Context: an optimization exercise on an open-source flow, tuned for small area and a short achievable clock period. The choices shown serve that exercise and are no tape-out recipe. At most, simulation tests tie the RTL to the original design; equivalence was not proved. Some runs may be left out. An edit can pass the tests and still lose a function that they never use. Only the layout flow was run in runs 2 to 4, 6, 9 and 10; the RTL was not checked for function there.

## flow/design.v

```verilog
module SCPU(
    clk,
    rst_n,
    in_valid,
    instruction,
    MEM_out,
    busy,
    out_valid,
    out0,
    out1,
    out2,
    out3,
    out4,
    out5,
    out6,
    out7,
    out8,
    out9,
    out10,
    out11,
    out12,
    out13,
    out14,
    out15,
    WEN,
    ADDR,
    MEM_in
);
input clk, rst_n, in_valid;
input [18:0] instruction;
output reg busy, out_valid;
output reg signed [15:0] out0, out1, out2, out3, out4, out5, out6, out7, out8, out9, out10, out11, out12, out13, out14, out15;
input signed [15:0] MEM_out;
output reg WEN;
output reg signed [15:0] MEM_in;
output reg [12:0] ADDR;
reg [2:0] opcode;
reg [3:0] rs_s1, rt_s1, rd_s1, rl_s1;
reg [3:0] rs_s2, rt_s2, rd_s2, rl_s2;
reg [3:0] rt_s3, rd_s3, rl_s3;
reg [3:0] rt_s4, rd_s4, rl_s4;
reg [3:0] rt_s5, rd_s5, rl_s5;
reg [3:0] func;
reg signed [7:0] imm_s1, imm_s2, imm_s3;
reg in_valid_s1, in_valid_s2, in_valid_s3, in_valid_s4, in_valid_s5;
reg signed [18:0] instruction_s1;
reg [4:0] calculate_s1, calculate_s2, calculate_s3, calculate_s4, calculate_s5;
reg signed [15:0] register [15:0];
reg signed [15:0] rs_data_s2, rt_data_s2, rd_data_s2, rl_data_s2;
reg signed [15:0] rs_data_s3, rt_data_s3, rd_data_s3, rl_data_s3;
reg signed [31:0] alu_result, alu_result_s4, alu_result_s5;
reg signed [15:0] load_memory, load_memory_s5;
parameter IDLE = 0;
parameter AND = 1;
parameter OR = 2;
parameter XOR = 3;
parameter ADD = 4;
parameter SUB = 5;
parameter MULT = 6;
parameter BEQ = 7;
parameter SLT = 8;
parameter ADDI = 9;
parameter SUBI = 10;
parameter STORE = 11;
parameter LOAD = 12;
always@(posedge clk,negedge rst_n)begin
	if(!rst_n)begin
		in_valid_s1 <= 0;
		in_valid_s2 <= 0;
		in_valid_s3 <= 0;
		in_valid_s4 <= 0;
		in_valid_s5 <= 0;
		instruction_s1 <= 0;
		busy <= 0;
		out_valid <= 0;
		out0 <= 0;
		out1 <= 0;
		out2 <= 0;
		out3 <= 0;
		out4 <= 0;
		out5 <= 0;
		out6 <= 0;
		out7 <= 0;
		out8 <= 0;
		out9 <= 0;
		out10 <= 0;
		out11 <= 0;
		out12 <= 0;
		out13 <= 0;
		out14 <= 0;
		out15 <= 0;
		WEN <= 1;
		calculate_s2 <= IDLE;
		calculate_s3 <= IDLE;
		calculate_s4 <= IDLE;
		calculate_s5 <= IDLE;
	end
	else begin
		busy <= 0;
		out0 <= register[0];
		out1 <= register[1];
		out2 <= register[2];
		out3 <= register[3];
		out4 <= register[4];
		out5 <= register[5];
		out6 <= register[6];
		out7 <= register[7];
		out8 <= register[8];
		out9 <= register[9];
		out10 <= register[10];
		out11 <= register[11];
		out12 <= register[12];
		out13 <= register[13];
		out14 <= register[14];
		out15 <= register[15];
		in_valid_s1 <= in_valid;
		instruction_s1 <= instruction;
		in_valid_s2 <= in_valid_s1;
		rs_s2 <= rs_s1;
		rt_s2 <= rt_s1;
		rd_s2 <= rd_s1;
		rl_s2 <= rl_s1;
		imm_s2 <= imm_s1;
		calculate_s2 <= calculate_s1;
		in_valid_s3 <= in_valid_s2;
		rt_s3 <= rt_s2;
		rd_s3 <= rd_s2;
		rl_s3 <= rl_s2;
		rs_data_s3 <= rs_data_s2;
		rt_data_s3 <= rt_data_s2;
		rd_data_s3 <= rd_data_s2;
		rl_data_s3 <= rl_data_s2;
		imm_s3 <= imm_s2;
		calculate_s3 <= calculate_s2;
		if( calculate_s2 == STORE ) begin
			WEN <= 0;
		end
		else begin
			WEN <= 1;
		end
		MEM_in <= rt_data_s2;
		in_valid_s4 <= in_valid_s3;
		rt_s4 <= rt_s3;
		rd_s4 <= rd_s3;
		rl_s4 <= rl_s3;
		alu_result_s4 <= alu_result;
		calculate_s4 <= calculate_s3;
		in_valid_s5 <= in_valid_s4;
		rt_s5 <= rt_s4;
		rd_s5 <= rd_s4;
		rl_s5 <= rl_s4;
		alu_result_s5 <= alu_result_s4;
		calculate_s5 <= calculate_s4;
		load_memory_s5 <= load_memory;
		out_valid <= in_valid_s5;
	end
end
always@(*) begin
	register[0] = out0;
	register[1] = out1;
	register[2] = out2;
	register[3] = out3;
	register[4] = out4;
	register[5] = out5;
	register[6] = out6;
	register[7] = out7;
	register[8] = out8;
	register[9] = out9;
	register[10] = out10;
	register[11] = out11;
	register[12] = out12;
	register[13] = out13;
	register[14] = out14;
	register[15] = out15;
	calculate_s1 = IDLE;	
	rs_s1 = instruction_s1[15:12];
	rt_s1 = instruction_s1[11:8];
	rd_s1 = instruction_s1[7:4];
	rl_s1 = instruction_s1[3:0];
	imm_s1 = instruction_s1[7:0];
	rs_data_s2 = 0;
	rt_data_s2 = 0;
	rd_data_s2 = 0;
	rl_data_s2 = 0;
	alu_result = 0;
	load_memory = 0;
	ADDR = 0;
	if( in_valid_s1 ) begin
		case( instruction_s1[18:16] )
			3'b000: begin
				case( instruction_s1[3:0] )
					4'b0000: begin
						calculate_s1 = AND;
					end
					4'b0001: begin
						calculate_s1 = OR;
					end
					4'b0010: begin
						calculate_s1 = XOR;
					end
					4'b0011: begin
						calculate_s1 = ADD;
					end
					4'b0100: begin
						calculate_s1 = SUB;
					end
				endcase
			end
			3'b001: begin
				calculate_s1 = MULT;
			end
			3'b010: begin
				calculate_s1 = BEQ;
			end
			3'b111: begin
				calculate_s1 = SLT;
			end
			3'b011: begin
				calculate_s1 = ADDI;
			end
			3'b100: begin
				calculate_s1 = SUBI;
			end
			3'b101: begin
				calculate_s1 = STORE;
			end
			3'b110: begin
				calculate_s1 = LOAD;
			end
		endcase
	end
	rs_data_s2 = register[rs_s2];
	rt_data_s2 = register[rt_s2];
	rd_data_s2 = register[rd_s2];
	rl_data_s2 = register[rl_s2];
	case( calculate_s3 )
		AND: begin
			alu_result = rs_data_s3 & rt_data_s3;
		end
		OR: begin
			alu_result = rs_data_s3 | rt_data_s3;
		end
		XOR: begin
			alu_result = rs_data_s3 ^ rt_data_s3; 
		end
		ADD: begin
			alu_result = rs_data_s3 + rt_data_s3;
		end
		SUB: begin
			alu_result = rs_data_s3 - rt_data_s3;
		end
		MULT: begin
			alu_result = rs_data_s3 * rt_data_s3;
		end
		BEQ: begin
			if( rs_data_s3 == rt_data_s3 ) begin
				alu_result = 1;
			end
			else begin
				alu_result = 0;
			end
		end
		SLT: begin
			if( rs_data_s3 < rt_data_s3 ) begin
				alu_result = 1;
			end
			else begin
				alu_result = 0;
			end
		end
		ADDI: begin
			alu_result = rs_data_s3 + imm_s3;
		end
		SUBI: begin
			alu_result = rs_data_s3 - imm_s3;
		end
		STORE: begin
			alu_result = rs_data_s3[12:0] + imm_s3;
			ADDR = alu_result[12:0];
		end
		LOAD: begin
			alu_result = rs_data_s3[12:0] + imm_s3;
			ADDR = alu_result[12:0];
		end
	endcase
	if( calculate_s4 == LOAD ) begin
		load_memory = MEM_out;
	end
	case( calculate_s5 )
		AND, OR, XOR, ADD, SUB: begin
			register[rd_s5] = alu_result_s5[15:0];
		end
		MULT: begin
			register[rd_s5] = alu_result_s5[31:16];
			register[rl_s5] = alu_result_s5[15:0];
		end
		BEQ: begin
			if( alu_result_s5 == 1 ) begin
				register[rd_s5] = 1;
				register[rl_s5] = 0;
			end
			else begin
				register[rd_s5] = 0;
				register[rl_s5] = 1;
			end
		end
		SLT: begin
			if( alu_result_s5 == 1 ) begin
				register[rd_s5] = 1;
				register[rl_s5] = 0;
			end
			else begin
				register[rd_s5] = 0;
				register[rl_s5] = 1;
			end
		end
		ADDI, SUBI: begin
			register[rt_s5] = alu_result_s5[15:0];
		end
		LOAD: begin
			register[rt_s5] = load_memory_s5;
		end
	endcase
end
endmodule
```

## flow/run.sh

```bash
#!/bin/bash
# synth_recipe.tcl (not shown) runs the flow's synth.tcl, then flattens the netlist and writes it again
# the make line also repeats each setting of config.mk as NAME=value (left out here)
make -C /OpenROAD-flow-scripts/flow DESIGN_CONFIG=/design/flow/config.mk WORK_HOME=/design/flow/orfs CLKGATE_MAP_FILE= SYNTH_SCRIPT=/design/flow/synth_recipe.tcl finish
```

## flow/config.mk

```make
export PLATFORM = sky130hd
export DESIGN_NAME = SCPU
export DESIGN_NICKNAME = SCPU
export VERILOG_FILES = /design/flow/design.v
export SDC_FILE = /design/flow/constraint.sdc
export NUM_CORES = 4
export LEC_CHECK = 0
export CAP_MARGIN = 20
export CORE_MARGIN = 2
export CORE_UTILIZATION = 40
export SLEW_MARGIN = 20
```

## flow/constraint.sdc

```tcl
create_clock -name core_clock -period 6.8 [get_ports {clk}]
set_input_delay 1.3600 -clock core_clock [delete_from_list [all_inputs] [get_ports {clk}]]
set_output_delay 1.3600 -clock core_clock [all_outputs]
set_load 0.01 [all_outputs]
```

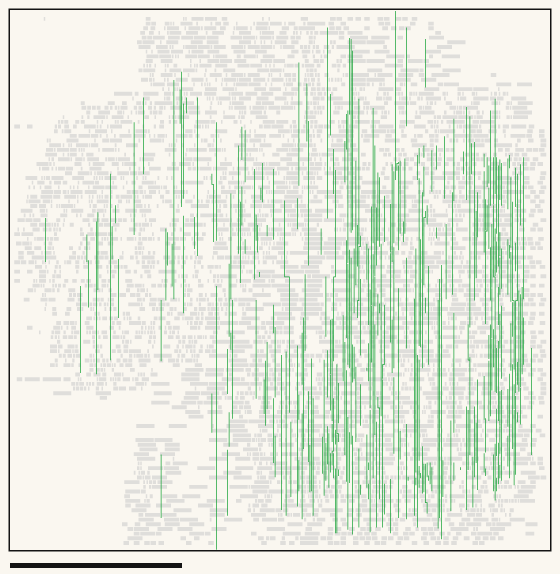
Figure 1: run 1, M4 wires.
The bar under the picture is 100 um long.
- longest straight run: 159 um
- main direction: vertical
- wire length on this layer: 13000 um
- share of all routed wire: 7.4%

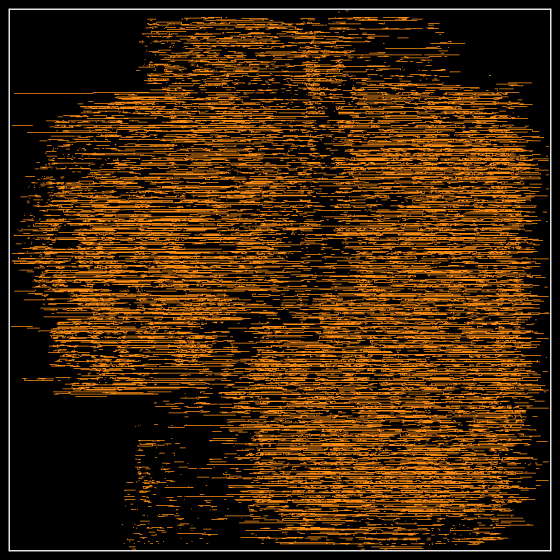
Figure 2: run 1, M1 wires.
- share of all routed wire: 37%
- nets with wire on the layer: 4407
- wire length on this layer: 65.3 mm
- longest straight run: 86.5 um

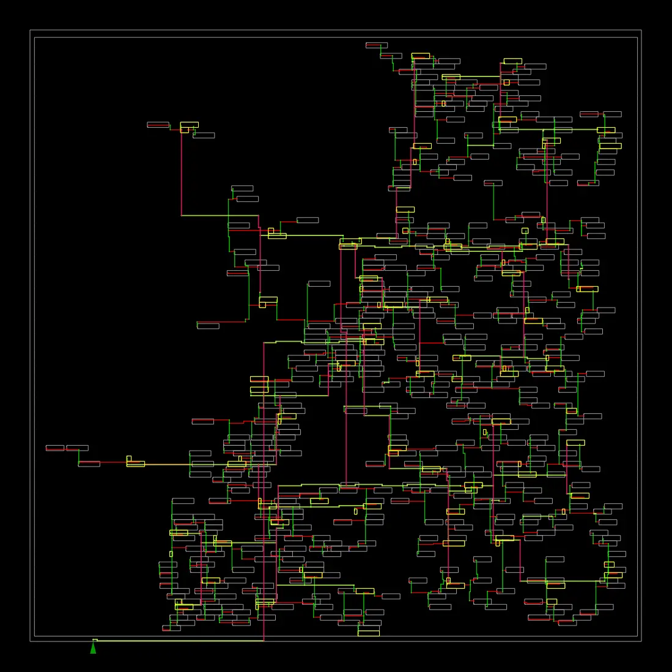
Figure 3: run 1, the clock network.
CTS sink count: 462
Clock buffer cells: 82

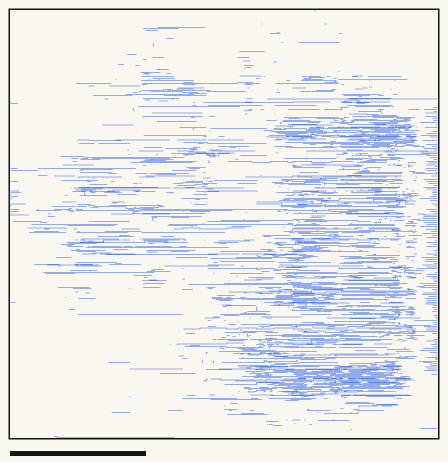
Figure 4: run 1, metal 3.
The bar under the picture is 100 um long.
- main direction: horizontal
- longest straight run: 124 um
- wire length on this layer: 22.7 mm
- share of all routed wire: 13%
- nets with wire on the layer: 741

==> results.json, run 1 <==
{
  "run_status": "no timing/DRC/antenna violations",
  "final_nets": 4838,
  "ant_nets": 0,
  "met1_usage_pct": 44.9,
  "routed-via-count": 36000,
  "antennaDiodeCount": 7,
  "timing.hold.worst_endpoint": "in_valid_s3",
  "dpl-instance-area_um2": 43700,
  "dp_slack_ps": -175,
  "io_pins": 326,
  "rr_startpoint": "rt_data_s3[5]",
  "final_period_minus_worst_setup_slack_ps": 6690,
  "critPathMostFrequentCell": "sky130_fd_sc_hd__fa_1",
  "die_width_um": 314,
  "netlist.top_cell.by_area": "sky130_fd_sc_hd__dfrtp_1",
  "synth-compound-area-share_pct": 19.0,
  "cells_taking_the_most_area_after_synthesis": "sky130_fd_sc_hd__dfrtp_1, sky130_fd_sc_hd__fa_1, sky130_fd_sc_hd__edfxtp_1",
  "finalCritPeriodShare_pct": 98.4,
  "inv_count": 386,
  "fp-row-count": 113,
  "detail_route.wirelength_um": 176000,
  "cp-end-kind": "register",
  "synth_enable_flop_cells": 164
}
Figure 5. The metal 2 layer (run 1).
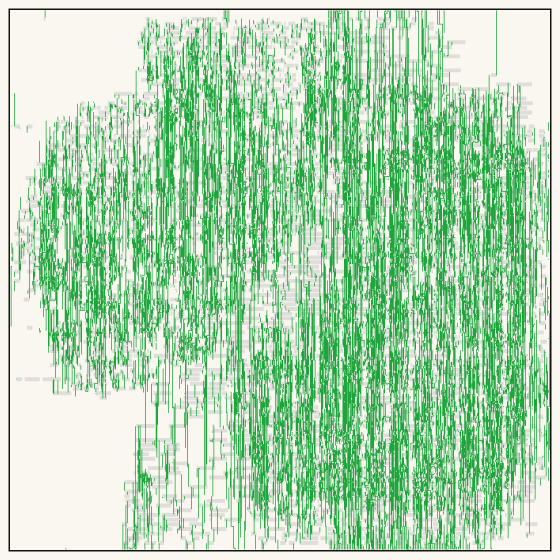

## Run 2: files that changed since run 1, shown whole
==> flow/design.v <==
module SCPU(
    clk, rst_n, in_valid, instruction, MEM_out,
    busy, out_valid,
    out0, out1, out2, out3, out4, out5, out6, out7,
    out8, out9, out10, out11, out12, out13, out14, out15,
    WEN, ADDR, MEM_in
);
input clk, rst_n, in_valid;
input [18:0] instruction;
input signed [15:0] MEM_out;
output busy;
output reg out_valid;
output reg signed [15:0] out0, out1, out2, out3, out4, out5, out6, out7,
                         out8, out9, out10, out11, out12, out13, out14, out15;
output reg WEN;
output signed [15:0] MEM_in;
output reg [12:0] ADDR;
assign busy = 1'b0;
wire [15:0] rf [0:15];
assign rf[0] = out0;
assign rf[1] = out1;
assign rf[2] = out2;
assign rf[3] = out3;
assign rf[4] = out4;
assign rf[5] = out5;
assign rf[6] = out6;
assign rf[7] = out7;
assign rf[8] = out8;
assign rf[9] = out9;
assign rf[10] = out10;
assign rf[11] = out11;
assign rf[12] = out12;
assign rf[13] = out13;
assign rf[14] = out14;
assign rf[15] = out15;
reg v1;
reg [18:0] i1;
always @(posedge clk or negedge rst_n)
    if (!rst_n) v1 <= 1'b0; else v1 <= in_valid;
always @(posedge clk) i1 <= instruction;
reg v2;
reg [2:0] op2;
reg [3:0] rs2, rt2;
reg [7:0] imm2;
always @(posedge clk or negedge rst_n)
    if (!rst_n) v2 <= 1'b0; else v2 <= v1;
always @(posedge clk) begin
    op2  <= i1[18:16];
    rs2  <= i1[15:12];
    rt2  <= i1[11:8];
    imm2 <= i1[7:0];
end
wire [15:0] rs_val = rf[rs2];
wire [15:0] rt_val = rf[rt2];
wire imm_op2 = (op2 == 3'b011) | (op2 == 3'b100);       
wire [15:0] b_val = imm_op2 ? {{8{imm2[7]}}, imm2} : rt_val;
wire [12:0] addr_n = rs_val[12:0] + {5'd0, imm2};
wire dst_rt2 = imm_op2 | (op2 == 3'b110);
wire [3:0] d_n = dst_rt2 ? rt2 : imm2[7:4];
reg v3;
reg [2:0] op3;
reg [3:0] d3, l3;
reg [15:0] A3, B3;
always @(posedge clk or negedge rst_n)
    if (!rst_n) begin
        v3 <= 1'b0;
        WEN <= 1'b1;
    end else begin
        v3 <= v2;
        WEN <= ~(v2 & (op2 == 3'b101));
    end
always @(posedge clk) begin
    op3 <= op2;
    d3 <= d_n;
    l3 <= imm2[3:0];
    A3 <= rs_val;
    B3 <= b_val;
    ADDR <= addr_n;
end
assign MEM_in = B3;
wire is_rr3 = (op3 == 3'b000);
wire sub3 = (is_rr3 & (l3 == 4'd4)) | (op3 == 3'b100) | (op3 == 3'b111);
wire [15:0] sum3 = A3 + (sub3 ? ~B3 : B3) + {15'd0, sub3};
wire eq3 = (A3 == B3);
wire lt3 = (A3[15] ^ B3[15]) ? A3[15] : sum3[15];
reg [15:0] alu3;
always @(*) begin
    case (op3)
        3'b000: case (l3[1:0])
                    2'd0: alu3 = l3[2] ? sum3 : (A3 & B3);
                    2'd1: alu3 = A3 | B3;
                    2'd2: alu3 = A3 ^ B3;
                    default: alu3 = sum3;
                endcase
        3'b010: alu3 = {15'd0, eq3};
        3'b111: alu3 = {15'd0, lt3};
        default: alu3 = sum3;
    endcase
end
wire wrd_n = v3 & (is_rr3 ? (l3 < 4'd5) : (op3 != 3'b101));
wire wrl_n = v3 & ((op3 == 3'b001) | (op3 == 3'b010) | (op3 == 3'b111));
wire m_0 = B3[1];
wire m_1 = B3[0] ^ 1'b0;
wire m_2 = (B3[1] & ~B3[0] & ~1'b0) | (~B3[1] & B3[0] & 1'b0);
wire m_3 = ((m_1 & A3[0]) | (m_2 & 1'b0)) ^ m_0;
wire m_4 = ((m_1 & A3[1]) | (m_2 & A3[0])) ^ m_0;
wire m_5 = ((m_1 & A3[2]) | (m_2 & A3[1])) ^ m_0;
wire m_6 = ((m_1 & A3[3]) | (m_2 & A3[2])) ^ m_0;
wire m_7 = ((m_1 & A3[4]) | (m_2 & A3[3])) ^ m_0;
wire m_8 = ((m_1 & A3[5]) | (m_2 & A3[4])) ^ m_0;
wire m_9 = ((m_1 & A3[6]) | (m_2 & A3[5])) ^ m_0;
wire m_10 = ((m_1 & A3[7]) | (m_2 & A3[6])) ^ m_0;
wire m_11 = ((m_1 & A3[8]) | (m_2 & A3[7])) ^ m_0;
wire m_12 = ((m_1 & A3[9]) | (m_2 & A3[8])) ^ m_0;
wire m_13 = ((m_1 & A3[10]) | (m_2 & A3[9])) ^ m_0;
wire m_14 = ((m_1 & A3[11]) | (m_2 & A3[10])) ^ m_0;
wire m_15 = ((m_1 & A3[12]) | (m_2 & A3[11])) ^ m_0;
wire m_16 = ((m_1 & A3[13]) | (m_2 & A3[12])) ^ m_0;
wire m_17 = ((m_1 & A3[14]) | (m_2 & A3[13])) ^ m_0;
wire m_18 = ((m_1 & A3[15]) | (m_2 & A3[14])) ^ m_0;
wire m_19 = ~(((m_1 & A3[15]) | (m_2 & A3[15])) ^ m_0);
wire m_20 = B3[3];
wire m_21 = B3[2] ^ B3[1];
wire m_22 = (B3[3] & ~B3[2] & ~B3[1]) | (~B3[3] & B3[2] & B3[1]);
wire m_23 = ((m_21 & A3[0]) | (m_22 & 1'b0)) ^ m_20;
wire m_24 = ((m_21 & A3[1]) | (m_22 & A3[0])) ^ m_20;
wire m_25 = ((m_21 & A3[2]) | (m_22 & A3[1])) ^ m_20;
wire m_26 = ((m_21 & A3[3]) | (m_22 & A3[2])) ^ m_20;
wire m_27 = ((m_21 & A3[4]) | (m_22 & A3[3])) ^ m_20;
wire m_28 = ((m_21 & A3[5]) | (m_22 & A3[4])) ^ m_20;
wire m_29 = ((m_21 & A3[6]) | (m_22 & A3[5])) ^ m_20;
wire m_30 = ((m_21 & A3[7]) | (m_22 & A3[6])) ^ m_20;
wire m_31 = ((m_21 & A3[8]) | (m_22 & A3[7])) ^ m_20;
wire m_32 = ((m_21 & A3[9]) | (m_22 & A3[8])) ^ m_20;
wire m_33 = ((m_21 & A3[10]) | (m_22 & A3[9])) ^ m_20;
wire m_34 = ((m_21 & A3[11]) | (m_22 & A3[10])) ^ m_20;
wire m_35 = ((m_21 & A3[12]) | (m_22 & A3[11])) ^ m_20;
wire m_36 = ((m_21 & A3[13]) | (m_22 & A3[12])) ^ m_20;
wire m_37 = ((m_21 & A3[14]) | (m_22 & A3[13])) ^ m_20;
wire m_38 = ((m_21 & A3[15]) | (m_22 & A3[14])) ^ m_20;
wire m_39 = ~(((m_21 & A3[15]) | (m_22 & A3[15])) ^ m_20);
wire m_40 = B3[5];
wire m_41 = B3[4] ^ B3[3];
wire m_42 = (B3[5] & ~B3[4] & ~B3[3]) | (~B3[5] & B3[4] & B3[3]);
wire m_43 = ((m_41 & A3[0]) | (m_42 & 1'b0)) ^ m_40;
wire m_44 = ((m_41 & A3[1]) | (m_42 & A3[0])) ^ m_40;
wire m_45 = ((m_41 & A3[2]) | (m_42 & A3[1])) ^ m_40;
wire m_46 = ((m_41 & A3[3]) | (m_42 & A3[2])) ^ m_40;
wire m_47 = ((m_41 & A3[4]) | (m_42 & A3[3])) ^ m_40;
wire m_48 = ((m_41 & A3[5]) | (m_42 & A3[4])) ^ m_40;
wire m_49 = ((m_41 & A3[6]) | (m_42 & A3[5])) ^ m_40;
wire m_50 = ((m_41 & A3[7]) | (m_42 & A3[6])) ^ m_40;
wire m_51 = ((m_41 & A3[8]) | (m_42 & A3[7])) ^ m_40;
wire m_52 = ((m_41 & A3[9]) | (m_42 & A3[8])) ^ m_40;
wire m_53 = ((m_41 & A3[10]) | (m_42 & A3[9])) ^ m_40;
wire m_54 = ((m_41 & A3[11]) | (m_42 & A3[10])) ^ m_40;
wire m_55 = ((m_41 & A3[12]) | (m_42 & A3[11])) ^ m_40;
wire m_56 = ((m_41 & A3[13]) | (m_42 & A3[12])) ^ m_40;
wire m_57 = ((m_41 & A3[14]) | (m_42 & A3[13])) ^ m_40;
wire m_58 = ((m_41 & A3[15]) | (m_42 & A3[14])) ^ m_40;
wire m_59 = ~(((m_41 & A3[15]) | (m_42 & A3[15])) ^ m_40);
wire m_60 = B3[7];
wire m_61 = B3[6] ^ B3[5];
wire m_62 = (B3[7] & ~B3[6] & ~B3[5]) | (~B3[7] & B3[6] & B3[5]);
wire m_63 = ((m_61 & A3[0]) | (m_62 & 1'b0)) ^ m_60;
wire m_64 = ((m_61 & A3[1]) | (m_62 & A3[0])) ^ m_60;
wire m_65 = ((m_61 & A3[2]) | (m_62 & A3[1])) ^ m_60;
wire m_66 = ((m_61 & A3[3]) | (m_62 & A3[2])) ^ m_60;
wire m_67 = ((m_61 & A3[4]) | (m_62 & A3[3])) ^ m_60;
wire m_68 = ((m_61 & A3[5]) | (m_62 & A3[4])) ^ m_60;
wire m_69 = ((m_61 & A3[6]) | (m_62 & A3[5])) ^ m_60;
wire m_70 = ((m_61 & A3[7]) | (m_62 & A3[6])) ^ m_60;
wire m_71 = ((m_61 & A3[8]) | (m_62 & A3[7])) ^ m_60;
wire m_72 = ((m_61 & A3[9]) | (m_62 & A3[8])) ^ m_60;
wire m_73 = ((m_61 & A3[10]) | (m_62 & A3[9])) ^ m_60;
wire m_74 = ((m_61 & A3[11]) | (m_62 & A3[10])) ^ m_60;
wire m_75 = ((m_61 & A3[12]) | (m_62 & A3[11])) ^ m_60;
wire m_76 = ((m_61 & A3[13]) | (m_62 & A3[12])) ^ m_60;
wire m_77 = ((m_61 & A3[14]) | (m_62 & A3[13])) ^ m_60;
wire m_78 = ((m_61 & A3[15]) | (m_62 & A3[14])) ^ m_60;
wire m_79 = ~(((m_61 & A3[15]) | (m_62 & A3[15])) ^ m_60);
wire m_80 = B3[9];
wire m_81 = B3[8] ^ B3[7];
wire m_82 = (B3[9] & ~B3[8] & ~B3[7]) | (~B3[9] & B3[8] & B3[7]);
wire m_83 = ((m_81 & A3[0]) | (m_82 & 1'b0)) ^ m_80;
wire m_84 = ((m_81 & A3[1]) | (m_82 & A3[0])) ^ m_80;
wire m_85 = ((m_81 & A3[2]) | (m_82 & A3[1])) ^ m_80;
wire m_86 = ((m_81 & A3[3]) | (m_82 & A3[2])) ^ m_80;
wire m_87 = ((m_81 & A3[4]) | (m_82 & A3[3])) ^ m_80;
wire m_88 = ((m_81 & A3[5]) | (m_82 & A3[4])) ^ m_80;
wire m_89 = ((m_81 & A3[6]) | (m_82 & A3[5])) ^ m_80;
wire m_90 = ((m_81 & A3[7]) | (m_82 & A3[6])) ^ m_80;
wire m_91 = ((m_81 & A3[8]) | (m_82 & A3[7])) ^ m_80;
wire m_92 = ((m_81 & A3[9]) | (m_82 & A3[8])) ^ m_80;
wire m_93 = ((m_81 & A3[10]) | (m_82 & A3[9])) ^ m_80;
wire m_94 = ((m_81 & A3[11]) | (m_82 & A3[10])) ^ m_80;
wire m_95 = ((m_81 & A3[12]) | (m_82 & A3[11])) ^ m_80;
wire m_96 = ((m_81 & A3[13]) | (m_82 & A3[12])) ^ m_80;
wire m_97 = ((m_81 & A3[14]) | (m_82 & A3[13])) ^ m_80;
wire m_98 = ((m_81 & A3[15]) | (m_82 & A3[14])) ^ m_80;
wire m_99 = ~(((m_81 & A3[15]) | (m_82 & A3[15])) ^ m_80);
wire m_100 = B3[11];
wire m_101 = B3[10] ^ B3[9];
wire m_102 = (B3[11] & ~B3[10] & ~B3[9]) | (~B3[11] & B3[10] & B3[9]);
wire m_103 = ((m_101 & A3[0]) | (m_102 & 1'b0)) ^ m_100;
wire m_104 = ((m_101 & A3[1]) | (m_102 & A3[0])) ^ m_100;
wire m_105 = ((m_101 & A3[2]) | (m_102 & A3[1])) ^ m_100;
wire m_106 = ((m_101 & A3[3]) | (m_102 & A3[2])) ^ m_100;
wire m_107 = ((m_101 & A3[4]) | (m_102 & A3[3])) ^ m_100;
wire m_108 = ((m_101 & A3[5]) | (m_102 & A3[4])) ^ m_100;
wire m_109 = ((m_101 & A3[6]) | (m_102 & A3[5])) ^ m_100;
wire m_110 = ((m_101 & A3[7]) | (m_102 & A3[6])) ^ m_100;
wire m_111 = ((m_101 & A3[8]) | (m_102 & A3[7])) ^ m_100;
wire m_112 = ((m_101 & A3[9]) | (m_102 & A3[8])) ^ m_100;
wire m_113 = ((m_101 & A3[10]) | (m_102 & A3[9])) ^ m_100;
wire m_114 = ((m_101 & A3[11]) | (m_102 & A3[10])) ^ m_100;
wire m_115 = ((m_101 & A3[12]) | (m_102 & A3[11])) ^ m_100;
wire m_116 = ((m_101 & A3[13]) | (m_102 & A3[12])) ^ m_100;
wire m_117 = ((m_101 & A3[14]) | (m_102 & A3[13])) ^ m_100;
wire m_118 = ((m_101 & A3[15]) | (m_102 & A3[14])) ^ m_100;
wire m_119 = ~(((m_101 & A3[15]) | (m_102 & A3[15])) ^ m_100);
wire m_120 = B3[13];
wire m_121 = B3[12] ^ B3[11];
wire m_122 = (B3[13] & ~B3[12] & ~B3[11]) | (~B3[13] & B3[12] & B3[11]);
wire m_123 = ((m_121 & A3[0]) | (m_122 & 1'b0)) ^ m_120;
wire m_124 = ((m_121 & A3[1]) | (m_122 & A3[0])) ^ m_120;
wire m_125 = ((m_121 & A3[2]) | (m_122 & A3[1])) ^ m_120;
wire m_126 = ((m_121 & A3[3]) | (m_122 & A3[2])) ^ m_120;
wire m_127 = ((m_121 & A3[4]) | (m_122 & A3[3])) ^ m_120;
wire m_128 = ((m_121 & A3[5]) | (m_122 & A3[4])) ^ m_120;
wire m_129 = ((m_121 & A3[6]) | (m_122 & A3[5])) ^ m_120;
wire m_130 = ((m_121 & A3[7]) | (m_122 & A3[6])) ^ m_120;
wire m_131 = ((m_121 & A3[8]) | (m_122 & A3[7])) ^ m_120;
wire m_132 = ((m_121 & A3[9]) | (m_122 & A3[8])) ^ m_120;
wire m_133 = ((m_121 & A3[10]) | (m_122 & A3[9])) ^ m_120;
wire m_134 = ((m_121 & A3[11]) | (m_122 & A3[10])) ^ m_120;
wire m_135 = ((m_121 & A3[12]) | (m_122 & A3[11])) ^ m_120;
wire m_136 = ((m_121 & A3[13]) | (m_122 & A3[12])) ^ m_120;
wire m_137 = ((m_121 & A3[14]) | (m_122 & A3[13])) ^ m_120;
wire m_138 = ((m_121 & A3[15]) | (m_122 & A3[14])) ^ m_120;
wire m_139 = ~(((m_121 & A3[15]) | (m_122 & A3[15])) ^ m_120);
wire m_140 = B3[15];
wire m_141 = B3[14] ^ B3[13];
wire m_142 = (B3[15] & ~B3[14] & ~B3[13]) | (~B3[15] & B3[14] & B3[13]);
wire m_143 = ((m_141 & A3[0]) | (m_142 & 1'b0)) ^ m_140;
wire m_144 = ((m_141 & A3[1]) | (m_142 & A3[0])) ^ m_140;
wire m_145 = ((m_141 & A3[2]) | (m_142 & A3[1])) ^ m_140;
wire m_146 = ((m_141 & A3[3]) | (m_142 & A3[2])) ^ m_140;
wire m_147 = ((m_141 & A3[4]) | (m_142 & A3[3])) ^ m_140;
wire m_148 = ((m_141 & A3[5]) | (m_142 & A3[4])) ^ m_140;
wire m_149 = ((m_141 & A3[6]) | (m_142 & A3[5])) ^ m_140;
wire m_150 = ((m_141 & A3[7]) | (m_142 & A3[6])) ^ m_140;
wire m_151 = ((m_141 & A3[8]) | (m_142 & A3[7])) ^ m_140;
wire m_152 = ((m_141 & A3[9]) | (m_142 & A3[8])) ^ m_140;
wire m_153 = ((m_141 & A3[10]) | (m_142 & A3[9])) ^ m_140;
wire m_154 = ((m_141 & A3[11]) | (m_142 & A3[10])) ^ m_140;
wire m_155 = ((m_141 & A3[12]) | (m_142 & A3[11])) ^ m_140;
wire m_156 = ((m_141 & A3[13]) | (m_142 & A3[12])) ^ m_140;
wire m_157 = ((m_141 & A3[14]) | (m_142 & A3[13])) ^ m_140;
wire m_158 = ((m_141 & A3[15]) | (m_142 & A3[14])) ^ m_140;
wire m_159 = ~(((m_141 & A3[15]) | (m_142 & A3[15])) ^ m_140);
wire m_160 = m_100 ^ m_103;
wire m_161 = m_100 & m_103;
wire m_162 = m_104 ^ m_86;
wire m_163 = m_104 & m_86;
wire m_164 = m_120 ^ m_123 ^ m_105;
wire m_165 = (m_120 & m_123) | (m_105 & (m_120 ^ m_123));
wire m_166 = m_87 ^ m_69;
wire m_167 = m_87 & m_69;
wire m_168 = m_124 ^ m_106 ^ m_88;
wire m_169 = (m_124 & m_106) | (m_88 & (m_124 ^ m_106));
wire m_170 = m_70 ^ m_52;
wire m_171 = m_70 & m_52;
wire m_172 = m_140 ^ m_143 ^ m_125;
wire m_173 = (m_140 & m_143) | (m_125 & (m_140 ^ m_143));
wire m_174 = m_107 ^ m_89 ^ m_71;
wire m_175 = (m_107 & m_89) | (m_71 & (m_107 ^ m_89));
wire m_176 = m_53 ^ m_35;
wire m_177 = m_53 & m_35;
wire m_178 = m_144 ^ m_126 ^ m_108;
wire m_179 = (m_144 & m_126) | (m_108 & (m_144 ^ m_126));
wire m_180 = m_90 ^ m_72 ^ m_54;
wire m_181 = (m_90 & m_72) | (m_54 & (m_90 ^ m_72));
wire m_182 = m_36 ^ m_18;
wire m_183 = m_36 & m_18;
wire m_184 = m_145 ^ m_127 ^ m_109;
wire m_185 = (m_145 & m_127) | (m_109 & (m_145 ^ m_127));
wire m_186 = m_91 ^ m_73 ^ m_55;
wire m_187 = (m_91 & m_73) | (m_55 & (m_91 ^ m_73));
wire m_188 = m_37 ^ m_19 ^ 1'b1;
wire m_189 = (m_37 & m_19) | (1'b1 & (m_37 ^ m_19));
wire m_190 = m_146 ^ m_128 ^ m_110;
wire m_191 = (m_146 & m_128) | (m_110 & (m_146 ^ m_128));
wire m_192 = m_92 ^ m_74 ^ m_56;
wire m_193 = (m_92 & m_74) | (m_56 & (m_92 ^ m_74));
wire m_194 = m_38 ^ 1'b1;
wire m_195 = m_38 & 1'b1;
wire m_196 = m_147 ^ m_129 ^ m_111;
wire m_197 = (m_147 & m_129) | (m_111 & (m_147 ^ m_129));
wire m_198 = m_93 ^ m_75 ^ m_57;
wire m_199 = (m_93 & m_75) | (m_57 & (m_93 ^ m_75));
wire m_200 = m_148 ^ m_130 ^ m_112;
wire m_201 = (m_148 & m_130) | (m_112 & (m_148 ^ m_130));
wire m_202 = m_94 ^ m_76;
wire m_203 = m_94 & m_76;
wire m_204 = m_149 ^ m_131 ^ m_113;
wire m_205 = (m_149 & m_131) | (m_113 & (m_149 ^ m_131));
wire m_206 = m_150 ^ m_132;
wire m_207 = m_150 & m_132;
wire m_208 = m_60 ^ m_63;
wire m_209 = m_60 & m_63;
wire m_210 = m_64 ^ m_46;
wire m_211 = m_64 & m_46;
wire m_212 = m_80 ^ m_83 ^ m_65;
wire m_213 = (m_80 & m_83) | (m_65 & (m_80 ^ m_83));
wire m_214 = m_47 ^ m_29;
wire m_215 = m_47 & m_29;
wire m_216 = m_84 ^ m_66 ^ m_48;
wire m_217 = (m_84 & m_66) | (m_48 & (m_84 ^ m_66));
wire m_218 = m_30 ^ m_12;
wire m_219 = m_30 & m_12;
wire m_220 = m_160 ^ m_85 ^ m_67;
wire m_221 = (m_160 & m_85) | (m_67 & (m_160 ^ m_85));
wire m_222 = m_49 ^ m_31 ^ m_13;
wire m_223 = (m_49 & m_31) | (m_13 & (m_49 ^ m_31));
wire m_224 = m_161 ^ m_162 ^ m_68;
wire m_225 = (m_161 & m_162) | (m_68 & (m_161 ^ m_162));
wire m_226 = m_50 ^ m_32 ^ m_14;
wire m_227 = (m_50 & m_32) | (m_14 & (m_50 ^ m_32));
wire m_228 = m_163 ^ m_166 ^ m_164;
wire m_229 = (m_163 & m_166) | (m_164 & (m_163 ^ m_166));
wire m_230 = m_51 ^ m_33 ^ m_15;
wire m_231 = (m_51 & m_33) | (m_15 & (m_51 ^ m_33));
wire m_232 = m_167 ^ m_165 ^ m_170;
wire m_233 = (m_167 & m_165) | (m_170 & (m_167 ^ m_165));
wire m_234 = m_168 ^ m_34 ^ m_16;
wire m_235 = (m_168 & m_34) | (m_16 & (m_168 ^ m_34));
wire m_236 = m_171 ^ m_169 ^ m_176;
wire m_237 = (m_171 & m_169) | (m_176 & (m_171 ^ m_169));
wire m_238 = m_174 ^ m_172 ^ m_17;
wire m_239 = (m_174 & m_172) | (m_17 & (m_174 ^ m_172));
wire m_240 = m_177 ^ m_175 ^ m_173;
wire m_241 = (m_177 & m_175) | (m_173 & (m_177 ^ m_175));
wire m_242 = m_182 ^ m_180 ^ m_178;
wire m_243 = (m_182 & m_180) | (m_178 & (m_182 ^ m_180));
wire m_244 = m_183 ^ m_181 ^ m_179;
wire m_245 = (m_183 & m_181) | (m_179 & (m_183 ^ m_181));
wire m_246 = m_188 ^ m_186 ^ m_184;
wire m_247 = (m_188 & m_186) | (m_184 & (m_188 ^ m_186));
wire m_248 = m_189 ^ m_187 ^ m_185;
wire m_249 = (m_189 & m_187) | (m_185 & (m_189 ^ m_187));
wire m_250 = m_194 ^ m_192 ^ m_190;
wire m_251 = (m_194 & m_192) | (m_190 & (m_194 ^ m_192));
wire m_252 = m_195 ^ m_193 ^ m_191;
wire m_253 = (m_195 & m_193) | (m_191 & (m_195 ^ m_193));
wire m_254 = m_198 ^ m_196 ^ m_39;
wire m_255 = (m_198 & m_196) | (m_39 & (m_198 ^ m_196));
wire m_256 = m_199 ^ m_197 ^ m_202;
wire m_257 = (m_199 & m_197) | (m_202 & (m_199 ^ m_197));
wire m_258 = m_200 ^ m_58 ^ 1'b1;
wire m_259 = (m_200 & m_58) | (1'b1 & (m_200 ^ m_58));
wire m_260 = m_203 ^ m_201 ^ m_204;
wire m_261 = (m_203 & m_201) | (m_204 & (m_203 ^ m_201));
wire m_262 = m_95 ^ m_77 ^ m_59;
wire m_263 = (m_95 & m_77) | (m_59 & (m_95 ^ m_77));
wire m_264 = m_205 ^ m_206 ^ m_114;
wire m_265 = (m_205 & m_206) | (m_114 & (m_205 ^ m_206));
wire m_266 = m_96 ^ m_78 ^ 1'b1;
wire m_267 = (m_96 & m_78) | (1'b1 & (m_96 ^ m_78));
wire m_268 = m_207 ^ m_151 ^ m_133;
wire m_269 = (m_207 & m_151) | (m_133 & (m_207 ^ m_151));
wire m_270 = m_115 ^ m_97 ^ m_79;
wire m_271 = (m_115 & m_97) | (m_79 & (m_115 ^ m_97));
wire m_272 = m_152 ^ m_134 ^ m_116;
wire m_273 = (m_152 & m_134) | (m_116 & (m_152 ^ m_134));
wire m_274 = m_98 ^ 1'b1;
wire m_275 = m_98 & 1'b1;
wire m_276 = m_153 ^ m_135 ^ m_117;
wire m_277 = (m_153 & m_135) | (m_117 & (m_153 ^ m_135));
wire m_278 = m_154 ^ m_136;
wire m_279 = m_154 & m_136;
wire m_280 = m_40 ^ m_43;
wire m_281 = m_40 & m_43;
wire m_282 = m_44 ^ m_26;
wire m_283 = m_44 & m_26;
wire m_284 = m_208 ^ m_45 ^ m_27;
wire m_285 = (m_208 & m_45) | (m_27 & (m_208 ^ m_45));
wire m_286 = m_209 ^ m_210 ^ m_28;
wire m_287 = (m_209 & m_210) | (m_28 & (m_209 ^ m_210));
wire m_288 = m_211 ^ m_214 ^ m_212;
wire m_289 = (m_211 & m_214) | (m_212 & (m_211 ^ m_214));
wire m_290 = m_215 ^ m_213 ^ m_218;
wire m_291 = (m_215 & m_213) | (m_218 & (m_215 ^ m_213));
wire m_292 = m_219 ^ m_217 ^ m_222;
wire m_293 = (m_219 & m_217) | (m_222 & (m_219 ^ m_217));
wire m_294 = m_223 ^ m_221 ^ m_226;
wire m_295 = (m_223 & m_221) | (m_226 & (m_223 ^ m_221));
wire m_296 = m_227 ^ m_225 ^ m_230;
wire m_297 = (m_227 & m_225) | (m_230 & (m_227 ^ m_225));
wire m_298 = m_231 ^ m_229 ^ m_234;
wire m_299 = (m_231 & m_229) | (m_234 & (m_231 ^ m_229));
wire m_300 = m_235 ^ m_233 ^ m_238;
wire m_301 = (m_235 & m_233) | (m_238 & (m_235 ^ m_233));
wire m_302 = m_239 ^ m_237 ^ m_242;
wire m_303 = (m_239 & m_237) | (m_242 & (m_239 ^ m_237));
wire m_304 = m_243 ^ m_241 ^ m_246;
wire m_305 = (m_243 & m_241) | (m_246 & (m_243 ^ m_241));
wire m_306 = m_247 ^ m_245 ^ m_250;
wire m_307 = (m_247 & m_245) | (m_250 & (m_247 ^ m_245));
wire m_308 = m_251 ^ m_249 ^ m_254;
wire m_309 = (m_251 & m_249) | (m_254 & (m_251 ^ m_249));
wire m_310 = m_255 ^ m_253 ^ m_258;
wire m_311 = (m_255 & m_253) | (m_258 & (m_255 ^ m_253));
wire m_312 = m_259 ^ m_257 ^ m_262;
wire m_313 = (m_259 & m_257) | (m_262 & (m_259 ^ m_257));
wire m_314 = m_263 ^ m_261 ^ m_266;
wire m_315 = (m_263 & m_261) | (m_266 & (m_263 ^ m_261));
wire m_316 = m_267 ^ m_265 ^ m_270;
wire m_317 = (m_267 & m_265) | (m_270 & (m_267 ^ m_265));
wire m_318 = m_271 ^ m_269 ^ m_274;
wire m_319 = (m_271 & m_269) | (m_274 & (m_271 ^ m_269));
wire m_320 = m_275 ^ m_273 ^ m_276;
wire m_321 = (m_275 & m_273) | (m_276 & (m_275 ^ m_273));
wire m_322 = m_277 ^ m_278 ^ m_118;
wire m_323 = (m_277 & m_278) | (m_118 & (m_277 ^ m_278));
wire m_324 = m_279 ^ m_155 ^ m_137;
wire m_325 = (m_279 & m_155) | (m_137 & (m_279 ^ m_155));
wire m_326 = m_156 ^ m_138;
wire m_327 = m_156 & m_138;
reg v4, wrd4, wrl4;
reg mul4, ld4;
reg [3:0] d4, l4;
reg [15:0] alu4;
always @(posedge clk or negedge rst_n)
    if (!rst_n) begin
        v4 <= 1'b0; wrd4 <= 1'b0; wrl4 <= 1'b0;
    end else begin
        v4 <= v3; wrd4 <= wrd_n; wrl4 <= wrl_n;
    end
always @(posedge clk) begin
    mul4 <= (op3 == 3'b001);
    ld4 <= (op3 == 3'b110);
    d4 <= d3;
    l4 <= l3;
    alu4 <= alu3;
end
reg mq_0, mq_1, mq_2, mq_3, mq_4, mq_5, mq_6, mq_7, mq_8, mq_9, mq_10, mq_11, mq_12, mq_13, mq_14, mq_15, mq_16, mq_17, mq_18, mq_19, mq_20, mq_21, mq_22, mq_23, mq_24, mq_25, mq_26, mq_27, mq_28, mq_29, mq_30, mq_31, mq_32, mq_33, mq_34, mq_35, mq_36, mq_37, mq_38, mq_39, mq_40, mq_41, mq_42, mq_43, mq_44, mq_45, mq_46, mq_47, mq_48, mq_49, mq_50, mq_51, mq_52, mq_53, mq_54, mq_55, mq_56, mq_57, mq_58, mq_59, mq_60, mq_61, mq_62, mq_63, mq_64, mq_65, mq_66, mq_67, mq_68, mq_69, mq_70, mq_71, mq_72, mq_73, mq_74, mq_75, mq_76, mq_77, mq_78, mq_79, mq_80, mq_81, mq_82;
always @(posedge clk) begin
    mq_0 <= m_3;
    mq_1 <= m_0;
    mq_2 <= m_4;
    mq_3 <= m_5;
    mq_4 <= m_23;
    mq_5 <= m_20;
    mq_6 <= m_6;
    mq_7 <= m_24;
    mq_8 <= m_7;
    mq_9 <= m_25;
    mq_10 <= m_280;
    mq_11 <= m_8;
    mq_12 <= m_282;
    mq_13 <= m_281;
    mq_14 <= m_9;
    mq_15 <= m_284;
    mq_16 <= m_283;
    mq_17 <= m_10;
    mq_18 <= m_286;
    mq_19 <= m_285;
    mq_20 <= m_11;
    mq_21 <= m_288;
    mq_22 <= m_287;
    mq_23 <= m_216;
    mq_24 <= m_290;
    mq_25 <= m_289;
    mq_26 <= m_220;
    mq_27 <= m_292;
    mq_28 <= m_291;
    mq_29 <= m_224;
    mq_30 <= m_294;
    mq_31 <= m_293;
    mq_32 <= m_228;
    mq_33 <= m_296;
    mq_34 <= m_295;
    mq_35 <= m_232;
    mq_36 <= m_298;
    mq_37 <= m_297;
    mq_38 <= m_236;
    mq_39 <= m_300;
    mq_40 <= m_299;
    mq_41 <= m_240;
    mq_42 <= m_302;
    mq_43 <= m_301;
    mq_44 <= m_244;
    mq_45 <= m_304;
    mq_46 <= m_303;
    mq_47 <= m_248;
    mq_48 <= m_306;
    mq_49 <= m_305;
    mq_50 <= m_252;
    mq_51 <= m_308;
    mq_52 <= m_307;
    mq_53 <= m_256;
    mq_54 <= m_310;
    mq_55 <= m_309;
    mq_56 <= m_260;
    mq_57 <= m_312;
    mq_58 <= m_311;
    mq_59 <= m_264;
    mq_60 <= m_314;
    mq_61 <= m_313;
    mq_62 <= m_268;
    mq_63 <= m_316;
    mq_64 <= m_315;
    mq_65 <= m_272;
    mq_66 <= m_318;
    mq_67 <= m_317;
    mq_68 <= m_99;
    mq_69 <= m_320;
    mq_70 <= m_319;
    mq_71 <= m_322;
    mq_72 <= m_321;
    mq_73 <= m_119;
    mq_74 <= m_324;
    mq_75 <= m_323;
    mq_76 <= m_326;
    mq_77 <= m_325;
    mq_78 <= m_139;
    mq_79 <= m_157;
    mq_80 <= m_327;
    mq_81 <= m_158;
    mq_82 <= m_159;
end
wire m_328 = mq_5 ^ mq_4;
wire m_329 = mq_5 & mq_4;
wire m_330 = mq_7 ^ mq_6;
wire m_331 = mq_7 & mq_6;
wire m_332 = mq_10 ^ mq_9 ^ mq_8;
wire m_333 = (mq_10 & mq_9) | (mq_8 & (mq_10 ^ mq_9));
wire m_334 = mq_13 ^ mq_12 ^ mq_11;
wire m_335 = (mq_13 & mq_12) | (mq_11 & (mq_13 ^ mq_12));
wire m_336 = mq_16 ^ mq_15 ^ mq_14;
wire m_337 = (mq_16 & mq_15) | (mq_14 & (mq_16 ^ mq_15));
wire m_338 = mq_19 ^ mq_18 ^ mq_17;
wire m_339 = (mq_19 & mq_18) | (mq_17 & (mq_19 ^ mq_18));
wire m_340 = mq_22 ^ mq_21 ^ mq_20;
wire m_341 = (mq_22 & mq_21) | (mq_20 & (mq_22 ^ mq_21));
wire m_342 = mq_25 ^ mq_24 ^ mq_23;
wire m_343 = (mq_25 & mq_24) | (mq_23 & (mq_25 ^ mq_24));
wire m_344 = mq_28 ^ mq_27 ^ mq_26;
wire m_345 = (mq_28 & mq_27) | (mq_26 & (mq_28 ^ mq_27));
wire m_346 = mq_31 ^ mq_30 ^ mq_29;
wire m_347 = (mq_31 & mq_30) | (mq_29 & (mq_31 ^ mq_30));
wire m_348 = mq_34 ^ mq_33 ^ mq_32;
wire m_349 = (mq_34 & mq_33) | (mq_32 & (mq_34 ^ mq_33));
wire m_350 = mq_37 ^ mq_36 ^ mq_35;
wire m_351 = (mq_37 & mq_36) | (mq_35 & (mq_37 ^ mq_36));
wire m_352 = mq_40 ^ mq_39 ^ mq_38;
wire m_353 = (mq_40 & mq_39) | (mq_38 & (mq_40 ^ mq_39));
wire m_354 = mq_43 ^ mq_42 ^ mq_41;
wire m_355 = (mq_43 & mq_42) | (mq_41 & (mq_43 ^ mq_42));
wire m_356 = mq_46 ^ mq_45 ^ mq_44;
wire m_357 = (mq_46 & mq_45) | (mq_44 & (mq_46 ^ mq_45));
wire m_358 = mq_49 ^ mq_48 ^ mq_47;
wire m_359 = (mq_49 & mq_48) | (mq_47 & (mq_49 ^ mq_48));
wire m_360 = mq_52 ^ mq_51 ^ mq_50;
wire m_361 = (mq_52 & mq_51) | (mq_50 & (mq_52 ^ mq_51));
wire m_362 = mq_55 ^ mq_54 ^ mq_53;
wire m_363 = (mq_55 & mq_54) | (mq_53 & (mq_55 ^ mq_54));
wire m_364 = mq_58 ^ mq_57 ^ mq_56;
wire m_365 = (mq_58 & mq_57) | (mq_56 & (mq_58 ^ mq_57));
wire m_366 = mq_61 ^ mq_60 ^ mq_59;
wire m_367 = (mq_61 & mq_60) | (mq_59 & (mq_61 ^ mq_60));
wire m_368 = mq_64 ^ mq_63 ^ mq_62;
wire m_369 = (mq_64 & mq_63) | (mq_62 & (mq_64 ^ mq_63));
wire m_370 = mq_67 ^ mq_66 ^ mq_65;
wire m_371 = (mq_67 & mq_66) | (mq_65 & (mq_67 ^ mq_66));
wire m_372 = mq_70 ^ mq_69 ^ mq_68;
wire m_373 = (mq_70 & mq_69) | (mq_68 & (mq_70 ^ mq_69));
wire m_374 = mq_72 ^ mq_71 ^ 1'b1;
wire m_375 = (mq_72 & mq_71) | (1'b1 & (mq_72 ^ mq_71));
wire m_376 = mq_75 ^ mq_74 ^ mq_73;
wire m_377 = (mq_75 & mq_74) | (mq_73 & (mq_75 ^ mq_74));
wire m_378 = mq_77 ^ mq_76 ^ 1'b1;
wire m_379 = (mq_77 & mq_76) | (1'b1 & (mq_77 ^ mq_76));
wire m_380 = mq_80 ^ mq_79 ^ mq_78;
wire m_381 = (mq_80 & mq_79) | (mq_78 & (mq_80 ^ mq_79));
wire m_382 = mq_81 ^ 1'b1;
wire m_383 = mq_81 & 1'b1;
wire [31:0] mrow0 = {1'b1, mq_82, m_382, m_380, m_378, m_376, m_374, m_372, m_370, m_368, m_366, m_364, m_362, m_360, m_358, m_356, m_354, m_352, m_350, m_348, m_346, m_344, m_342, m_340, m_338, m_336, m_334, m_332, m_330, mq_3, mq_2, mq_0};
wire [31:0] mrow1 = {1'b0, m_383, m_381, m_379, m_377, m_375, m_373, m_371, m_369, m_367, m_365, m_363, m_361, m_359, m_357, m_355, m_353, m_351, m_349, m_347, m_345, m_343, m_341, m_339, m_337, m_335, m_333, m_331, m_329, m_328, 1'b0, mq_1};
wire [31:0] prod4 = mrow0 + mrow1;
wire [15:0] resd_n = ld4 ? MEM_out : (mul4 ? prod4[31:16] : alu4);
wire [15:0] resl_n = mul4 ? prod4[15:0] : {15'd0, ~alu4[0]};
reg v5, wrd5, wrl5;
reg [3:0] d5, l5;
reg [15:0] resd5, resl5;
always @(posedge clk or negedge rst_n)
    if (!rst_n) begin
        v5 <= 1'b0; wrd5 <= 1'b0; wrl5 <= 1'b0;
    end else begin
        v5 <= v4; wrd5 <= wrd4; wrl5 <= wrl4;
    end
always @(posedge clk) begin
    d5 <= d4;
    l5 <= l4;
    resd5 <= resd_n;
    resl5 <= resl_n;
end
always @(posedge clk or negedge rst_n)
    if (!rst_n) out_valid <= 1'b0; else out_valid <= v5;
always @(posedge clk or negedge rst_n)
    if (!rst_n) out0 <= 16'd0;
    else if (wrl5 && l5 == 4'd0) out0 <= resl5;
    else if (wrd5 && d5 == 4'd0) out0 <= resd5;
always @(posedge clk or negedge rst_n)
    if (!rst_n) out1 <= 16'd0;
    else if (wrl5 && l5 == 4'd1) out1 <= resl5;
    else if (wrd5 && d5 == 4'd1) out1 <= resd5;
always @(posedge clk or negedge rst_n)
    if (!rst_n) out2 <= 16'd0;
    else if (wrl5 && l5 == 4'd2) out2 <= resl5;
    else if (wrd5 && d5 == 4'd2) out2 <= resd5;
always @(posedge clk or negedge rst_n)
    if (!rst_n) out3 <= 16'd0;
    else if (wrl5 && l5 == 4'd3) out3 <= resl5;
    else if (wrd5 && d5 == 4'd3) out3 <= resd5;
always @(posedge clk or negedge rst_n)
    if (!rst_n) out4 <= 16'd0;
    else if (wrl5 && l5 == 4'd4) out4 <= resl5;
    else if (wrd5 && d5 == 4'd4) out4 <= resd5;
always @(posedge clk or negedge rst_n)
    if (!rst_n) out5 <= 16'd0;
    else if (wrl5 && l5 == 4'd5) out5 <= resl5;
    else if (wrd5 && d5 == 4'd5) out5 <= resd5;
always @(posedge clk or negedge rst_n)
    if (!rst_n) out6 <= 16'd0;
    else if (wrl5 && l5 == 4'd6) out6 <= resl5;
    else if (wrd5 && d5 == 4'd6) out6 <= resd5;
always @(posedge clk or negedge rst_n)
    if (!rst_n) out7 <= 16'd0;
    else if (wrl5 && l5 == 4'd7) out7 <= resl5;
    else if (wrd5 && d5 == 4'd7) out7 <= resd5;
always @(posedge clk or negedge rst_n)
    if (!rst_n) out8 <= 16'd0;
    else if (wrl5 && l5 == 4'd8) out8 <= resl5;
    else if (wrd5 && d5 == 4'd8) out8 <= resd5;
always @(posedge clk or negedge rst_n)
    if (!rst_n) out9 <= 16'd0;
    else if (wrl5 && l5 == 4'd9) out9 <= resl5;
    else if (wrd5 && d5 == 4'd9) out9 <= resd5;
always @(posedge clk or negedge rst_n)
    if (!rst_n) out10 <= 16'd0;
    else if (wrl5 && l5 == 4'd10) out10 <= resl5;
    else if (wrd5 && d5 == 4'd10) out10 <= resd5;
always @(posedge clk or negedge rst_n)
    if (!rst_n) out11 <= 16'd0;
    else if (wrl5 && l5 == 4'd11) out11 <= resl5;
    else if (wrd5 && d5 == 4'd11) out11 <= resd5;
always @(posedge clk or negedge rst_n)
    if (!rst_n) out12 <= 16'd0;
    else if (wrl5 && l5 == 4'd12) out12 <= resl5;
    else if (wrd5 && d5 == 4'd12) out12 <= resd5;
always @(posedge clk or negedge rst_n)
    if (!rst_n) out13 <= 16'd0;
    else if (wrl5 && l5 == 4'd13) out13 <= resl5;
    else if (wrd5 && d5 == 4'd13) out13 <= resd5;
always @(posedge clk or negedge rst_n)
    if (!rst_n) out14 <= 16'd0;
    else if (wrl5 && l5 == 4'd14) out14 <= resl5;
    else if (wrd5 && d5 == 4'd14) out14 <= resd5;
always @(posedge clk or negedge rst_n)
    if (!rst_n) out15 <= 16'd0;
    else if (wrl5 && l5 == 4'd15) out15 <= resl5;
    else if (wrd5 && d5 == 4'd15) out15 <= resd5;
endmodule
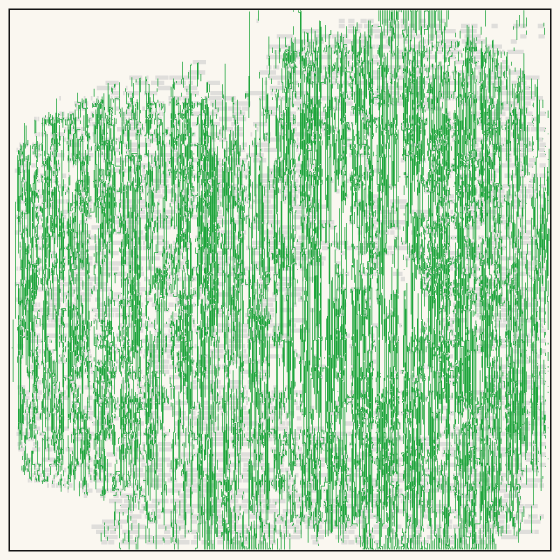
Figure 6: run 2, the metal 2 layer.
- share of all routed wire: 45%
- main direction: vertical
- wire length on this layer: 69.1 mm
- longest straight run: 137 um
aggregate routed wire length: 154000 um
routed vias: 30900
global-route met2 utilization: 58.1%

==> run 2 against run 1 <==
Largest cell class unchanged. Clock-buffer cell count shrank 2. Final area shrank 17%. Maximum frequency grew 56%. Still clean. Critical endpoint is now ADDR[12].
==> results.json, run 2 <==
{
  "antennaDiodeCount": 2,
  "fp-row-count": 102,
  "inv_count": 130,
  "finalHoldWorstSlack_ps": 326,
  "run_status": "no timing/DRC/antenna violations",
  "rr_startpoint": "rs2[1]",
  "ctsResizeCount": 0,
  "netlist.top_cell.by_area": "sky130_fd_sc_hd__dfrtp_1",
  "die_width_um": 285,
  "finalCritPeriodShare_pct": 62.9,
  "met1_usage_pct": 47.9,
  "finalSetupTns_ps": 0,
  "synth-main-ff-cell": "sky130_fd_sc_hd__dfrtp_1",
  "synth-compound-area-share_pct": 24.5,
  "dpl-instance-area_um2": 35600,
  "cells_taking_the_most_area_after_synthesis": "sky130_fd_sc_hd__dfrtp_1, sky130_fd_sc_hd__dfxtp_1, sky130_fd_sc_hd__mux2i_1",
  "grt_usage_pct": 36.9,
  "synth_enable_flop_cells": 0,
  "setup.worst_path.start": "rs2[1]",
  "io_pins": 326,
  "timing.hold.worst_endpoint": "rt2[0]",
  "ant_nets": 0,
  "final-max-slew-violation-count": 0,
  "synth_adder_area_share_pct": 9.89,
  "cp-end-kind": "register",
  "max_freq_ghz": 0.234,
  "maximum_number_of_pins_on_one_net_before_global_route_repair": 152,
  "cts.sink_count": 510,
  "final_nets": 4019,
  "routed-wl-met3_um": 14700
}
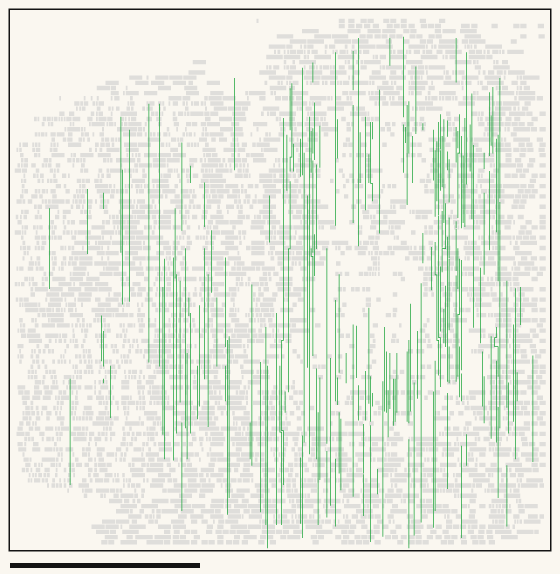
Figure 7: run 2, M4 wires.
The bar under the picture is 100 um long.
- wire length on this layer: 9420 um
- share of all routed wire: 6.1%

Figure 8. The clock network (run 2).
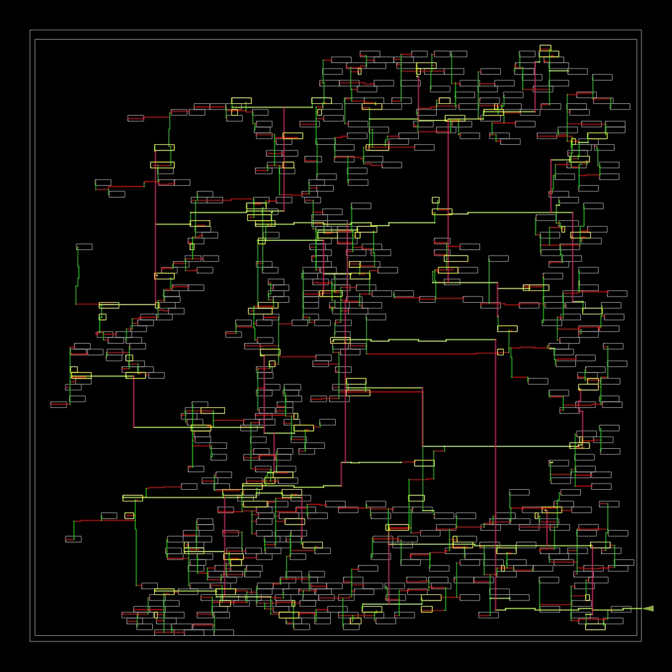

==> run 3, diff against run 2 <==
--- a/flow/config.mk
+++ b/flow/config.mk
@@ -7,2 +7,3 @@
 export LEC_CHECK = 0
+export ABC_CLOCK_PERIOD_IN_PS = 2800
 export CAP_MARGIN = 20
@@ -10,2 +11,3 @@
 export CORE_UTILIZATION = 40
+export SETUP_SLACK_MARGIN = 4.0
 export SLEW_MARGIN = 20
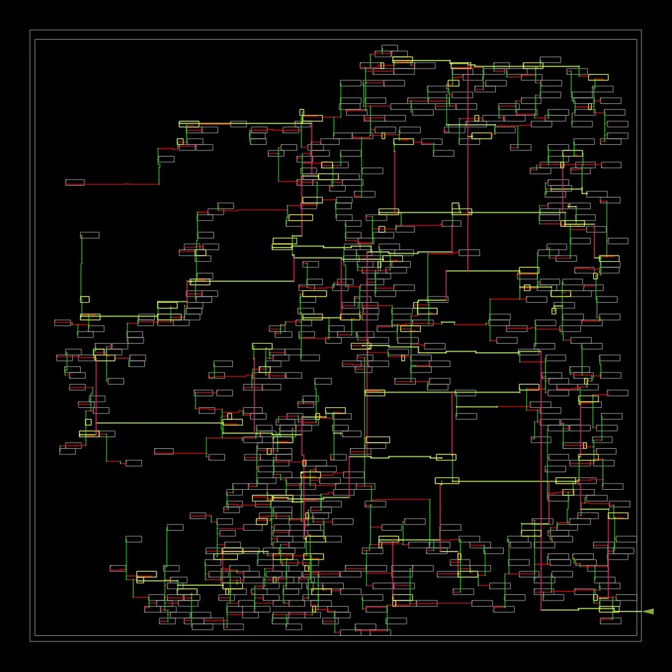
Figure 9: run 3, the clock network.
Clock buffer cells: 79
clock latency reported for the late side of the worst-skew pair: 660 ps
Seq cells: 510

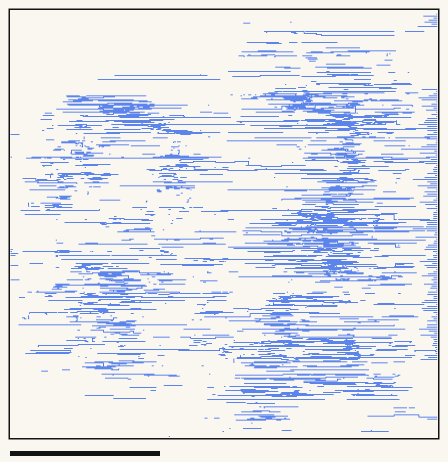
Figure 10: run 3, metal 3.
The bar under the picture is 100 um long.
- nets with wire on the layer: 807
- main direction: horizontal
- share of all routed wire: 11%
- wire length on this layer: 18800 um
- longest straight run: 108 um
aggregate routed wire length: 165000 um
global-route track usage on met3: 9.36%
routed vias: 33900

==> run 3 against run 2 <==
Still clean on timing, DRC and antenna. Global-route usage up 1.2 points. First-iteration DRC count up 19%. Routed wire length grew 7.4%. Via count is 9.7% higher. Worst setup slack gained 930 ps. Utilization grew 8.2 points. Clock skew up 14 ps. Cell count rose by 8.7%. Synthesized area unchanged. Highest routed layer unchanged.
==> results.json, run 3 <==
{
  "run_status": "no timing/DRC/antenna violations",
  "grtUsageMet2_pct": 58.7,
  "finalCritPeriodShare_pct": 49.2,
  "clk_root_buffer_cell": "sky130_fd_sc_hd__clkbuf_16",
  "post_synth_and_or_nand_nor_area_fraction_pct": 12.3,
  "final_period_minus_worst_setup_slack_ps": 3340,
  "crit_path_max_fanout": 7,
  "max_freq_ghz": 0.299,
  "rsz_0062_raised_after_global_routing": "yes",
  "grt_usage_pct": 38.1,
  "ctsResizeCount": 874,
  "final_nets": 4444,
  "drt-initial-drc-count": 4782,
  "worst_setup_path_endpoint": "ADDR[12]",
  "ant_nets": 0,
  "cts.sink_count": 510,
  "final-max-slew-violation-count": 0,
  "timing.hold.worst.start": "l4[2]",
  "synth_enable_flop_cells": 0,
  "finalSetupTns_ps": 0,
  "inv_count": 130,
  "synth_adder_area_share_pct": 9.89,
  "fp-row-count": 102,
  "met1_usage_pct": 49.2,
  "setup.worst_path.start": "rs2[2]",
  "antennaDiodeCount": 5,
  "maximum_number_of_pins_on_one_net_before_global_route_repair": 118,
  "io_pins": 326,
  "dpl-instance-area_um2": 35700,
  "area_overhead_of_the_layout_relative_to_synthesis_pct": 39.6,
  "cells_taking_the_most_area_after_synthesis": "sky130_fd_sc_hd__dfrtp_1, sky130_fd_sc_hd__dfxtp_1, sky130_fd_sc_hd__mux2i_1",
  "die_width_um": 285,
  "netlist.top_cell.by_area": "sky130_fd_sc_hd__dfrtp_1",
  "finalHoldWorstSlack_ps": 319,
  "synth-main-ff-cell": "sky130_fd_sc_hd__dfrtp_1",
  "cp-end-kind": "register",
  "rr_startpoint": "rs2[2]",
  "placedCellCount": 4751,
  "synth-compound-area-share_pct": 24.5,
  "timing.hold.worst_endpoint": "l5[2]",
  "non_clock_buffer_count": 850,
  "dp_slack_ps": 2790
}
Figure 11. The metal 2 layer (run 3).
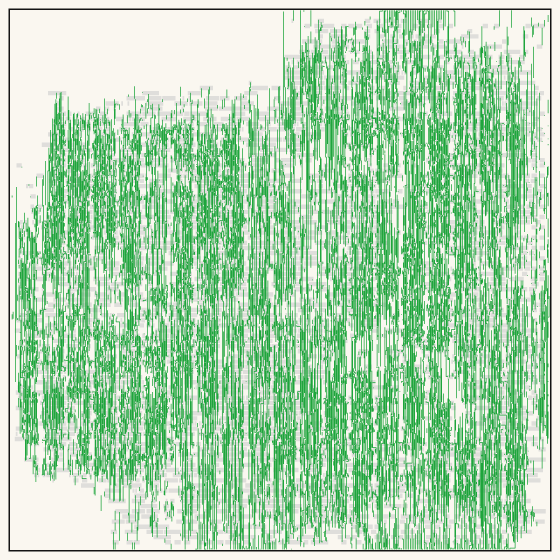

==> run 4: too many edits to list; what changed since run 3 <==
flow/design.v: 675 -> 701 lines; modules unchanged: 0
  SCPU: edited, 675 -> 701 lines
--- a/flow/config.mk
+++ b/flow/config.mk
@@ -6,8 +6,6 @@
 export NUM_CORES = 4
 export LEC_CHECK = 0
-export ABC_CLOCK_PERIOD_IN_PS = 2800
 export CAP_MARGIN = 20
 export CORE_MARGIN = 2
 export CORE_UTILIZATION = 40
-export SETUP_SLACK_MARGIN = 4.0
 export SLEW_MARGIN = 20
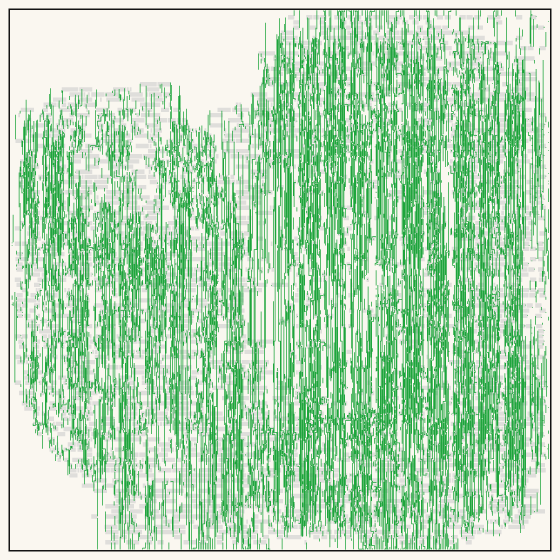
Figure 12: run 4, the metal 2 layer.
- longest straight run: 140 um
- nets with wire on the layer: 2940
- share of all routed wire: 45%
aggregate routed wire length: 146000 um
global-route met2 utilization: 56.0%
routed vias: 28600

==> run 4 against run 3 <==
Register-to-register slack worse by 1800 ps. Maximum frequency is 35% lower. Critical path depth fell by 9. Worst hold slack got worse by 0.64 ps. Still clean. Largest cell class unchanged. Routed wire length decreased by 11%. Utilization down 8.7 points. Clock-buffer cell count is 6 higher.
==> results.json, run 4 <==
{
  "run_status": "no timing/DRC/antenna violations",
  "maximum_number_of_pins_on_one_net_before_global_route_repair": 163,
  "rr_startpoint": "rs2[0]",
  "die_width_um": 285,
  "inv_count": 144,
  "fp-row-count": 103,
  "crit_path_max_fanout": 38,
  "netlist.top_cell.by_area": "sky130_fd_sc_hd__dfrtp_1",
  "final-max-slew-violation-count": 0,
  "dp_slack_ps": 1870,
  "synth-main-ff-cell": "sky130_fd_sc_hd__dfxtp_1",
  "critPathMostFrequentCell": "sky130_fd_sc_hd__a21oi_1",
  "finalSetupTns_ps": 0,
  "drt-initial-drc-count": 3576,
  "ctsResizeCount": 0,
  "final_nets": 3797,
  "timing.hold.worst_endpoint": "d4[1]",
  "dpl-instance-area_um2": 35600,
  "cp-end-kind": "register",
  "grt_usage_pct": 35.0,
  "finalHoldWorstSlack_ps": 318,
  "synth_enable_flop_cells": 0,
  "finalCritPeriodShare_pct": 75.3,
  "post_synth_and_or_nand_nor_area_fraction_pct": 10.4
}
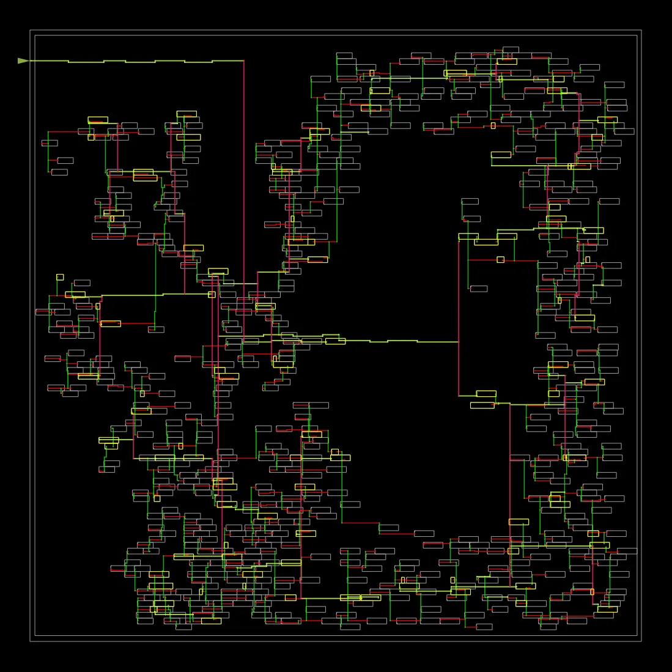
Figure 13: run 4, the clock network.
clock tree skew after final layout: 51.1 ps
clock latency reported for the late side of the worst-skew pair: 670 ps
CTS sink count: 542

Figure 14. Metal 3 (run 4).
The bar under the picture is 100 um long.
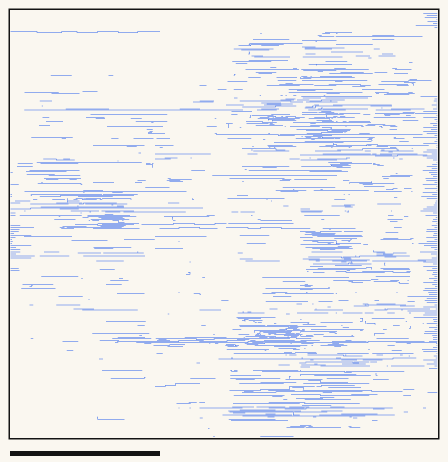

==> run 5, diff against run 4 <==
--- a/flow/design.v
+++ b/flow/design.v
@@ -52,4 +52,18 @@
 end
-wire [15:0] rs_val = rf[rs2];
-wire [15:0] rt_val = rf[rt2];
+wire [15:0] rs_oh2 = 16'd1 << rs2;
+reg [15:0] rs_val;
+integer rs_i;
+always @(*) begin
+    rs_val = 16'd0;
+    for (rs_i = 0; rs_i < 16; rs_i = rs_i + 1)
+        rs_val = rs_val | ({16{rs_oh2[rs_i]}} & rf[rs_i]);
+end
+wire [15:0] rt_oh2 = 16'd1 << rt2;
+reg [15:0] rt_val;
+integer rt_i;
+always @(*) begin
+    rt_val = 16'd0;
+    for (rt_i = 0; rt_i < 16; rt_i = rt_i + 1)
+        rt_val = rt_val | ({16{rt_oh2[rt_i]}} & rf[rt_i]);
+end
 wire imm_op2 = (op2 == 3'b011) | (op2 == 3'b100);       
--- a/flow/config.mk
+++ b/flow/config.mk
@@ -7,2 +7,3 @@
 export LEC_CHECK = 0
+export ABC_AREA = 1
 export CAP_MARGIN = 20
@@ -10,2 +11,3 @@
 export CORE_UTILIZATION = 40
+export SETUP_SLACK_MARGIN = 3.6
 export SLEW_MARGIN = 20
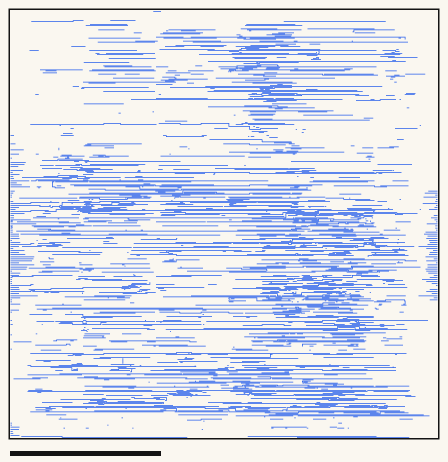
Figure 15: run 5, metal 3.
The bar under the picture is 100 um long.
- wire length on this layer: 25.5 mm
- share of all routed wire: 14%
aggregate routed wire length: 180000 um
routed vias: 33000

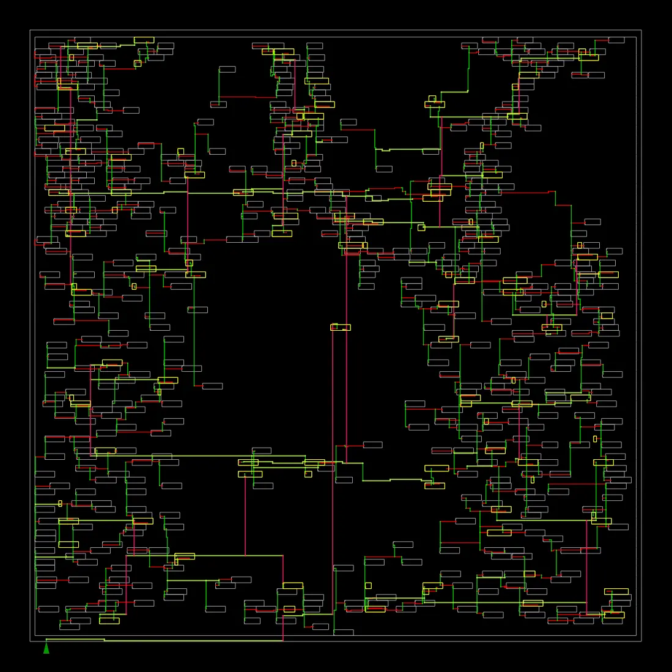
Figure 16: run 5, the clock network.
clock tree skew after final layout: 21.7 ps
Clock buffer cells: 77
TritonCTS Buffers: 60

==> run 5 against run 4 <==
Final area up 1.3%. Worst setup slack better by 1900 ps. Via count up 16%. Still clean. Critical path depth down 9. Utilization up 1.5 points. Sequential share of layout area down 0.26 points.
==> results.json, run 5 <==
{
  "synth_enable_flop_cells": 0,
  "final_nets": 4600,
  "fp-row-count": 102,
  "cts.sink_count": 542,
  "post_synth_and_or_nand_nor_area_fraction_pct": 18.3,
  "die_width_um": 283,
  "ctsResizeCount": 92,
  "synth_adder_area_share_pct": 9.69,
  "max_freq_ghz": 0.307,
  "grt.met3_usage_pct": 16.4,
  "grt_usage_pct": 43.4,
  "final-max-slew-violation-count": 0,
  "met1_usage_pct": 61.5,
  "placedCellCount": 5320,
  "finalHoldWorstSlack_ps": 326,
  "run_status": "no timing/DRC/antenna violations",
  "rr_startpoint": "rt2[2]",
  "worst_setup_path_endpoint": "out7[14]",
  "antennaDiodeCount": 4,
  "netlist.top_cell.by_area": "sky130_fd_sc_hd__dfrtp_1",
  "synth-main-ff-cell": "sky130_fd_sc_hd__dfxtp_1",
  "crit_path_max_fanout": 4,
  "maximum_number_of_pins_on_one_net_before_global_route_repair": 127,
  "grtUsageMet2_pct": 58.2,
  "sequential_cell_total": 542,
  "inv_count": 568,
  "timing.hold.worst_endpoint": "l5[0]",
  "clkLatencyLatePin_ps": 670,
  "finalSetupTns_ps": 0,
  "timing.hold.worst.start": "l4[0]",
  "synth-compound-area-share_pct": 19.2,
  "final_period_minus_worst_setup_slack_ps": 3250,
  "setup.worst_path.start": "out7[14]"
}
Figure 17. The metal 2 layer (run 5).
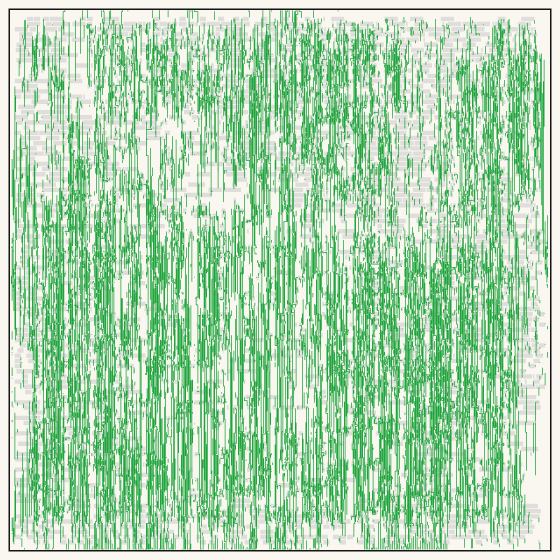

==> run 6, diff against run 5 <==
--- a/flow/design.v
+++ b/flow/design.v
@@ -52,3 +52,4 @@
 end
-wire [15:0] rs_oh2 = 16'd1 << rs2;
+reg [15:0] rs_oh2;
+always @(posedge clk) rs_oh2 <= 16'd1 << i1[15:12];
 reg [15:0] rs_val;
==> flow/flow/run.sh (new file) <==
#!/bin/bash
# The standard layout (standard.sh, standard synthesis included), except that
# the input and output ports are buffered with plain buffers (buf_2) instead of
# the delay cells buffer_ports picks by default. The make output goes to
# standard.log; ORFS keeps each tool's own log under orfs/logs/.
set -euo pipefail
export BUFFER_PORTS_ARGS="-buffer_cell sky130_fd_sc_hd__buf_2"
bash standard.sh > standard.log 2>&1
==> flow/standard.sh (new file) <==
#!/bin/bash
# synth_recipe.tcl (not shown) runs the flow's synth.tcl, then flattens the netlist and writes it again
# the make line also repeats each setting of config.mk as NAME=value (left out here)
make -C /OpenROAD-flow-scripts/flow DESIGN_CONFIG=/design/flow/config.mk WORK_HOME=/design/flow/orfs CLKGATE_MAP_FILE= SYNTH_SCRIPT=/design/flow/synth_recipe.tcl "${@:-finish}"
--- a/flow/config.mk
+++ b/flow/config.mk
@@ -11,3 +11,3 @@
 export CORE_UTILIZATION = 40
-export SETUP_SLACK_MARGIN = 3.6
+export SETUP_SLACK_MARGIN = 4.1
 export SLEW_MARGIN = 20
removed: flow/run.sh
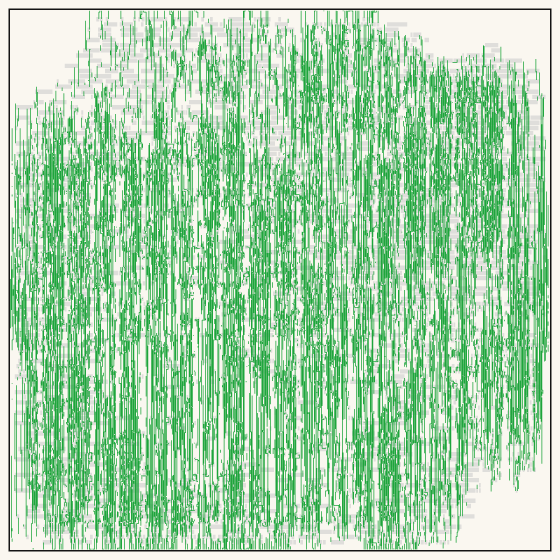
Figure 18: run 6, the metal 2 layer.
- main direction: vertical
- longest straight run: 123 um
global-route met2 utilization: 63.5%
aggregate routed wire length: 175000 um
routed vias: 33300

==> run 6 against run 5 <==
Synthesized cell count decreased by 1.0%. Global-route usage decreased by 1.4 points. Synthesized area increased by 0.15%. Final area about the same. Die area increased by 0.15%. Worst hold slack got worse by 0.59 ps. Critical path depth increased by 7. Clock skew increased by 6.9 ps. Cell count increased by 0.84%. Utilization decreased by 0.062 points.
==> results.json, run 6 <==
{
  "run_status": "no timing/DRC/antenna violations",
  "cp-end-kind": "register",
  "dpl-instance-area_um2": 33900,
  "fp-row-count": 102,
  "final-max-slew-violation-count": 0,
  "synth_async_sr_flop_share_pct": 48.6,
  "synth-main-ff-cell": "sky130_fd_sc_hd__dfxtp_1",
  "maximum_number_of_pins_on_one_net_before_global_route_repair": 154,
  "finalCritPeriodShare_pct": 41.0,
  "rr_startpoint": "rt2[2]",
  "grt.met3_usage_pct": 11.2,
  "critPathMostFrequentCell": "sky130_fd_sc_hd__inv_2",
  "ctsResizeCount": 224,
  "netlist.top_cell.by_area": "sky130_fd_sc_hd__dfrtp_1",
  "clk_root_buffer_cell": "sky130_fd_sc_hd__clkbuf_16",
  "dp_slack_ps": 3510,
  "final_period_minus_worst_setup_slack_ps": 2780,
  "finalHoldWorstSlack_ps": 325,
  "die_width_um": 284,
  "synth_enable_flop_cells": 0,
  "drt-initial-drc-count": 4437,
  "cts-buffers-inserted": 67,
  "finClkSkew_ps": 28.6,
  "max_freq_ghz": 0.359,
  "routed-wl-met3_um": 21000,
  "non_clock_buffer_count": 476,
  "cells_taking_the_most_area_after_synthesis": "sky130_fd_sc_hd__dfrtp_1, sky130_fd_sc_hd__dfxtp_1, sky130_fd_sc_hd__nand2_1",
  "area_overhead_of_the_layout_relative_to_synthesis_pct": 22.1,
  "post_synth_and_or_nand_nor_area_fraction_pct": 18.5,
  "sequential_cell_total": 554,
  "cts.sink_count": 554,
  "setup.worst_path.start": "rt2[2]",
  "placedCellCount": 5279,
  "nClkBuffers": 96,
  "antennaDiodeCount": 5,
  "timing.hold.worst.start": "l4[0]",
  "min_path_cells": 0,
  "final-instance-count-excl-fill": 5508,
  "crit_path_max_fanout": 14,
  "met1_usage_pct": 54.6,
  "final_nets": 4638,
  "clock_path_buffers": 3,
  "clkLatencyLatePin_ps": 630,
  "tapcells": 1040,
  "worst_setup_path_endpoint": "B3[15]",
  "inv_count": 545,
  "io_pins": 326,
  "netlist_instances": 4048,
  "rsz_0062_raised_after_global_routing": "yes"
}
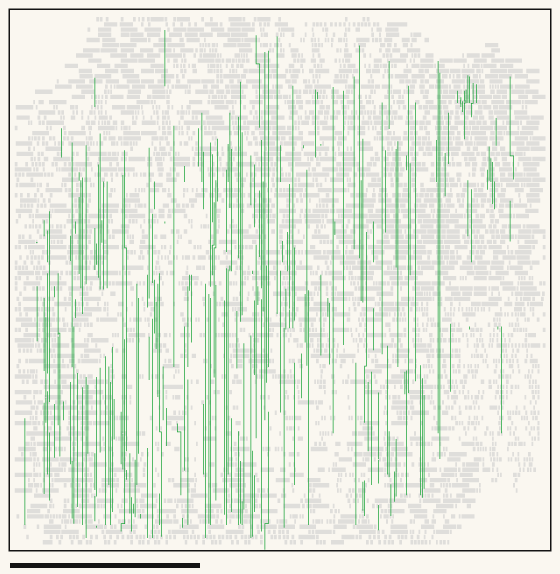
Figure 19: run 6, M4 wires.
The bar under the picture is 100 um long.
- main direction: vertical
- wire length on this layer: 11600 um
- share of all routed wire: 6.6%

Figure 20. M1 wires (run 6).
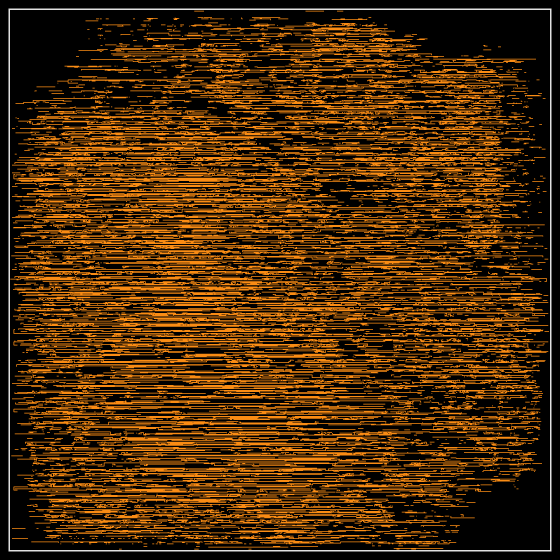

## Run 7: large edit since run 6, in outline
flow/design.v: 716 -> 988 lines; modules unchanged: 0
  SCPU: edited, 716 -> 988 lines
==> flow/flow/run.sh (replaced) <==
#!/bin/bash
# The standard layout (standard.sh, standard synthesis included), except that
# the input and output ports are buffered with plain buffers (buf_1) instead of
# the delay cells buffer_ports picks by default. The make output goes to
# standard.log; ORFS keeps each tool's own log under orfs/logs/.
set -euo pipefail
export BUFFER_PORTS_ARGS="-buffer_cell sky130_fd_sc_hd__buf_1"
bash standard.sh > standard.log 2>&1
--- a/flow/config.mk
+++ b/flow/config.mk
@@ -10,4 +10,6 @@
 export CORE_MARGIN = 2
 export CORE_UTILIZATION = 40
-export SETUP_SLACK_MARGIN = 4.1
+export CTS_CLUSTER_DIAMETER = 100
+export CTS_CLUSTER_SIZE = 16
+export SETUP_SLACK_MARGIN = 4.0
 export SLEW_MARGIN = 20
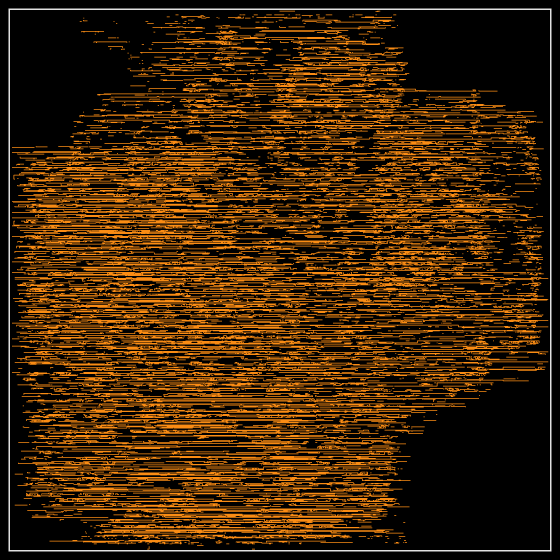
Figure 21: run 7, M1 wires.
- nets with wire on the layer: 3614
- main direction: horizontal
- longest straight run: 80.3 um
- wire length on this layer: 56.0 mm
- share of all routed wire: 40%
met1 usage in global routing: 47.4%
aggregate routed wire length: 141000 um
routed vias: 29000

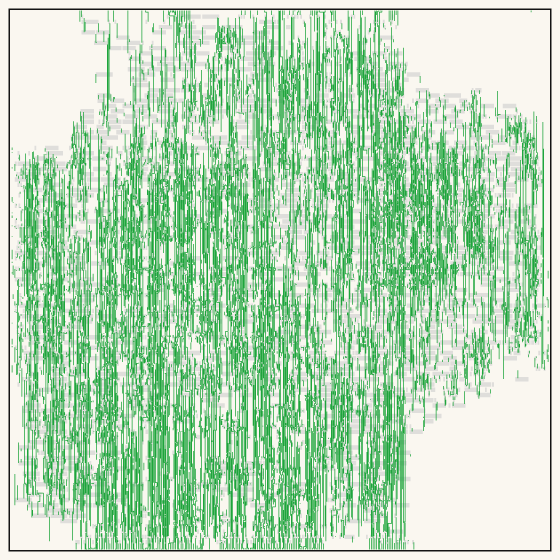
Figure 22: run 7, the metal 2 layer.
- wire length on this layer: 59.2 mm
- main direction: vertical
- nets with wire on the layer: 3203
global-route met2 utilization: 51.2%

==> run 7 against run 6 <==
Utilization fell by 3.6 points. Non-clock buffer count shrank 45. Final area fell by 9.5%. Critical path depth is 7 lower. Maximum frequency down 1.8%. Critical path type is now reg2out. Critical endpoint is now out5[4]. Largest cell class unchanged.
==> results.json, run 7 <==
{
  "clkLatencyLatePin_ps": 610,
  "cp-end-kind": "primary output",
  "sequential_cell_total": 570,
  "antennaDiodeCount": 1,
  "layout.cells.most_common": "sky130_fd_sc_hd__nand2_1",
  "die_width_um": 280,
  "finalCritPeriodShare_pct": 41.7,
  "min_path_cells": 0,
  "io_pins": 326,
  "grt_usage_pct": 35.1,
  "timing.hold.worst_endpoint": "imm2[2]",
  "finClkSkew_ps": 31.7,
  "synth-main-ff-cell": "sky130_fd_sc_hd__dfxtp_1",
  "cts.sink_count": 570,
  "netlist_instances": 3455,
  "setup.worst_path.start": "out5[4]",
  "timing.hold.worst.start": "i1[2]",
  "topRoutingLayerUsed": "met5",
  "rsz_0062_raised_after_global_routing": "yes",
  "synth-compound-area-share_pct": 17.4,
  "area_overhead_of_the_layout_relative_to_synthesis_pct": 13.8,
  "fp-row-count": 101,
  "placedCellCount": 4576,
  "dpl-instance-area_um2": 32000,
  "synth_enable_flop_cells": 0,
  "drt-initial-drc-count": 4076,
  "ant_nets": 0,
  "cells_taking_the_most_area_after_synthesis": "sky130_fd_sc_hd__dfrtp_1, sky130_fd_sc_hd__dfxtp_1, sky130_fd_sc_hd__nand2_1",
  "nClkBuffers": 67,
  "finalHoldWorstSlack_ps": 327,
  "dp_slack_ps": 3460,
  "synth_async_sr_flop_share_pct": 47.2,
  "maximum_number_of_pins_on_one_net_before_global_route_repair": 123,
  "final-instance-count-excl-fill": 4735,
  "routed-wl-met3_um": 16900,
  "worst_slew_slack_as_a_fraction_of_its_limit_pct": 20.4,
  "run_status": "no timing/DRC/antenna violations",
  "post_synth_and_or_nand_nor_area_fraction_pct": 17.9,
  "grt.met3_usage_pct": 9.92,
  "tapcells": 978,
  "clk_root_buffer_cell": "sky130_fd_sc_hd__clkbuf_16",
  "final_period_minus_worst_setup_slack_ps": 2830,
  "drt-vias-per-instance": 6.13,
  "final_cell_mix": "sky130_fd_sc_hd__nand2_1, sky130_fd_sc_hd__buf_1, sky130_fd_sc_hd__inv_1",
  "final-max-slew-violation-count": 0,
  "worst_setup_path_endpoint": "out5[4]",
  "non_clock_buffer_count": 431,
  "inv_count": 361,
  "max_freq_ghz": 0.353,
  "clock_cell_area_share_pct": 3.51,
  "crit_path_max_fanout": 4,
  "cts-buffers-inserted": 42,
  "netlist.top_cell.by_area": "sky130_fd_sc_hd__dfrtp_1",
  "clock_path_buffers": 3
}
Figure 23. The clock network (run 7).
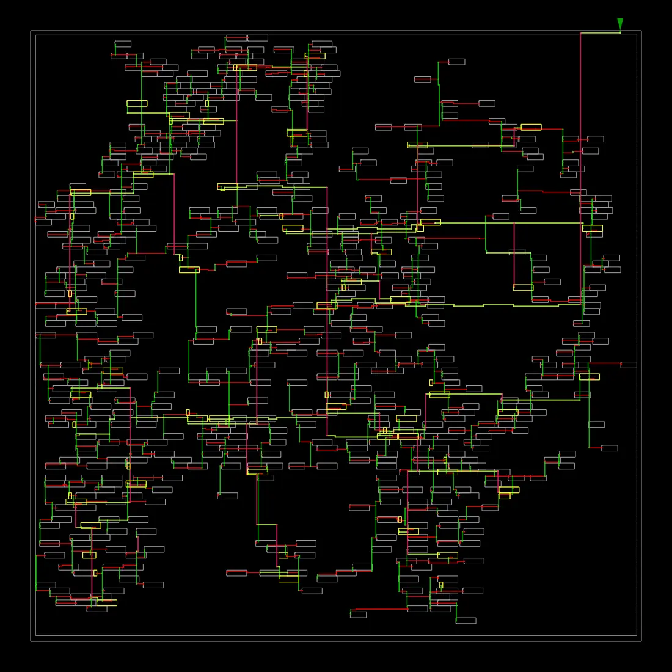

==> run 8, diff against run 7 <==
--- a/flow/config.mk
+++ b/flow/config.mk
@@ -11,4 +11,2 @@
 export CORE_UTILIZATION = 40
-export CTS_CLUSTER_DIAMETER = 100
-export CTS_CLUSTER_SIZE = 16
 export SETUP_SLACK_MARGIN = 4.0
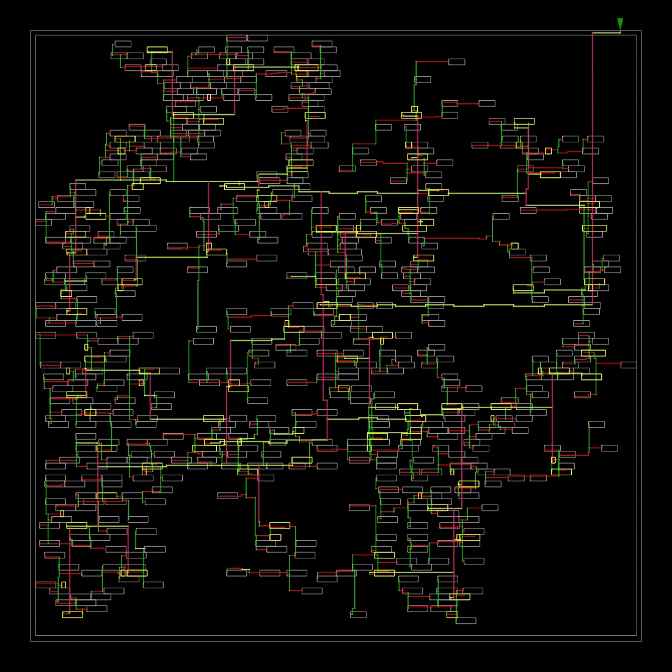
Figure 24: run 8, the clock network.
clock tree skew after final layout: 43.5 ps
clock latency reported for the late side of the worst-skew pair: 660 ps
CTS sink count: 570
Seq cells: 570

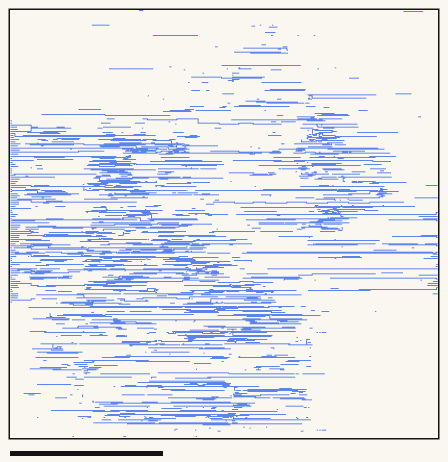
Figure 25: run 8, metal 3.
The bar under the picture is 100 um long.
- wire length on this layer: 17700 um
- longest straight run: 140 um
- main direction: horizontal
- share of all routed wire: 13%
aggregate routed wire length: 141000 um
routed vias: 29100
global-route track usage on met3: 10.3%

==> run 8 against run 7 <==
Sequential cell count stayed put. Highest routed layer unchanged. Global-route usage increased by 0.088 points. Utilization increased by 1.2 points.
==> results.json, run 8 <==
{
  "area_overhead_of_the_layout_relative_to_synthesis_pct": 16.7,
  "crit_path_max_fanout": 18,
  "post_synth_and_or_nand_nor_area_fraction_pct": 17.9,
  "rr_startpoint": "l5[3]",
  "ant_nets": 0,
  "timing.hold.worst.start": "d4[2]",
  "final_period_minus_worst_setup_slack_ps": 2820,
  "nClkBuffers": 89,
  "max_freq_ghz": 0.355,
  "layout.cells.most_common": "sky130_fd_sc_hd__nand2_1",
  "fp-row-count": 101,
  "timing.hold.worst_endpoint": "d5[2]",
  "drt-initial-drc-count": 4074,
  "worst_setup_path_endpoint": "out4[13]",
  "synth-main-ff-cell": "sky130_fd_sc_hd__dfxtp_1",
  "clock_cell_area_share_pct": 5.99,
  "dpl-instance-area_um2": 32000,
  "final-max-slew-violation-count": 0,
  "final-instance-count-excl-fill": 4774,
  "finalSetupTns_ps": 0,
  "grtUsageMet2_pct": 51.6,
  "routed-wl-met3_um": 17700,
  "clk_root_buffer_cell": "sky130_fd_sc_hd__clkbuf_16",
  "cells_taking_the_most_area_after_synthesis": "sky130_fd_sc_hd__dfrtp_1, sky130_fd_sc_hd__dfxtp_1, sky130_fd_sc_hd__nand2_1",
  "multi_input_comb_area_um2": 15700,
  "finalCritPeriodShare_pct": 41.5,
  "synth_async_sr_flop_share_pct": 47.2,
  "netlist.top_cell.by_area": "sky130_fd_sc_hd__dfrtp_1",
  "met1_usage_pct": 47.4,
  "synth-compound-area-share_pct": 17.4,
  "synth_adder_area_share_pct": 10.2,
  "tapcells": 978,
  "synth_enable_flop_cells": 0,
  "worst_slew_slack_as_a_fraction_of_its_limit_pct": 19.1,
  "die_width_um": 280,
  "final_nets": 3976,
  "cp-end-kind": "register",
  "dp_slack_ps": 3460,
  "maximum_number_of_pins_on_one_net_before_global_route_repair": 123,
  "finalHoldWorstSlack_ps": 317,
  "run_status": "no timing/DRC/antenna violations",
  "antennaDiodeCount": 1,
  "sequential_cell_area_um2": 12800,
  "grt_usage_pct": 35.2
}
Figure 26. The metal 2 layer (run 8).
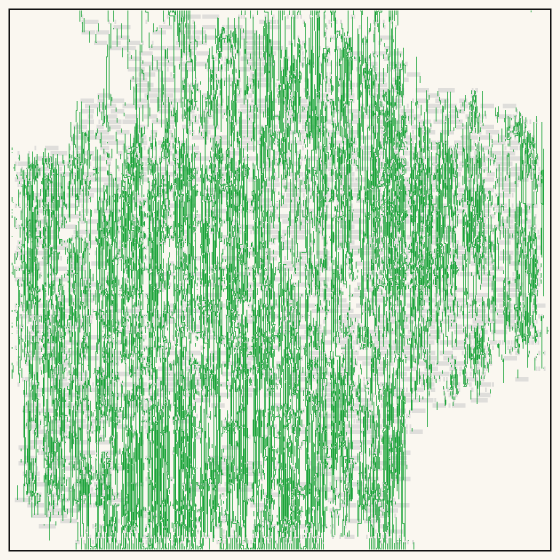

--- run 9: outline of the changes from run 8 ---
flow/design.v: 988 -> 946 lines; modules unchanged: 0
  SCPU: edited, 988 -> 946 lines
--- a/flow/config.mk
+++ b/flow/config.mk
@@ -10,4 +10,6 @@
 export CORE_MARGIN = 2
 export CORE_UTILIZATION = 40
+export CTS_CLUSTER_DIAMETER = 100
+export CTS_CLUSTER_SIZE = 16
 export SETUP_SLACK_MARGIN = 4.0
 export SLEW_MARGIN = 20
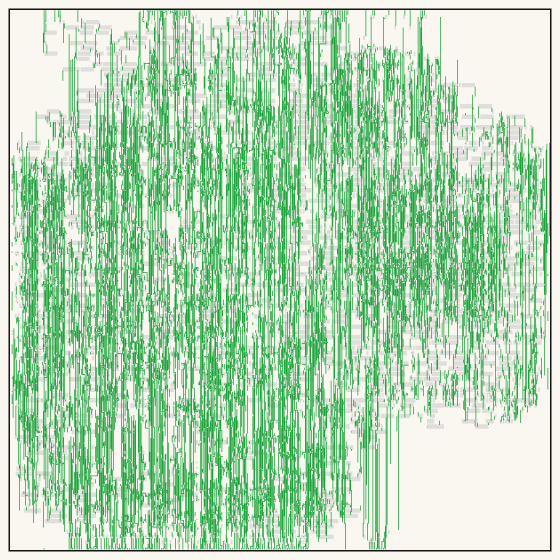
Figure 27: run 9, the metal 2 layer.
- share of all routed wire: 43%
- longest straight run: 117 um
- main direction: vertical
- wire length on this layer: 62.3 mm
routed vias: 29000
global-route met2 utilization: 54.2%

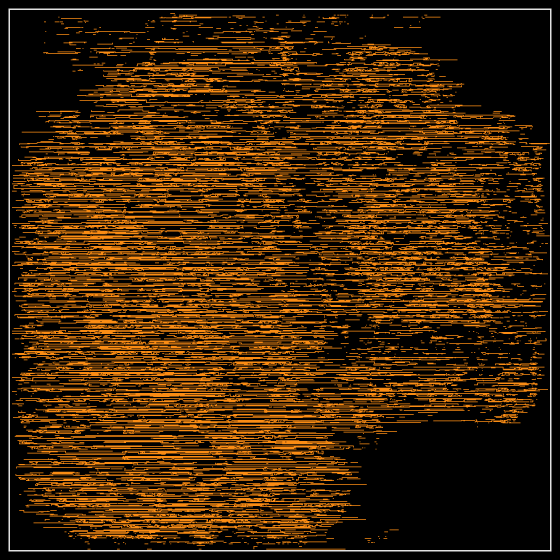
Figure 28: run 9, M1 wires.
- nets with wire on the layer: 3678
- main direction: horizontal
met1 usage in global routing: 47.0%
aggregate routed wire length: 145000 um

==> run 9 against run 8 <==
Via count decreased by 0.12%. Non-clock buffer count is 20 higher. Utilization down 1.1 points. Worst hold slack better by 11 ps. Die area about the same. Synthesized area about the same.
==> results.json, run 9 <==
{
  "run_status": "no timing/DRC/antenna violations",
  "ctsResizeCount": 81,
  "cp-end-kind": "register",
  "tapcells": 978,
  "cells_taking_the_most_area_after_synthesis": "sky130_fd_sc_hd__dfrtp_1, sky130_fd_sc_hd__dfxtp_1, sky130_fd_sc_hd__nand2_1",
  "max_freq_ghz": 0.346,
  "worst_setup_path_endpoint": "ADDR[12]",
  "layout.cells.most_common": "sky130_fd_sc_hd__nand2_1",
  "worst_slew_slack_as_a_fraction_of_its_limit_pct": 18.5,
  "final_cell_mix": "sky130_fd_sc_hd__nand2_1, sky130_fd_sc_hd__o21ai_0, sky130_fd_sc_hd__inv_1, sky130_fd_sc_hd__buf_1, sky130_fd_sc_hd__dfrtp_1",
  "clkLatencyLatePin_ps": 630,
  "non_clock_buffer_count": 445,
  "synth-main-ff-cell": "sky130_fd_sc_hd__dfrtp_1",
  "finalCritPeriodShare_pct": 42.5,
  "timing.hold.worst_endpoint": "imm2[6]",
  "clock_cell_area_share_pct": 3.62,
  "dpl-instance-area_um2": 32200,
  "grt.met3_usage_pct": 9.53,
  "cts-buffers-inserted": 43,
  "clk_root_buffer_cell": "sky130_fd_sc_hd__clkbuf_16",
  "dp_slack_ps": 3510,
  "area_overhead_of_the_layout_relative_to_synthesis_pct": 13.7,
  "maximum_number_of_pins_on_one_net_before_global_route_repair": 167,
  "rsz_0062_raised_after_global_routing": "yes",
  "inv_count": 373,
  "crit_path_max_fanout": 16,
  "netlist_instances": 3479,
  "finalSetupTns_ps": 0,
  "io_pins": 326,
  "die_width_um": 280,
  "grt_usage_pct": 35.9,
  "finalHoldWorstSlack_ps": 328,
  "final_nets": 4003,
  "post_synth_and_or_nand_nor_area_fraction_pct": 14.5,
  "final-max-slew-violation-count": 0,
  "final_period_minus_worst_setup_slack_ps": 2890,
  "nClkBuffers": 68,
  "finClkSkew_ps": 37.5,
  "synth_enable_flop_cells": 0,
  "synth-compound-area-share_pct": 19.2
}
Figure 29. Metal 3 (run 9).
The bar under the picture is 100 um long.
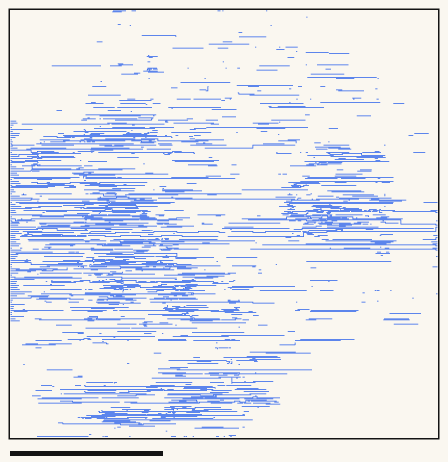

==> run 10, diff against run 9 <==
--- a/flow/config.mk
+++ b/flow/config.mk
@@ -13,3 +13,3 @@
 export CTS_CLUSTER_SIZE = 16
-export SETUP_SLACK_MARGIN = 4.0
+export SETUP_SLACK_MARGIN = 4.1
 export SLEW_MARGIN = 20
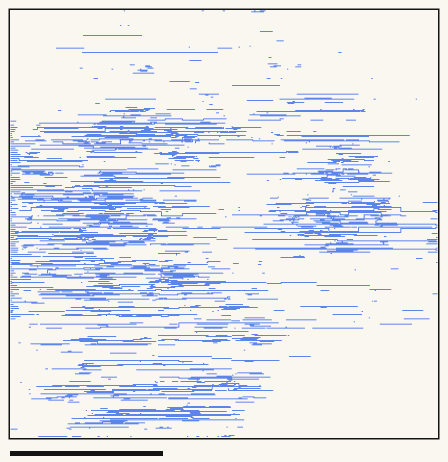
Figure 30: run 10, metal 3.
The bar under the picture is 100 um long.
- nets with wire on the layer: 682
- longest straight run: 118 um
- main direction: horizontal
- share of all routed wire: 12%
- wire length on this layer: 16600 um
aggregate routed wire length: 144000 um
routed vias: 29200

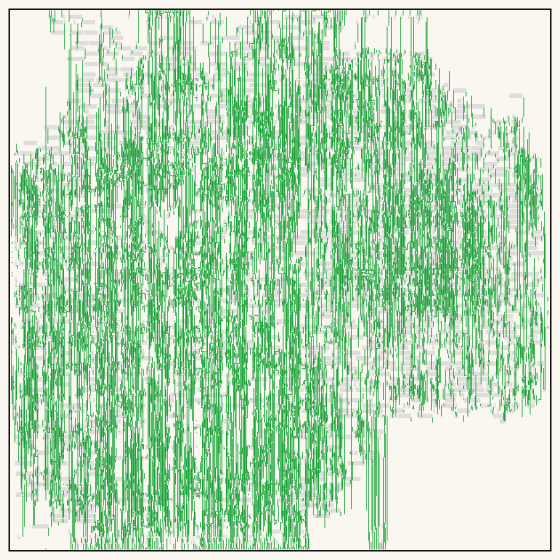
Figure 31: run 10, the metal 2 layer.
- share of all routed wire: 44%
- wire length on this layer: 62.5 mm
- nets with wire on the layer: 3167
- longest straight run: 122 um
- main direction: vertical

==> run 10 against run 9 <==
Routed wire length decreased by 1.0%. Die area stayed put. Register-to-register slack improved by 150 ps. Via count rose by 0.54%. Clock skew rose by 12 ps. Final area grew 2.3%. Non-clock buffer count is 22 higher. Worst hold slack worse by 5.6 ps. Sequential cell count unchanged. Worst setup slack improved by 150 ps. Critical endpoint is now mq_13.
==> results.json, run 10 <==
{
  "setup.worst_path.start": "btwo3[5]",
  "drt-initial-drc-count": 4212,
  "drt-vias-per-instance": 6.08,
  "worst_setup_path_endpoint": "mq_13",
  "rr_startpoint": "btwo3[5]",
  "ctsResizeCount": 188,
  "finalHoldWorstSlack_ps": 323,
  "clkLatencyLatePin_ps": 630,
  "sequential_cell_area_um2": 13400,
  "sequential_cell_total": 584,
  "die_width_um": 280,
  "rsz_0062_raised_after_global_routing": "yes",
  "layout.cells.most_common": "sky130_fd_sc_hd__nand2_1",
  "cts.sink_count": 584,
  "maximum_number_of_pins_on_one_net_before_global_route_repair": 114,
  "synth-main-ff-cell": "sky130_fd_sc_hd__dfrtp_1",
  "non_clock_buffer_count": 467,
  "timing.hold.worst_endpoint": "op2[2]",
  "antennaDiodeCount": 5,
  "finalSetupTns_ps": 0,
  "crit_path_max_fanout": 5,
  "topRoutingLayerUsed": "met5",
  "run_status": "no timing/DRC/antenna violations",
  "io_pins": 326,
  "clock_path_buffers": 3
}
Figure 32. The clock network (run 10).
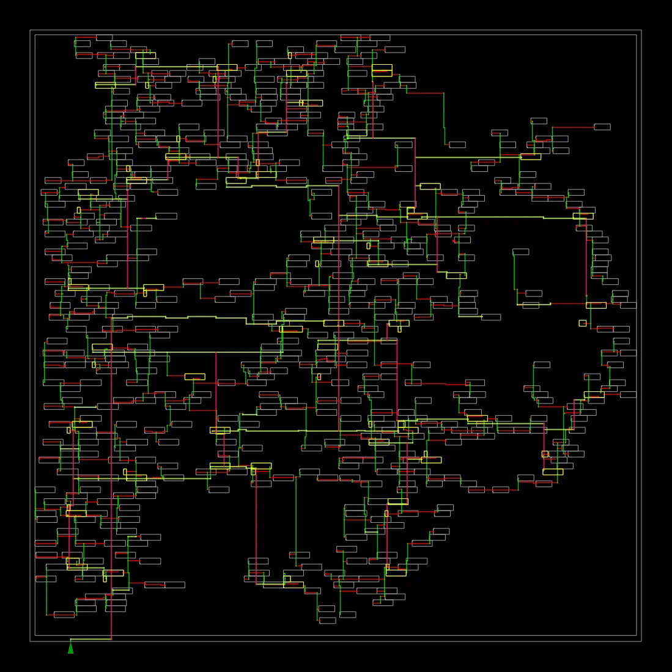

==> run 11, diff against run 10 <==
--- a/flow/design.v
+++ b/flow/design.v
@@ -880,4 +880,4 @@
 wire [15:0] resl_n = mul4 ? prod4[15:0] : {15'd0, ~alu4[0]};
-reg v5;
-reg [15:0] wl5, wd5;
+reg v5, wrd5, wrl5;
+reg [3:0] d5a, d5b, l5a, l5b;
 reg [15:0] resd5, resl5;
@@ -885,9 +885,11 @@
     if (!rst_n) begin
-        v5 <= 1'b0; wl5 <= 16'd0; wd5 <= 16'd0;
+        v5 <= 1'b0; wrd5 <= 1'b0; wrl5 <= 1'b0;
     end else begin
-        v5 <= v4;
-        wl5 <= {15'd0, wrl4} << l4;
-        wd5 <= ({15'd0, wrd4} << d4) & ~({15'd0, wrl4} << l4);
+        v5 <= v4; wrd5 <= wrd4 & ~(wrl4 & (d4 == l4)); wrl5 <= wrl4;
     end
 always @(posedge clk) begin
+    d5a <= 4'd1 << d4[1:0];
+    d5b <= 4'd1 << d4[3:2];
+    l5a <= 4'd1 << l4[1:0];
+    l5b <= 4'd1 << l4[3:2];
     resd5 <= resd_n;
@@ -897,50 +899,82 @@
     if (!rst_n) out_valid <= 1'b0; else out_valid <= v5;
+wire wl_0 = wrl5 & l5a[0] & l5b[0];
+wire wd_0 = wrd5 & d5a[0] & d5b[0];
 always @(posedge clk or negedge rst_n)
     if (!rst_n) out0 <= 16'd0;
-    else out0 <= ({16{wl5[0]}} & resl5) | ({16{wd5[0]}} & resd5) | ({16{~(wl5[0] | wd5[0])}} & out0);
+    else out0 <= ({16{wl_0}} & resl5) | ({16{wd_0}} & resd5) | ({16{~(wl_0 | wd_0)}} & out0);
+wire wl_1 = wrl5 & l5a[1] & l5b[0];
+wire wd_1 = wrd5 & d5a[1] & d5b[0];
 always @(posedge clk or negedge rst_n)
     if (!rst_n) out1 <= 16'd0;
-    else out1 <= ({16{wl5[1]}} & resl5) | ({16{wd5[1]}} & resd5) | ({16{~(wl5[1] | wd5[1])}} & out1);
+    else out1 <= ({16{wl_1}} & resl5) | ({16{wd_1}} & resd5) | ({16{~(wl_1 | wd_1)}} & out1);
+wire wl_2 = wrl5 & l5a[2] & l5b[0];
+wire wd_2 = wrd5 & d5a[2] & d5b[0];
 always @(posedge clk or negedge rst_n)
     if (!rst_n) out2 <= 16'd0;
-    else out2 <= ({16{wl5[2]}} & resl5) | ({16{wd5[2]}} & resd5) | ({16{~(wl5[2] | wd5[2])}} & out2);
+    else out2 <= ({16{wl_2}} & resl5) | ({16{wd_2}} & resd5) | ({16{~(wl_2 | wd_2)}} & out2);
+wire wl_3 = wrl5 & l5a[3] & l5b[0];
+wire wd_3 = wrd5 & d5a[3] & d5b[0];
 always @(posedge clk or negedge rst_n)
     if (!rst_n) out3 <= 16'd0;
-    else out3 <= ({16{wl5[3]}} & resl5) | ({16{wd5[3]}} & resd5) | ({16{~(wl5[3] | wd5[3])}} & out3);
+    else out3 <= ({16{wl_3}} & resl5) | ({16{wd_3}} & resd5) | ({16{~(wl_3 | wd_3)}} & out3);
+wire wl_4 = wrl5 & l5a[0] & l5b[1];
+wire wd_4 = wrd5 & d5a[0] & d5b[1];
 always @(posedge clk or negedge rst_n)
     if (!rst_n) out4 <= 16'd0;
-    else out4 <= ({16{wl5[4]}} & resl5) | ({16{wd5[4]}} & resd5) | ({16{~(wl5[4] | wd5[4])}} & out4);
+    else out4 <= ({16{wl_4}} & resl5) | ({16{wd_4}} & resd5) | ({16{~(wl_4 | wd_4)}} & out4);
+wire wl_5 = wrl5 & l5a[1] & l5b[1];
+wire wd_5 = wrd5 & d5a[1] & d5b[1];
 always @(posedge clk or negedge rst_n)
     if (!rst_n) out5 <= 16'd0;
-    else out5 <= ({16{wl5[5]}} & resl5) | ({16{wd5[5]}} & resd5) | ({16{~(wl5[5] | wd5[5])}} & out5);
+    else out5 <= ({16{wl_5}} & resl5) | ({16{wd_5}} & resd5) | ({16{~(wl_5 | wd_5)}} & out5);
+wire wl_6 = wrl5 & l5a[2] & l5b[1];
+wire wd_6 = wrd5 & d5a[2] & d5b[1];
 always @(posedge clk or negedge rst_n)
     if (!rst_n) out6 <= 16'd0;
-    else out6 <= ({16{wl5[6]}} & resl5) | ({16{wd5[6]}} & resd5) | ({16{~(wl5[6] | wd5[6])}} & out6);
+    else out6 <= ({16{wl_6}} & resl5) | ({16{wd_6}} & resd5) | ({16{~(wl_6 | wd_6)}} & out6);
+wire wl_7 = wrl5 & l5a[3] & l5b[1];
+wire wd_7 = wrd5 & d5a[3] & d5b[1];
 always @(posedge clk or negedge rst_n)
     if (!rst_n) out7 <= 16'd0;
-    else out7 <= ({16{wl5[7]}} & resl5) | ({16{wd5[7]}} & resd5) | ({16{~(wl5[7] | wd5[7])}} & out7);
+    else out7 <= ({16{wl_7}} & resl5) | ({16{wd_7}} & resd5) | ({16{~(wl_7 | wd_7)}} & out7);
+wire wl_8 = wrl5 & l5a[0] & l5b[2];
+wire wd_8 = wrd5 & d5a[0] & d5b[2];
 always @(posedge clk or negedge rst_n)
     if (!rst_n) out8 <= 16'd0;
-    else out8 <= ({16{wl5[8]}} & resl5) | ({16{wd5[8]}} & resd5) | ({16{~(wl5[8] | wd5[8])}} & out8);
+    else out8 <= ({16{wl_8}} & resl5) | ({16{wd_8}} & resd5) | ({16{~(wl_8 | wd_8)}} & out8);
+wire wl_9 = wrl5 & l5a[1] & l5b[2];
+wire wd_9 = wrd5 & d5a[1] & d5b[2];
 always @(posedge clk or negedge rst_n)
     if (!rst_n) out9 <= 16'd0;
-    else out9 <= ({16{wl5[9]}} & resl5) | ({16{wd5[9]}} & resd5) | ({16{~(wl5[9] | wd5[9])}} & out9);
+    else out9 <= ({16{wl_9}} & resl5) | ({16{wd_9}} & resd5) | ({16{~(wl_9 | wd_9)}} & out9);
+wire wl_10 = wrl5 & l5a[2] & l5b[2];
+wire wd_10 = wrd5 & d5a[2] & d5b[2];
 always @(posedge clk or negedge rst_n)
     if (!rst_n) out10 <= 16'd0;
-    else out10 <= ({16{wl5[10]}} & resl5) | ({16{wd5[10]}} & resd5) | ({16{~(wl5[10] | wd5[10])}} & out10);
+    else out10 <= ({16{wl_10}} & resl5) | ({16{wd_10}} & resd5) | ({16{~(wl_10 | wd_10)}} & out10);
+wire wl_11 = wrl5 & l5a[3] & l5b[2];
+wire wd_11 = wrd5 & d5a[3] & d5b[2];
 always @(posedge clk or negedge rst_n)
     if (!rst_n) out11 <= 16'd0;
-    else out11 <= ({16{wl5[11]}} & resl5) | ({16{wd5[11]}} & resd5) | ({16{~(wl5[11] | wd5[11])}} & out11);
+    else out11 <= ({16{wl_11}} & resl5) | ({16{wd_11}} & resd5) | ({16{~(wl_11 | wd_11)}} & out11);
+wire wl_12 = wrl5 & l5a[0] & l5b[3];
+wire wd_12 = wrd5 & d5a[0] & d5b[3];
 always @(posedge clk or negedge rst_n)
     if (!rst_n) out12 <= 16'd0;
-    else out12 <= ({16{wl5[12]}} & resl5) | ({16{wd5[12]}} & resd5) | ({16{~(wl5[12] | wd5[12])}} & out12);
+    else out12 <= ({16{wl_12}} & resl5) | ({16{wd_12}} & resd5) | ({16{~(wl_12 | wd_12)}} & out12);
+wire wl_13 = wrl5 & l5a[1] & l5b[3];
+wire wd_13 = wrd5 & d5a[1] & d5b[3];
 always @(posedge clk or negedge rst_n)
     if (!rst_n) out13 <= 16'd0;
-    else out13 <= ({16{wl5[13]}} & resl5) | ({16{wd5[13]}} & resd5) | ({16{~(wl5[13] | wd5[13])}} & out13);
+    else out13 <= ({16{wl_13}} & resl5) | ({16{wd_13}} & resd5) | ({16{~(wl_13 | wd_13)}} & out13);
+wire wl_14 = wrl5 & l5a[2] & l5b[3];
+wire wd_14 = wrd5 & d5a[2] & d5b[3];
 always @(posedge clk or negedge rst_n)
     if (!rst_n) out14 <= 16'd0;
-    else out14 <= ({16{wl5[14]}} & resl5) | ({16{wd5[14]}} & resd5) | ({16{~(wl5[14] | wd5[14])}} & out14);
+    else out14 <= ({16{wl_14}} & resl5) | ({16{wd_14}} & resd5) | ({16{~(wl_14 | wd_14)}} & out14);
+wire wl_15 = wrl5 & l5a[3] & l5b[3];
+wire wd_15 = wrd5 & d5a[3] & d5b[3];
 always @(posedge clk or negedge rst_n)
     if (!rst_n) out15 <= 16'd0;
-    else out15 <= ({16{wl5[15]}} & resl5) | ({16{wd5[15]}} & resd5) | ({16{~(wl5[15] | wd5[15])}} & out15);
+    else out15 <= ({16{wl_15}} & resl5) | ({16{wd_15}} & resd5) | ({16{~(wl_15 | wd_15)}} & out15);
 endmodule
--- a/flow/config.mk
+++ b/flow/config.mk
@@ -13,3 +13,3 @@
 export CTS_CLUSTER_SIZE = 16
-export SETUP_SLACK_MARGIN = 4.1
+export SETUP_SLACK_MARGIN = 4.0
 export SLEW_MARGIN = 20
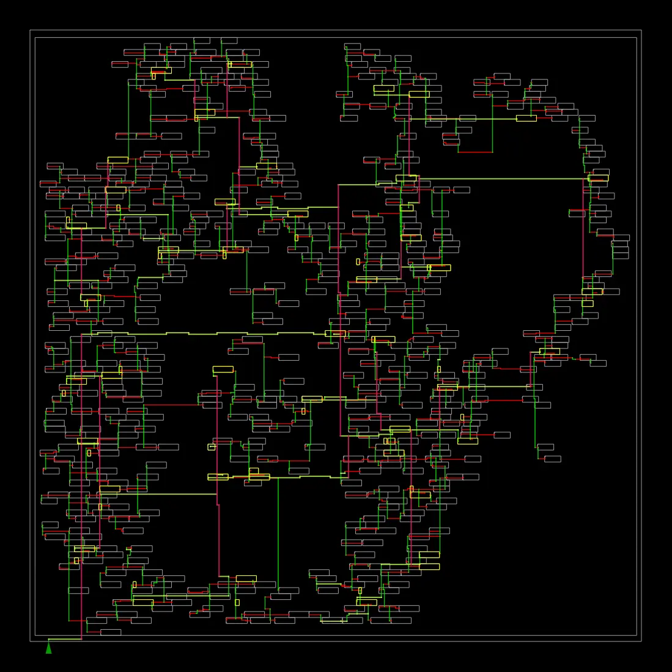
Figure 33: run 11, the clock network.
TritonCTS Buffers: 42
clock latency reported for the late side of the worst-skew pair: 610 ps
Clock buffer cells: 67
clock tree skew after final layout: 28.0 ps

==> run 11 against run 10 <==
Still clean. Routed wire length fell by 8.7%. Worst setup slack got worse by 70 ps. Synthesized area fell by 1.1%. Final area shrank 3.6%. Worst hold slack gained 3.2 ps.
==> results.json, run 11 <==
{
  "final_nets": 3948,
  "timing.hold.worst_endpoint": "imm2[6]",
  "cp-end-kind": "primary output",
  "netlist_instances": 3442,
  "worst_slew_slack_as_a_fraction_of_its_limit_pct": 29.4,
  "met1_usage_pct": 44.9,
  "antennaDiodeCount": 1,
  "crit_path_max_fanout": 4,
  "clock_cell_area_share_pct": 3.61,
  "final-max-slew-violation-count": 0,
  "max_freq_ghz": 0.356,
  "synth_async_sr_flop_share_pct": 47.2,
  "die_width_um": 278,
  "netlist.top_cell.by_area": "sky130_fd_sc_hd__dfrtp_1",
  "topRoutingLayerUsed": "met5",
  "maximum_number_of_pins_on_one_net_before_global_route_repair": 114,
  "finalCritPeriodShare_pct": 41.3,
  "inv_count": 346,
  "fp-row-count": 100,
  "final_period_minus_worst_setup_slack_ps": 2810,
  "sequential_cell_area_um2": 12900,
  "dpl-instance-area_um2": 31600,
  "synth_adder_area_share_pct": 10.3,
  "cells_taking_the_most_area_after_synthesis": "sky130_fd_sc_hd__dfrtp_1, sky130_fd_sc_hd__dfxtp_1, sky130_fd_sc_hd__nand2_1",
  "tapcells": 969,
  "run_status": "no timing/DRC/antenna violations",
  "layout.cells.most_common": "sky130_fd_sc_hd__nand2_1",
  "sequential_cell_total": 570,
  "routed-via-count": 28700,
  "ctsResizeCount": 72,
  "rsz_0062_raised_after_global_routing": "yes",
  "synth_enable_flop_cells": 0,
  "worst_setup_path_endpoint": "out1[6]",
  "final-instance-count-excl-fill": 4715,
  "finalSetupTns_ps": 0,
  "clock_path_buffers": 3,
  "non_clock_buffer_count": 431,
  "grt.met3_usage_pct": 8.40,
  "grtUsageMet2_pct": 47.1,
  "timing.hold.worst.start": "i1[6]"
}
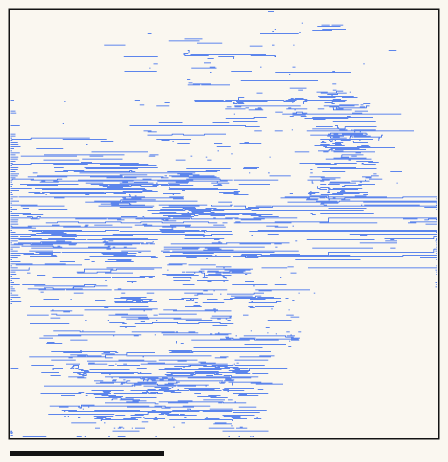
Figure 34: run 11, metal 3.
The bar under the picture is 100 um long.
- share of all routed wire: 12%
- nets with wire on the layer: 698

Figure 35. M4 wires (run 11).
The bar under the picture is 100 um long.
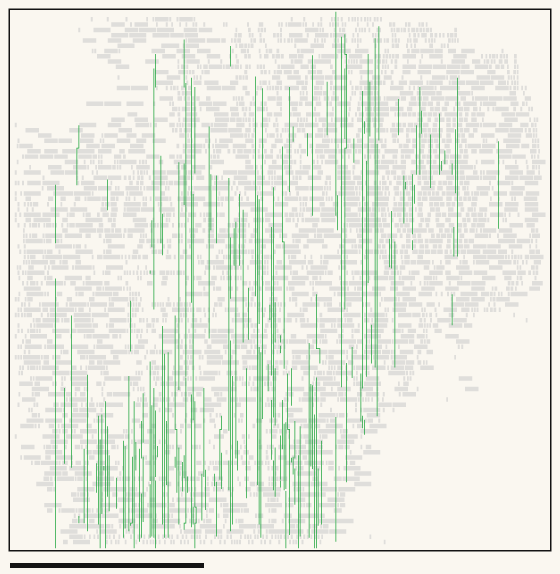

==> run 12, diff against run 11 <==
--- a/flow/config.mk
+++ b/flow/config.mk
@@ -13,3 +13,4 @@
 export CTS_CLUSTER_SIZE = 16
-export SETUP_SLACK_MARGIN = 4.0
+export PLACE_DENSITY = 0.8
+export SETUP_SLACK_MARGIN = 4.1
 export SLEW_MARGIN = 20
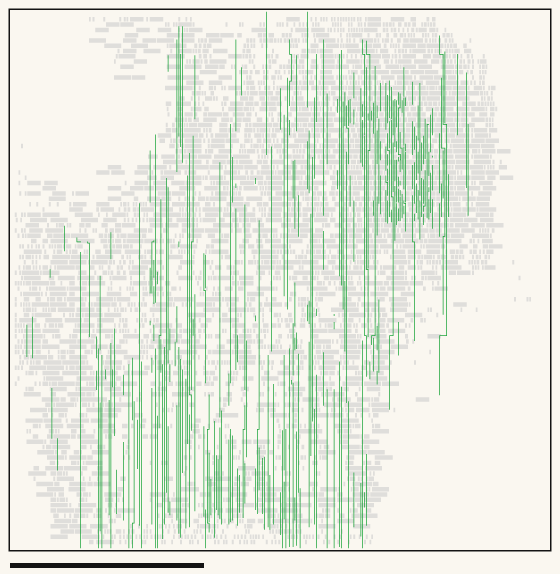
Figure 36: run 12, M4 wires.
The bar under the picture is 100 um long.
- longest straight run: 166 um
- wire length on this layer: 11900 um
- nets with wire on the layer: 247
- main direction: vertical
- share of all routed wire: 8.6%
routed vias: 30000
aggregate routed wire length: 138000 um

==> run 12 against run 11 <==
Non-clock buffer count grew 30. Final area grew 1.9%. Via count grew 4.4%. Synthesized cell count is the same. Die area is the same. Critical endpoint is now mq_13.
==> results.json, run 12 <==
{
  "max_freq_ghz": 0.347,
  "multi_input_comb_area_um2": 15500,
  "tapcells": 969,
  "clock_cell_area_share_pct": 3.33,
  "grtUsageMet2_pct": 46.7,
  "netlist.top_cell.by_area": "sky130_fd_sc_hd__dfrtp_1",
  "topRoutingLayerUsed": "met5",
  "maximum_number_of_pins_on_one_net_before_global_route_repair": 105,
  "finalCritPeriodShare_pct": 42.3,
  "inv_count": 348,
  "rsz_0062_raised_after_global_routing": "yes",
  "clock_path_buffers": 3,
  "rr_startpoint": "bone3[6]",
  "crit_path_max_fanout": 7,
  "nClkBuffers": 65,
  "drt-vias-per-instance": 6.33,
  "placedCellCount": 4550,
  "met1_usage_pct": 43.7,
  "area_overhead_of_the_layout_relative_to_synthesis_pct": 15.4,
  "cp-end-kind": "register",
  "worst_setup_path_endpoint": "mq_13",
  "finClkSkew_ps": 52.9,
  "drt-initial-drc-count": 5279,
  "timing.hold.worst.start": "ld3",
  "finalHoldWorstSlack_ps": 315,
  "dp_slack_ps": 3550,
  "final_cell_mix": "sky130_fd_sc_hd__nand2_1, sky130_fd_sc_hd__buf_1, sky130_fd_sc_hd__inv_1",
  "setup.worst_path.start": "bone3[6]",
  "clk_root_buffer_cell": "sky130_fd_sc_hd__clkbuf_16",
  "clkLatencyLatePin_ps": 620,
  "antennaDiodeCount": 0,
  "routed-wl-met3_um": 20100,
  "post_synth_and_or_nand_nor_area_fraction_pct": 18.3,
  "non_clock_buffer_count": 461,
  "run_status": "no timing/DRC/antenna violations",
  "worst_slew_slack_as_a_fraction_of_its_limit_pct": 13.9,
  "final_nets": 3978,
  "final-max-slew-violation-count": 0,
  "final_period_minus_worst_setup_slack_ps": 2880,
  "timing.hold.worst_endpoint": "ld4",
  "ant_nets": 0,
  "grt_usage_pct": 33.5
}
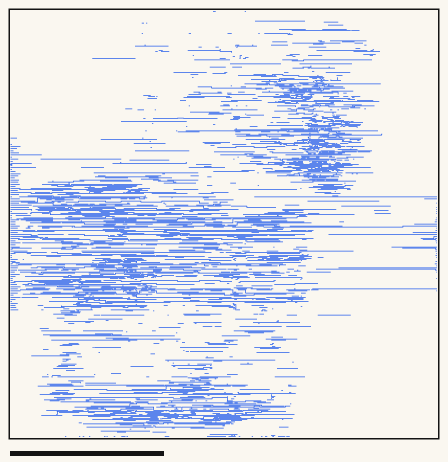
Figure 37: run 12, metal 3.
The bar under the picture is 100 um long.
- share of all routed wire: 15%
- nets with wire on the layer: 836
global-route track usage on met3: 12.4%

Figure 38. The clock network (run 12).
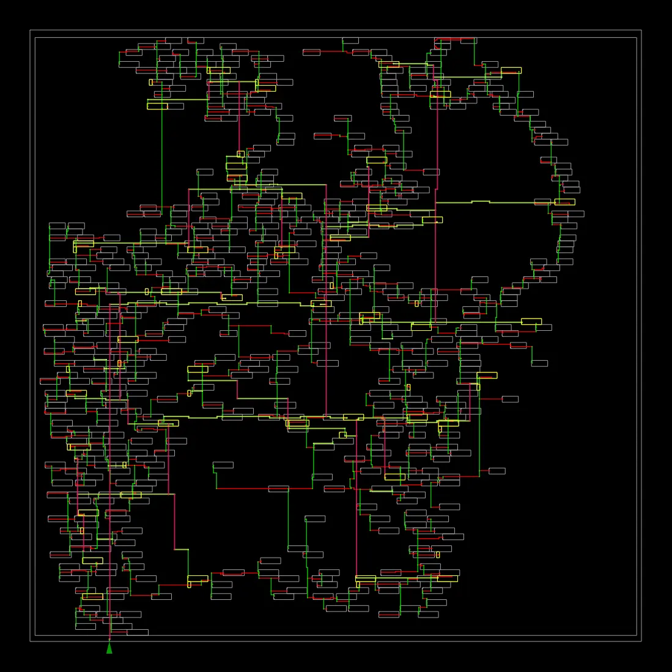

==> run 13, diff against run 12 <==
--- a/flow/config.mk
+++ b/flow/config.mk
@@ -13,3 +13,3 @@
 export CTS_CLUSTER_SIZE = 16
-export PLACE_DENSITY = 0.8
+export PLACE_DENSITY = 0.45
 export SETUP_SLACK_MARGIN = 4.1
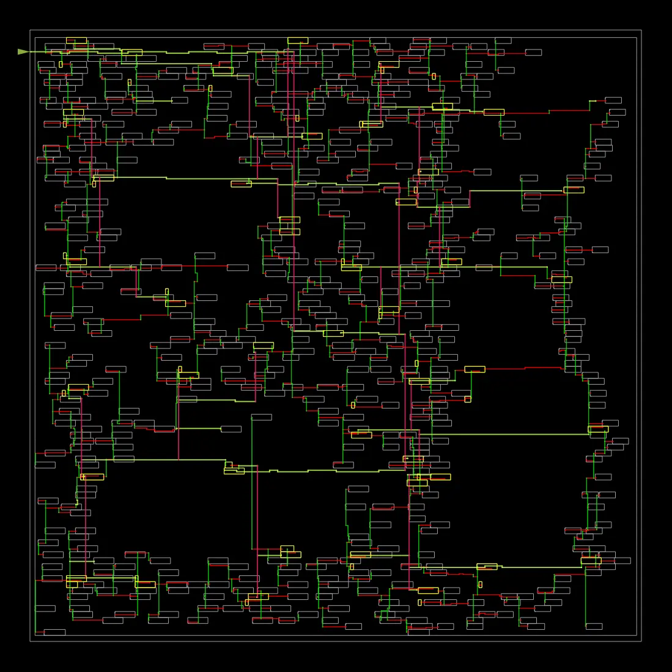
Figure 39: run 13, the clock network.
Clock buffer cells: 70
clock latency reported for the late side of the worst-skew pair: 630 ps

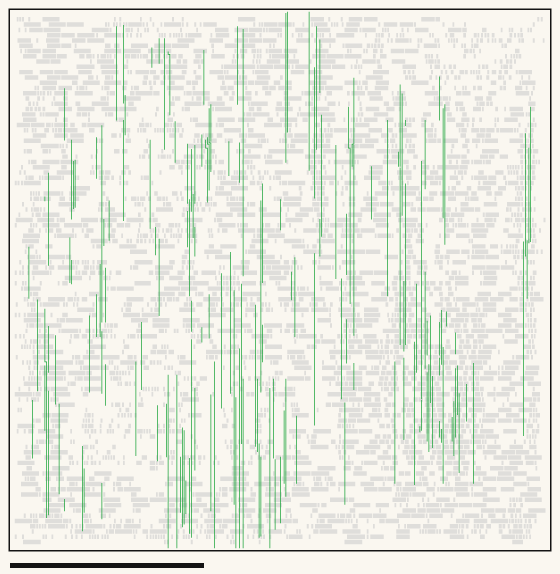
Figure 40: run 13, M4 wires.
The bar under the picture is 100 um long.
- nets with wire on the layer: 129
- share of all routed wire: 4.9%
aggregate routed wire length: 146000 um
routed vias: 28800

==> run 13 against run 12 <==
Synthesized area did not move. Worst setup slack gained 140 ps. Non-clock buffer count rose by 16. Cell count rose by 0.53%. Critical path type unchanged. Critical endpoint is now mq_7.
==> results.json, run 13 <==
{
  "clock_path_buffers": 3,
  "synth-main-ff-cell": "sky130_fd_sc_hd__dfxtp_1",
  "placedCellCount": 4567,
  "maximum_number_of_pins_on_one_net_before_global_route_repair": 137,
  "finClkSkew_ps": 42.4,
  "timing.hold.worst_endpoint": "d4[3]",
  "final_period_minus_worst_setup_slack_ps": 2740,
  "max_freq_ghz": 0.365,
  "crit_path_max_fanout": 5,
  "synth-compound-area-share_pct": 16.2,
  "netlist.top_cell.by_area": "sky130_fd_sc_hd__dfrtp_1",
  "final_nets": 3997,
  "run_status": "no timing/DRC/antenna violations",
  "final_cell_mix": "sky130_fd_sc_hd__nand2_1, sky130_fd_sc_hd__buf_1, sky130_fd_sc_hd__inv_1",
  "die_width_um": 278,
  "finalHoldWorstSlack_ps": 321,
  "ant_nets": 0,
  "tapcells": 969,
  "min_path_cells": 0,
  "rsz_0062_raised_after_global_routing": "yes",
  "io_pins": 326,
  "synth_enable_flop_cells": 0
}

[re-timing with driven ports]
The flow's constraints put no driver on any port. The routed layouts listed below were extracted and timed again, unchanged, in two steps. Step 1 sets driving cells, clkbuf_16 on the clock port and buf_2 on the other inputs (assumed; they add their load-dependent delay and slew). Step 2 moves the port delays by t, midway between the first and last clock arrival at a register: inputs arrive t later, outputs are due t later. That takes back most of the time a late clock gives input paths. Three values: ideal, step 1, step 2; two values: the first two.
| run | shift t [ns] | setup WS [ns] | worst hold slack (ns) | clock arrival spread, ns | worst slew at a driven data input, ns |
|---|---|---|---|---|---|
| run 1 | 0.702 | 0.112 / 0.112 / 0.112 | 0.340 / 0.340 / 0.340 | 0.021 / 0.021 | 0.06 |
| run 2 | 0.705 | 2.525 / 2.525 / 2.525 | 0.326 / 0.326 / 0.326 | 0.040 / 0.039 | 0.07 |
| run 3 | 0.709 | 3.456 / 3.456 / 3.456 | 0.319 / 0.319 / 0.319 | 0.050 / 0.050 | 0.07 |
| run 4 | 0.712 | 1.680 / 1.680 / 1.680 | 0.318 / 0.318 / 0.318 | 0.051 / 0.051 | 0.05 |
| run 5 | 0.726 | 3.545 / 3.478 / 3.651 | 0.326 / 0.326 / 0.326 | 0.028 / 0.028 | 0.07 |
| run 6 | 0.684 | 4.015 / 4.015 / 4.015 | 0.325 / 0.325 / 0.325 | 0.030 / 0.030 | 0.05 |
| run 7 | 0.664 | 3.965 / 3.898 / 3.987 | 0.327 / 0.327 / 0.327 | 0.033 / 0.034 | 0.07 |
| run 8 | 0.702 | 3.981 / 3.919 / 3.981 | 0.317 / 0.317 / 0.317 | 0.045 / 0.045 | 0.07 |
| run 9 | 0.683 | 3.908 / 3.908 / 3.908 | 0.328 / 0.328 / 0.328 | 0.039 / 0.038 | 0.04 |
| run 10 | 0.684 | 4.063 / 4.002 / 4.049 | 0.323 / 0.323 / 0.323 | 0.051 / 0.052 | 0.05 |
| run 11 | 0.673 | 3.993 / 3.920 / 4.033 | 0.326 / 0.326 / 0.326 | 0.029 / 0.029 | 0.07 |
| run 12 | 0.664 | 3.921 / 3.921 / 3.831 | 0.315 / 0.315 / 0.315 | 0.055 / 0.054 | 0.05 |
| run 13 | 0.680 | 4.057 / 4.033 / 4.057 | 0.321 / 0.321 / 0.321 | 0.046 / 0.046 | 0.06 |
After both steps every run listed still meets setup and hold. The setup slack of run 12, which loses most, moves by 0.000 ns with the drivers and by -0.090 ns with both steps. Setup slack includes reset recovery checks.
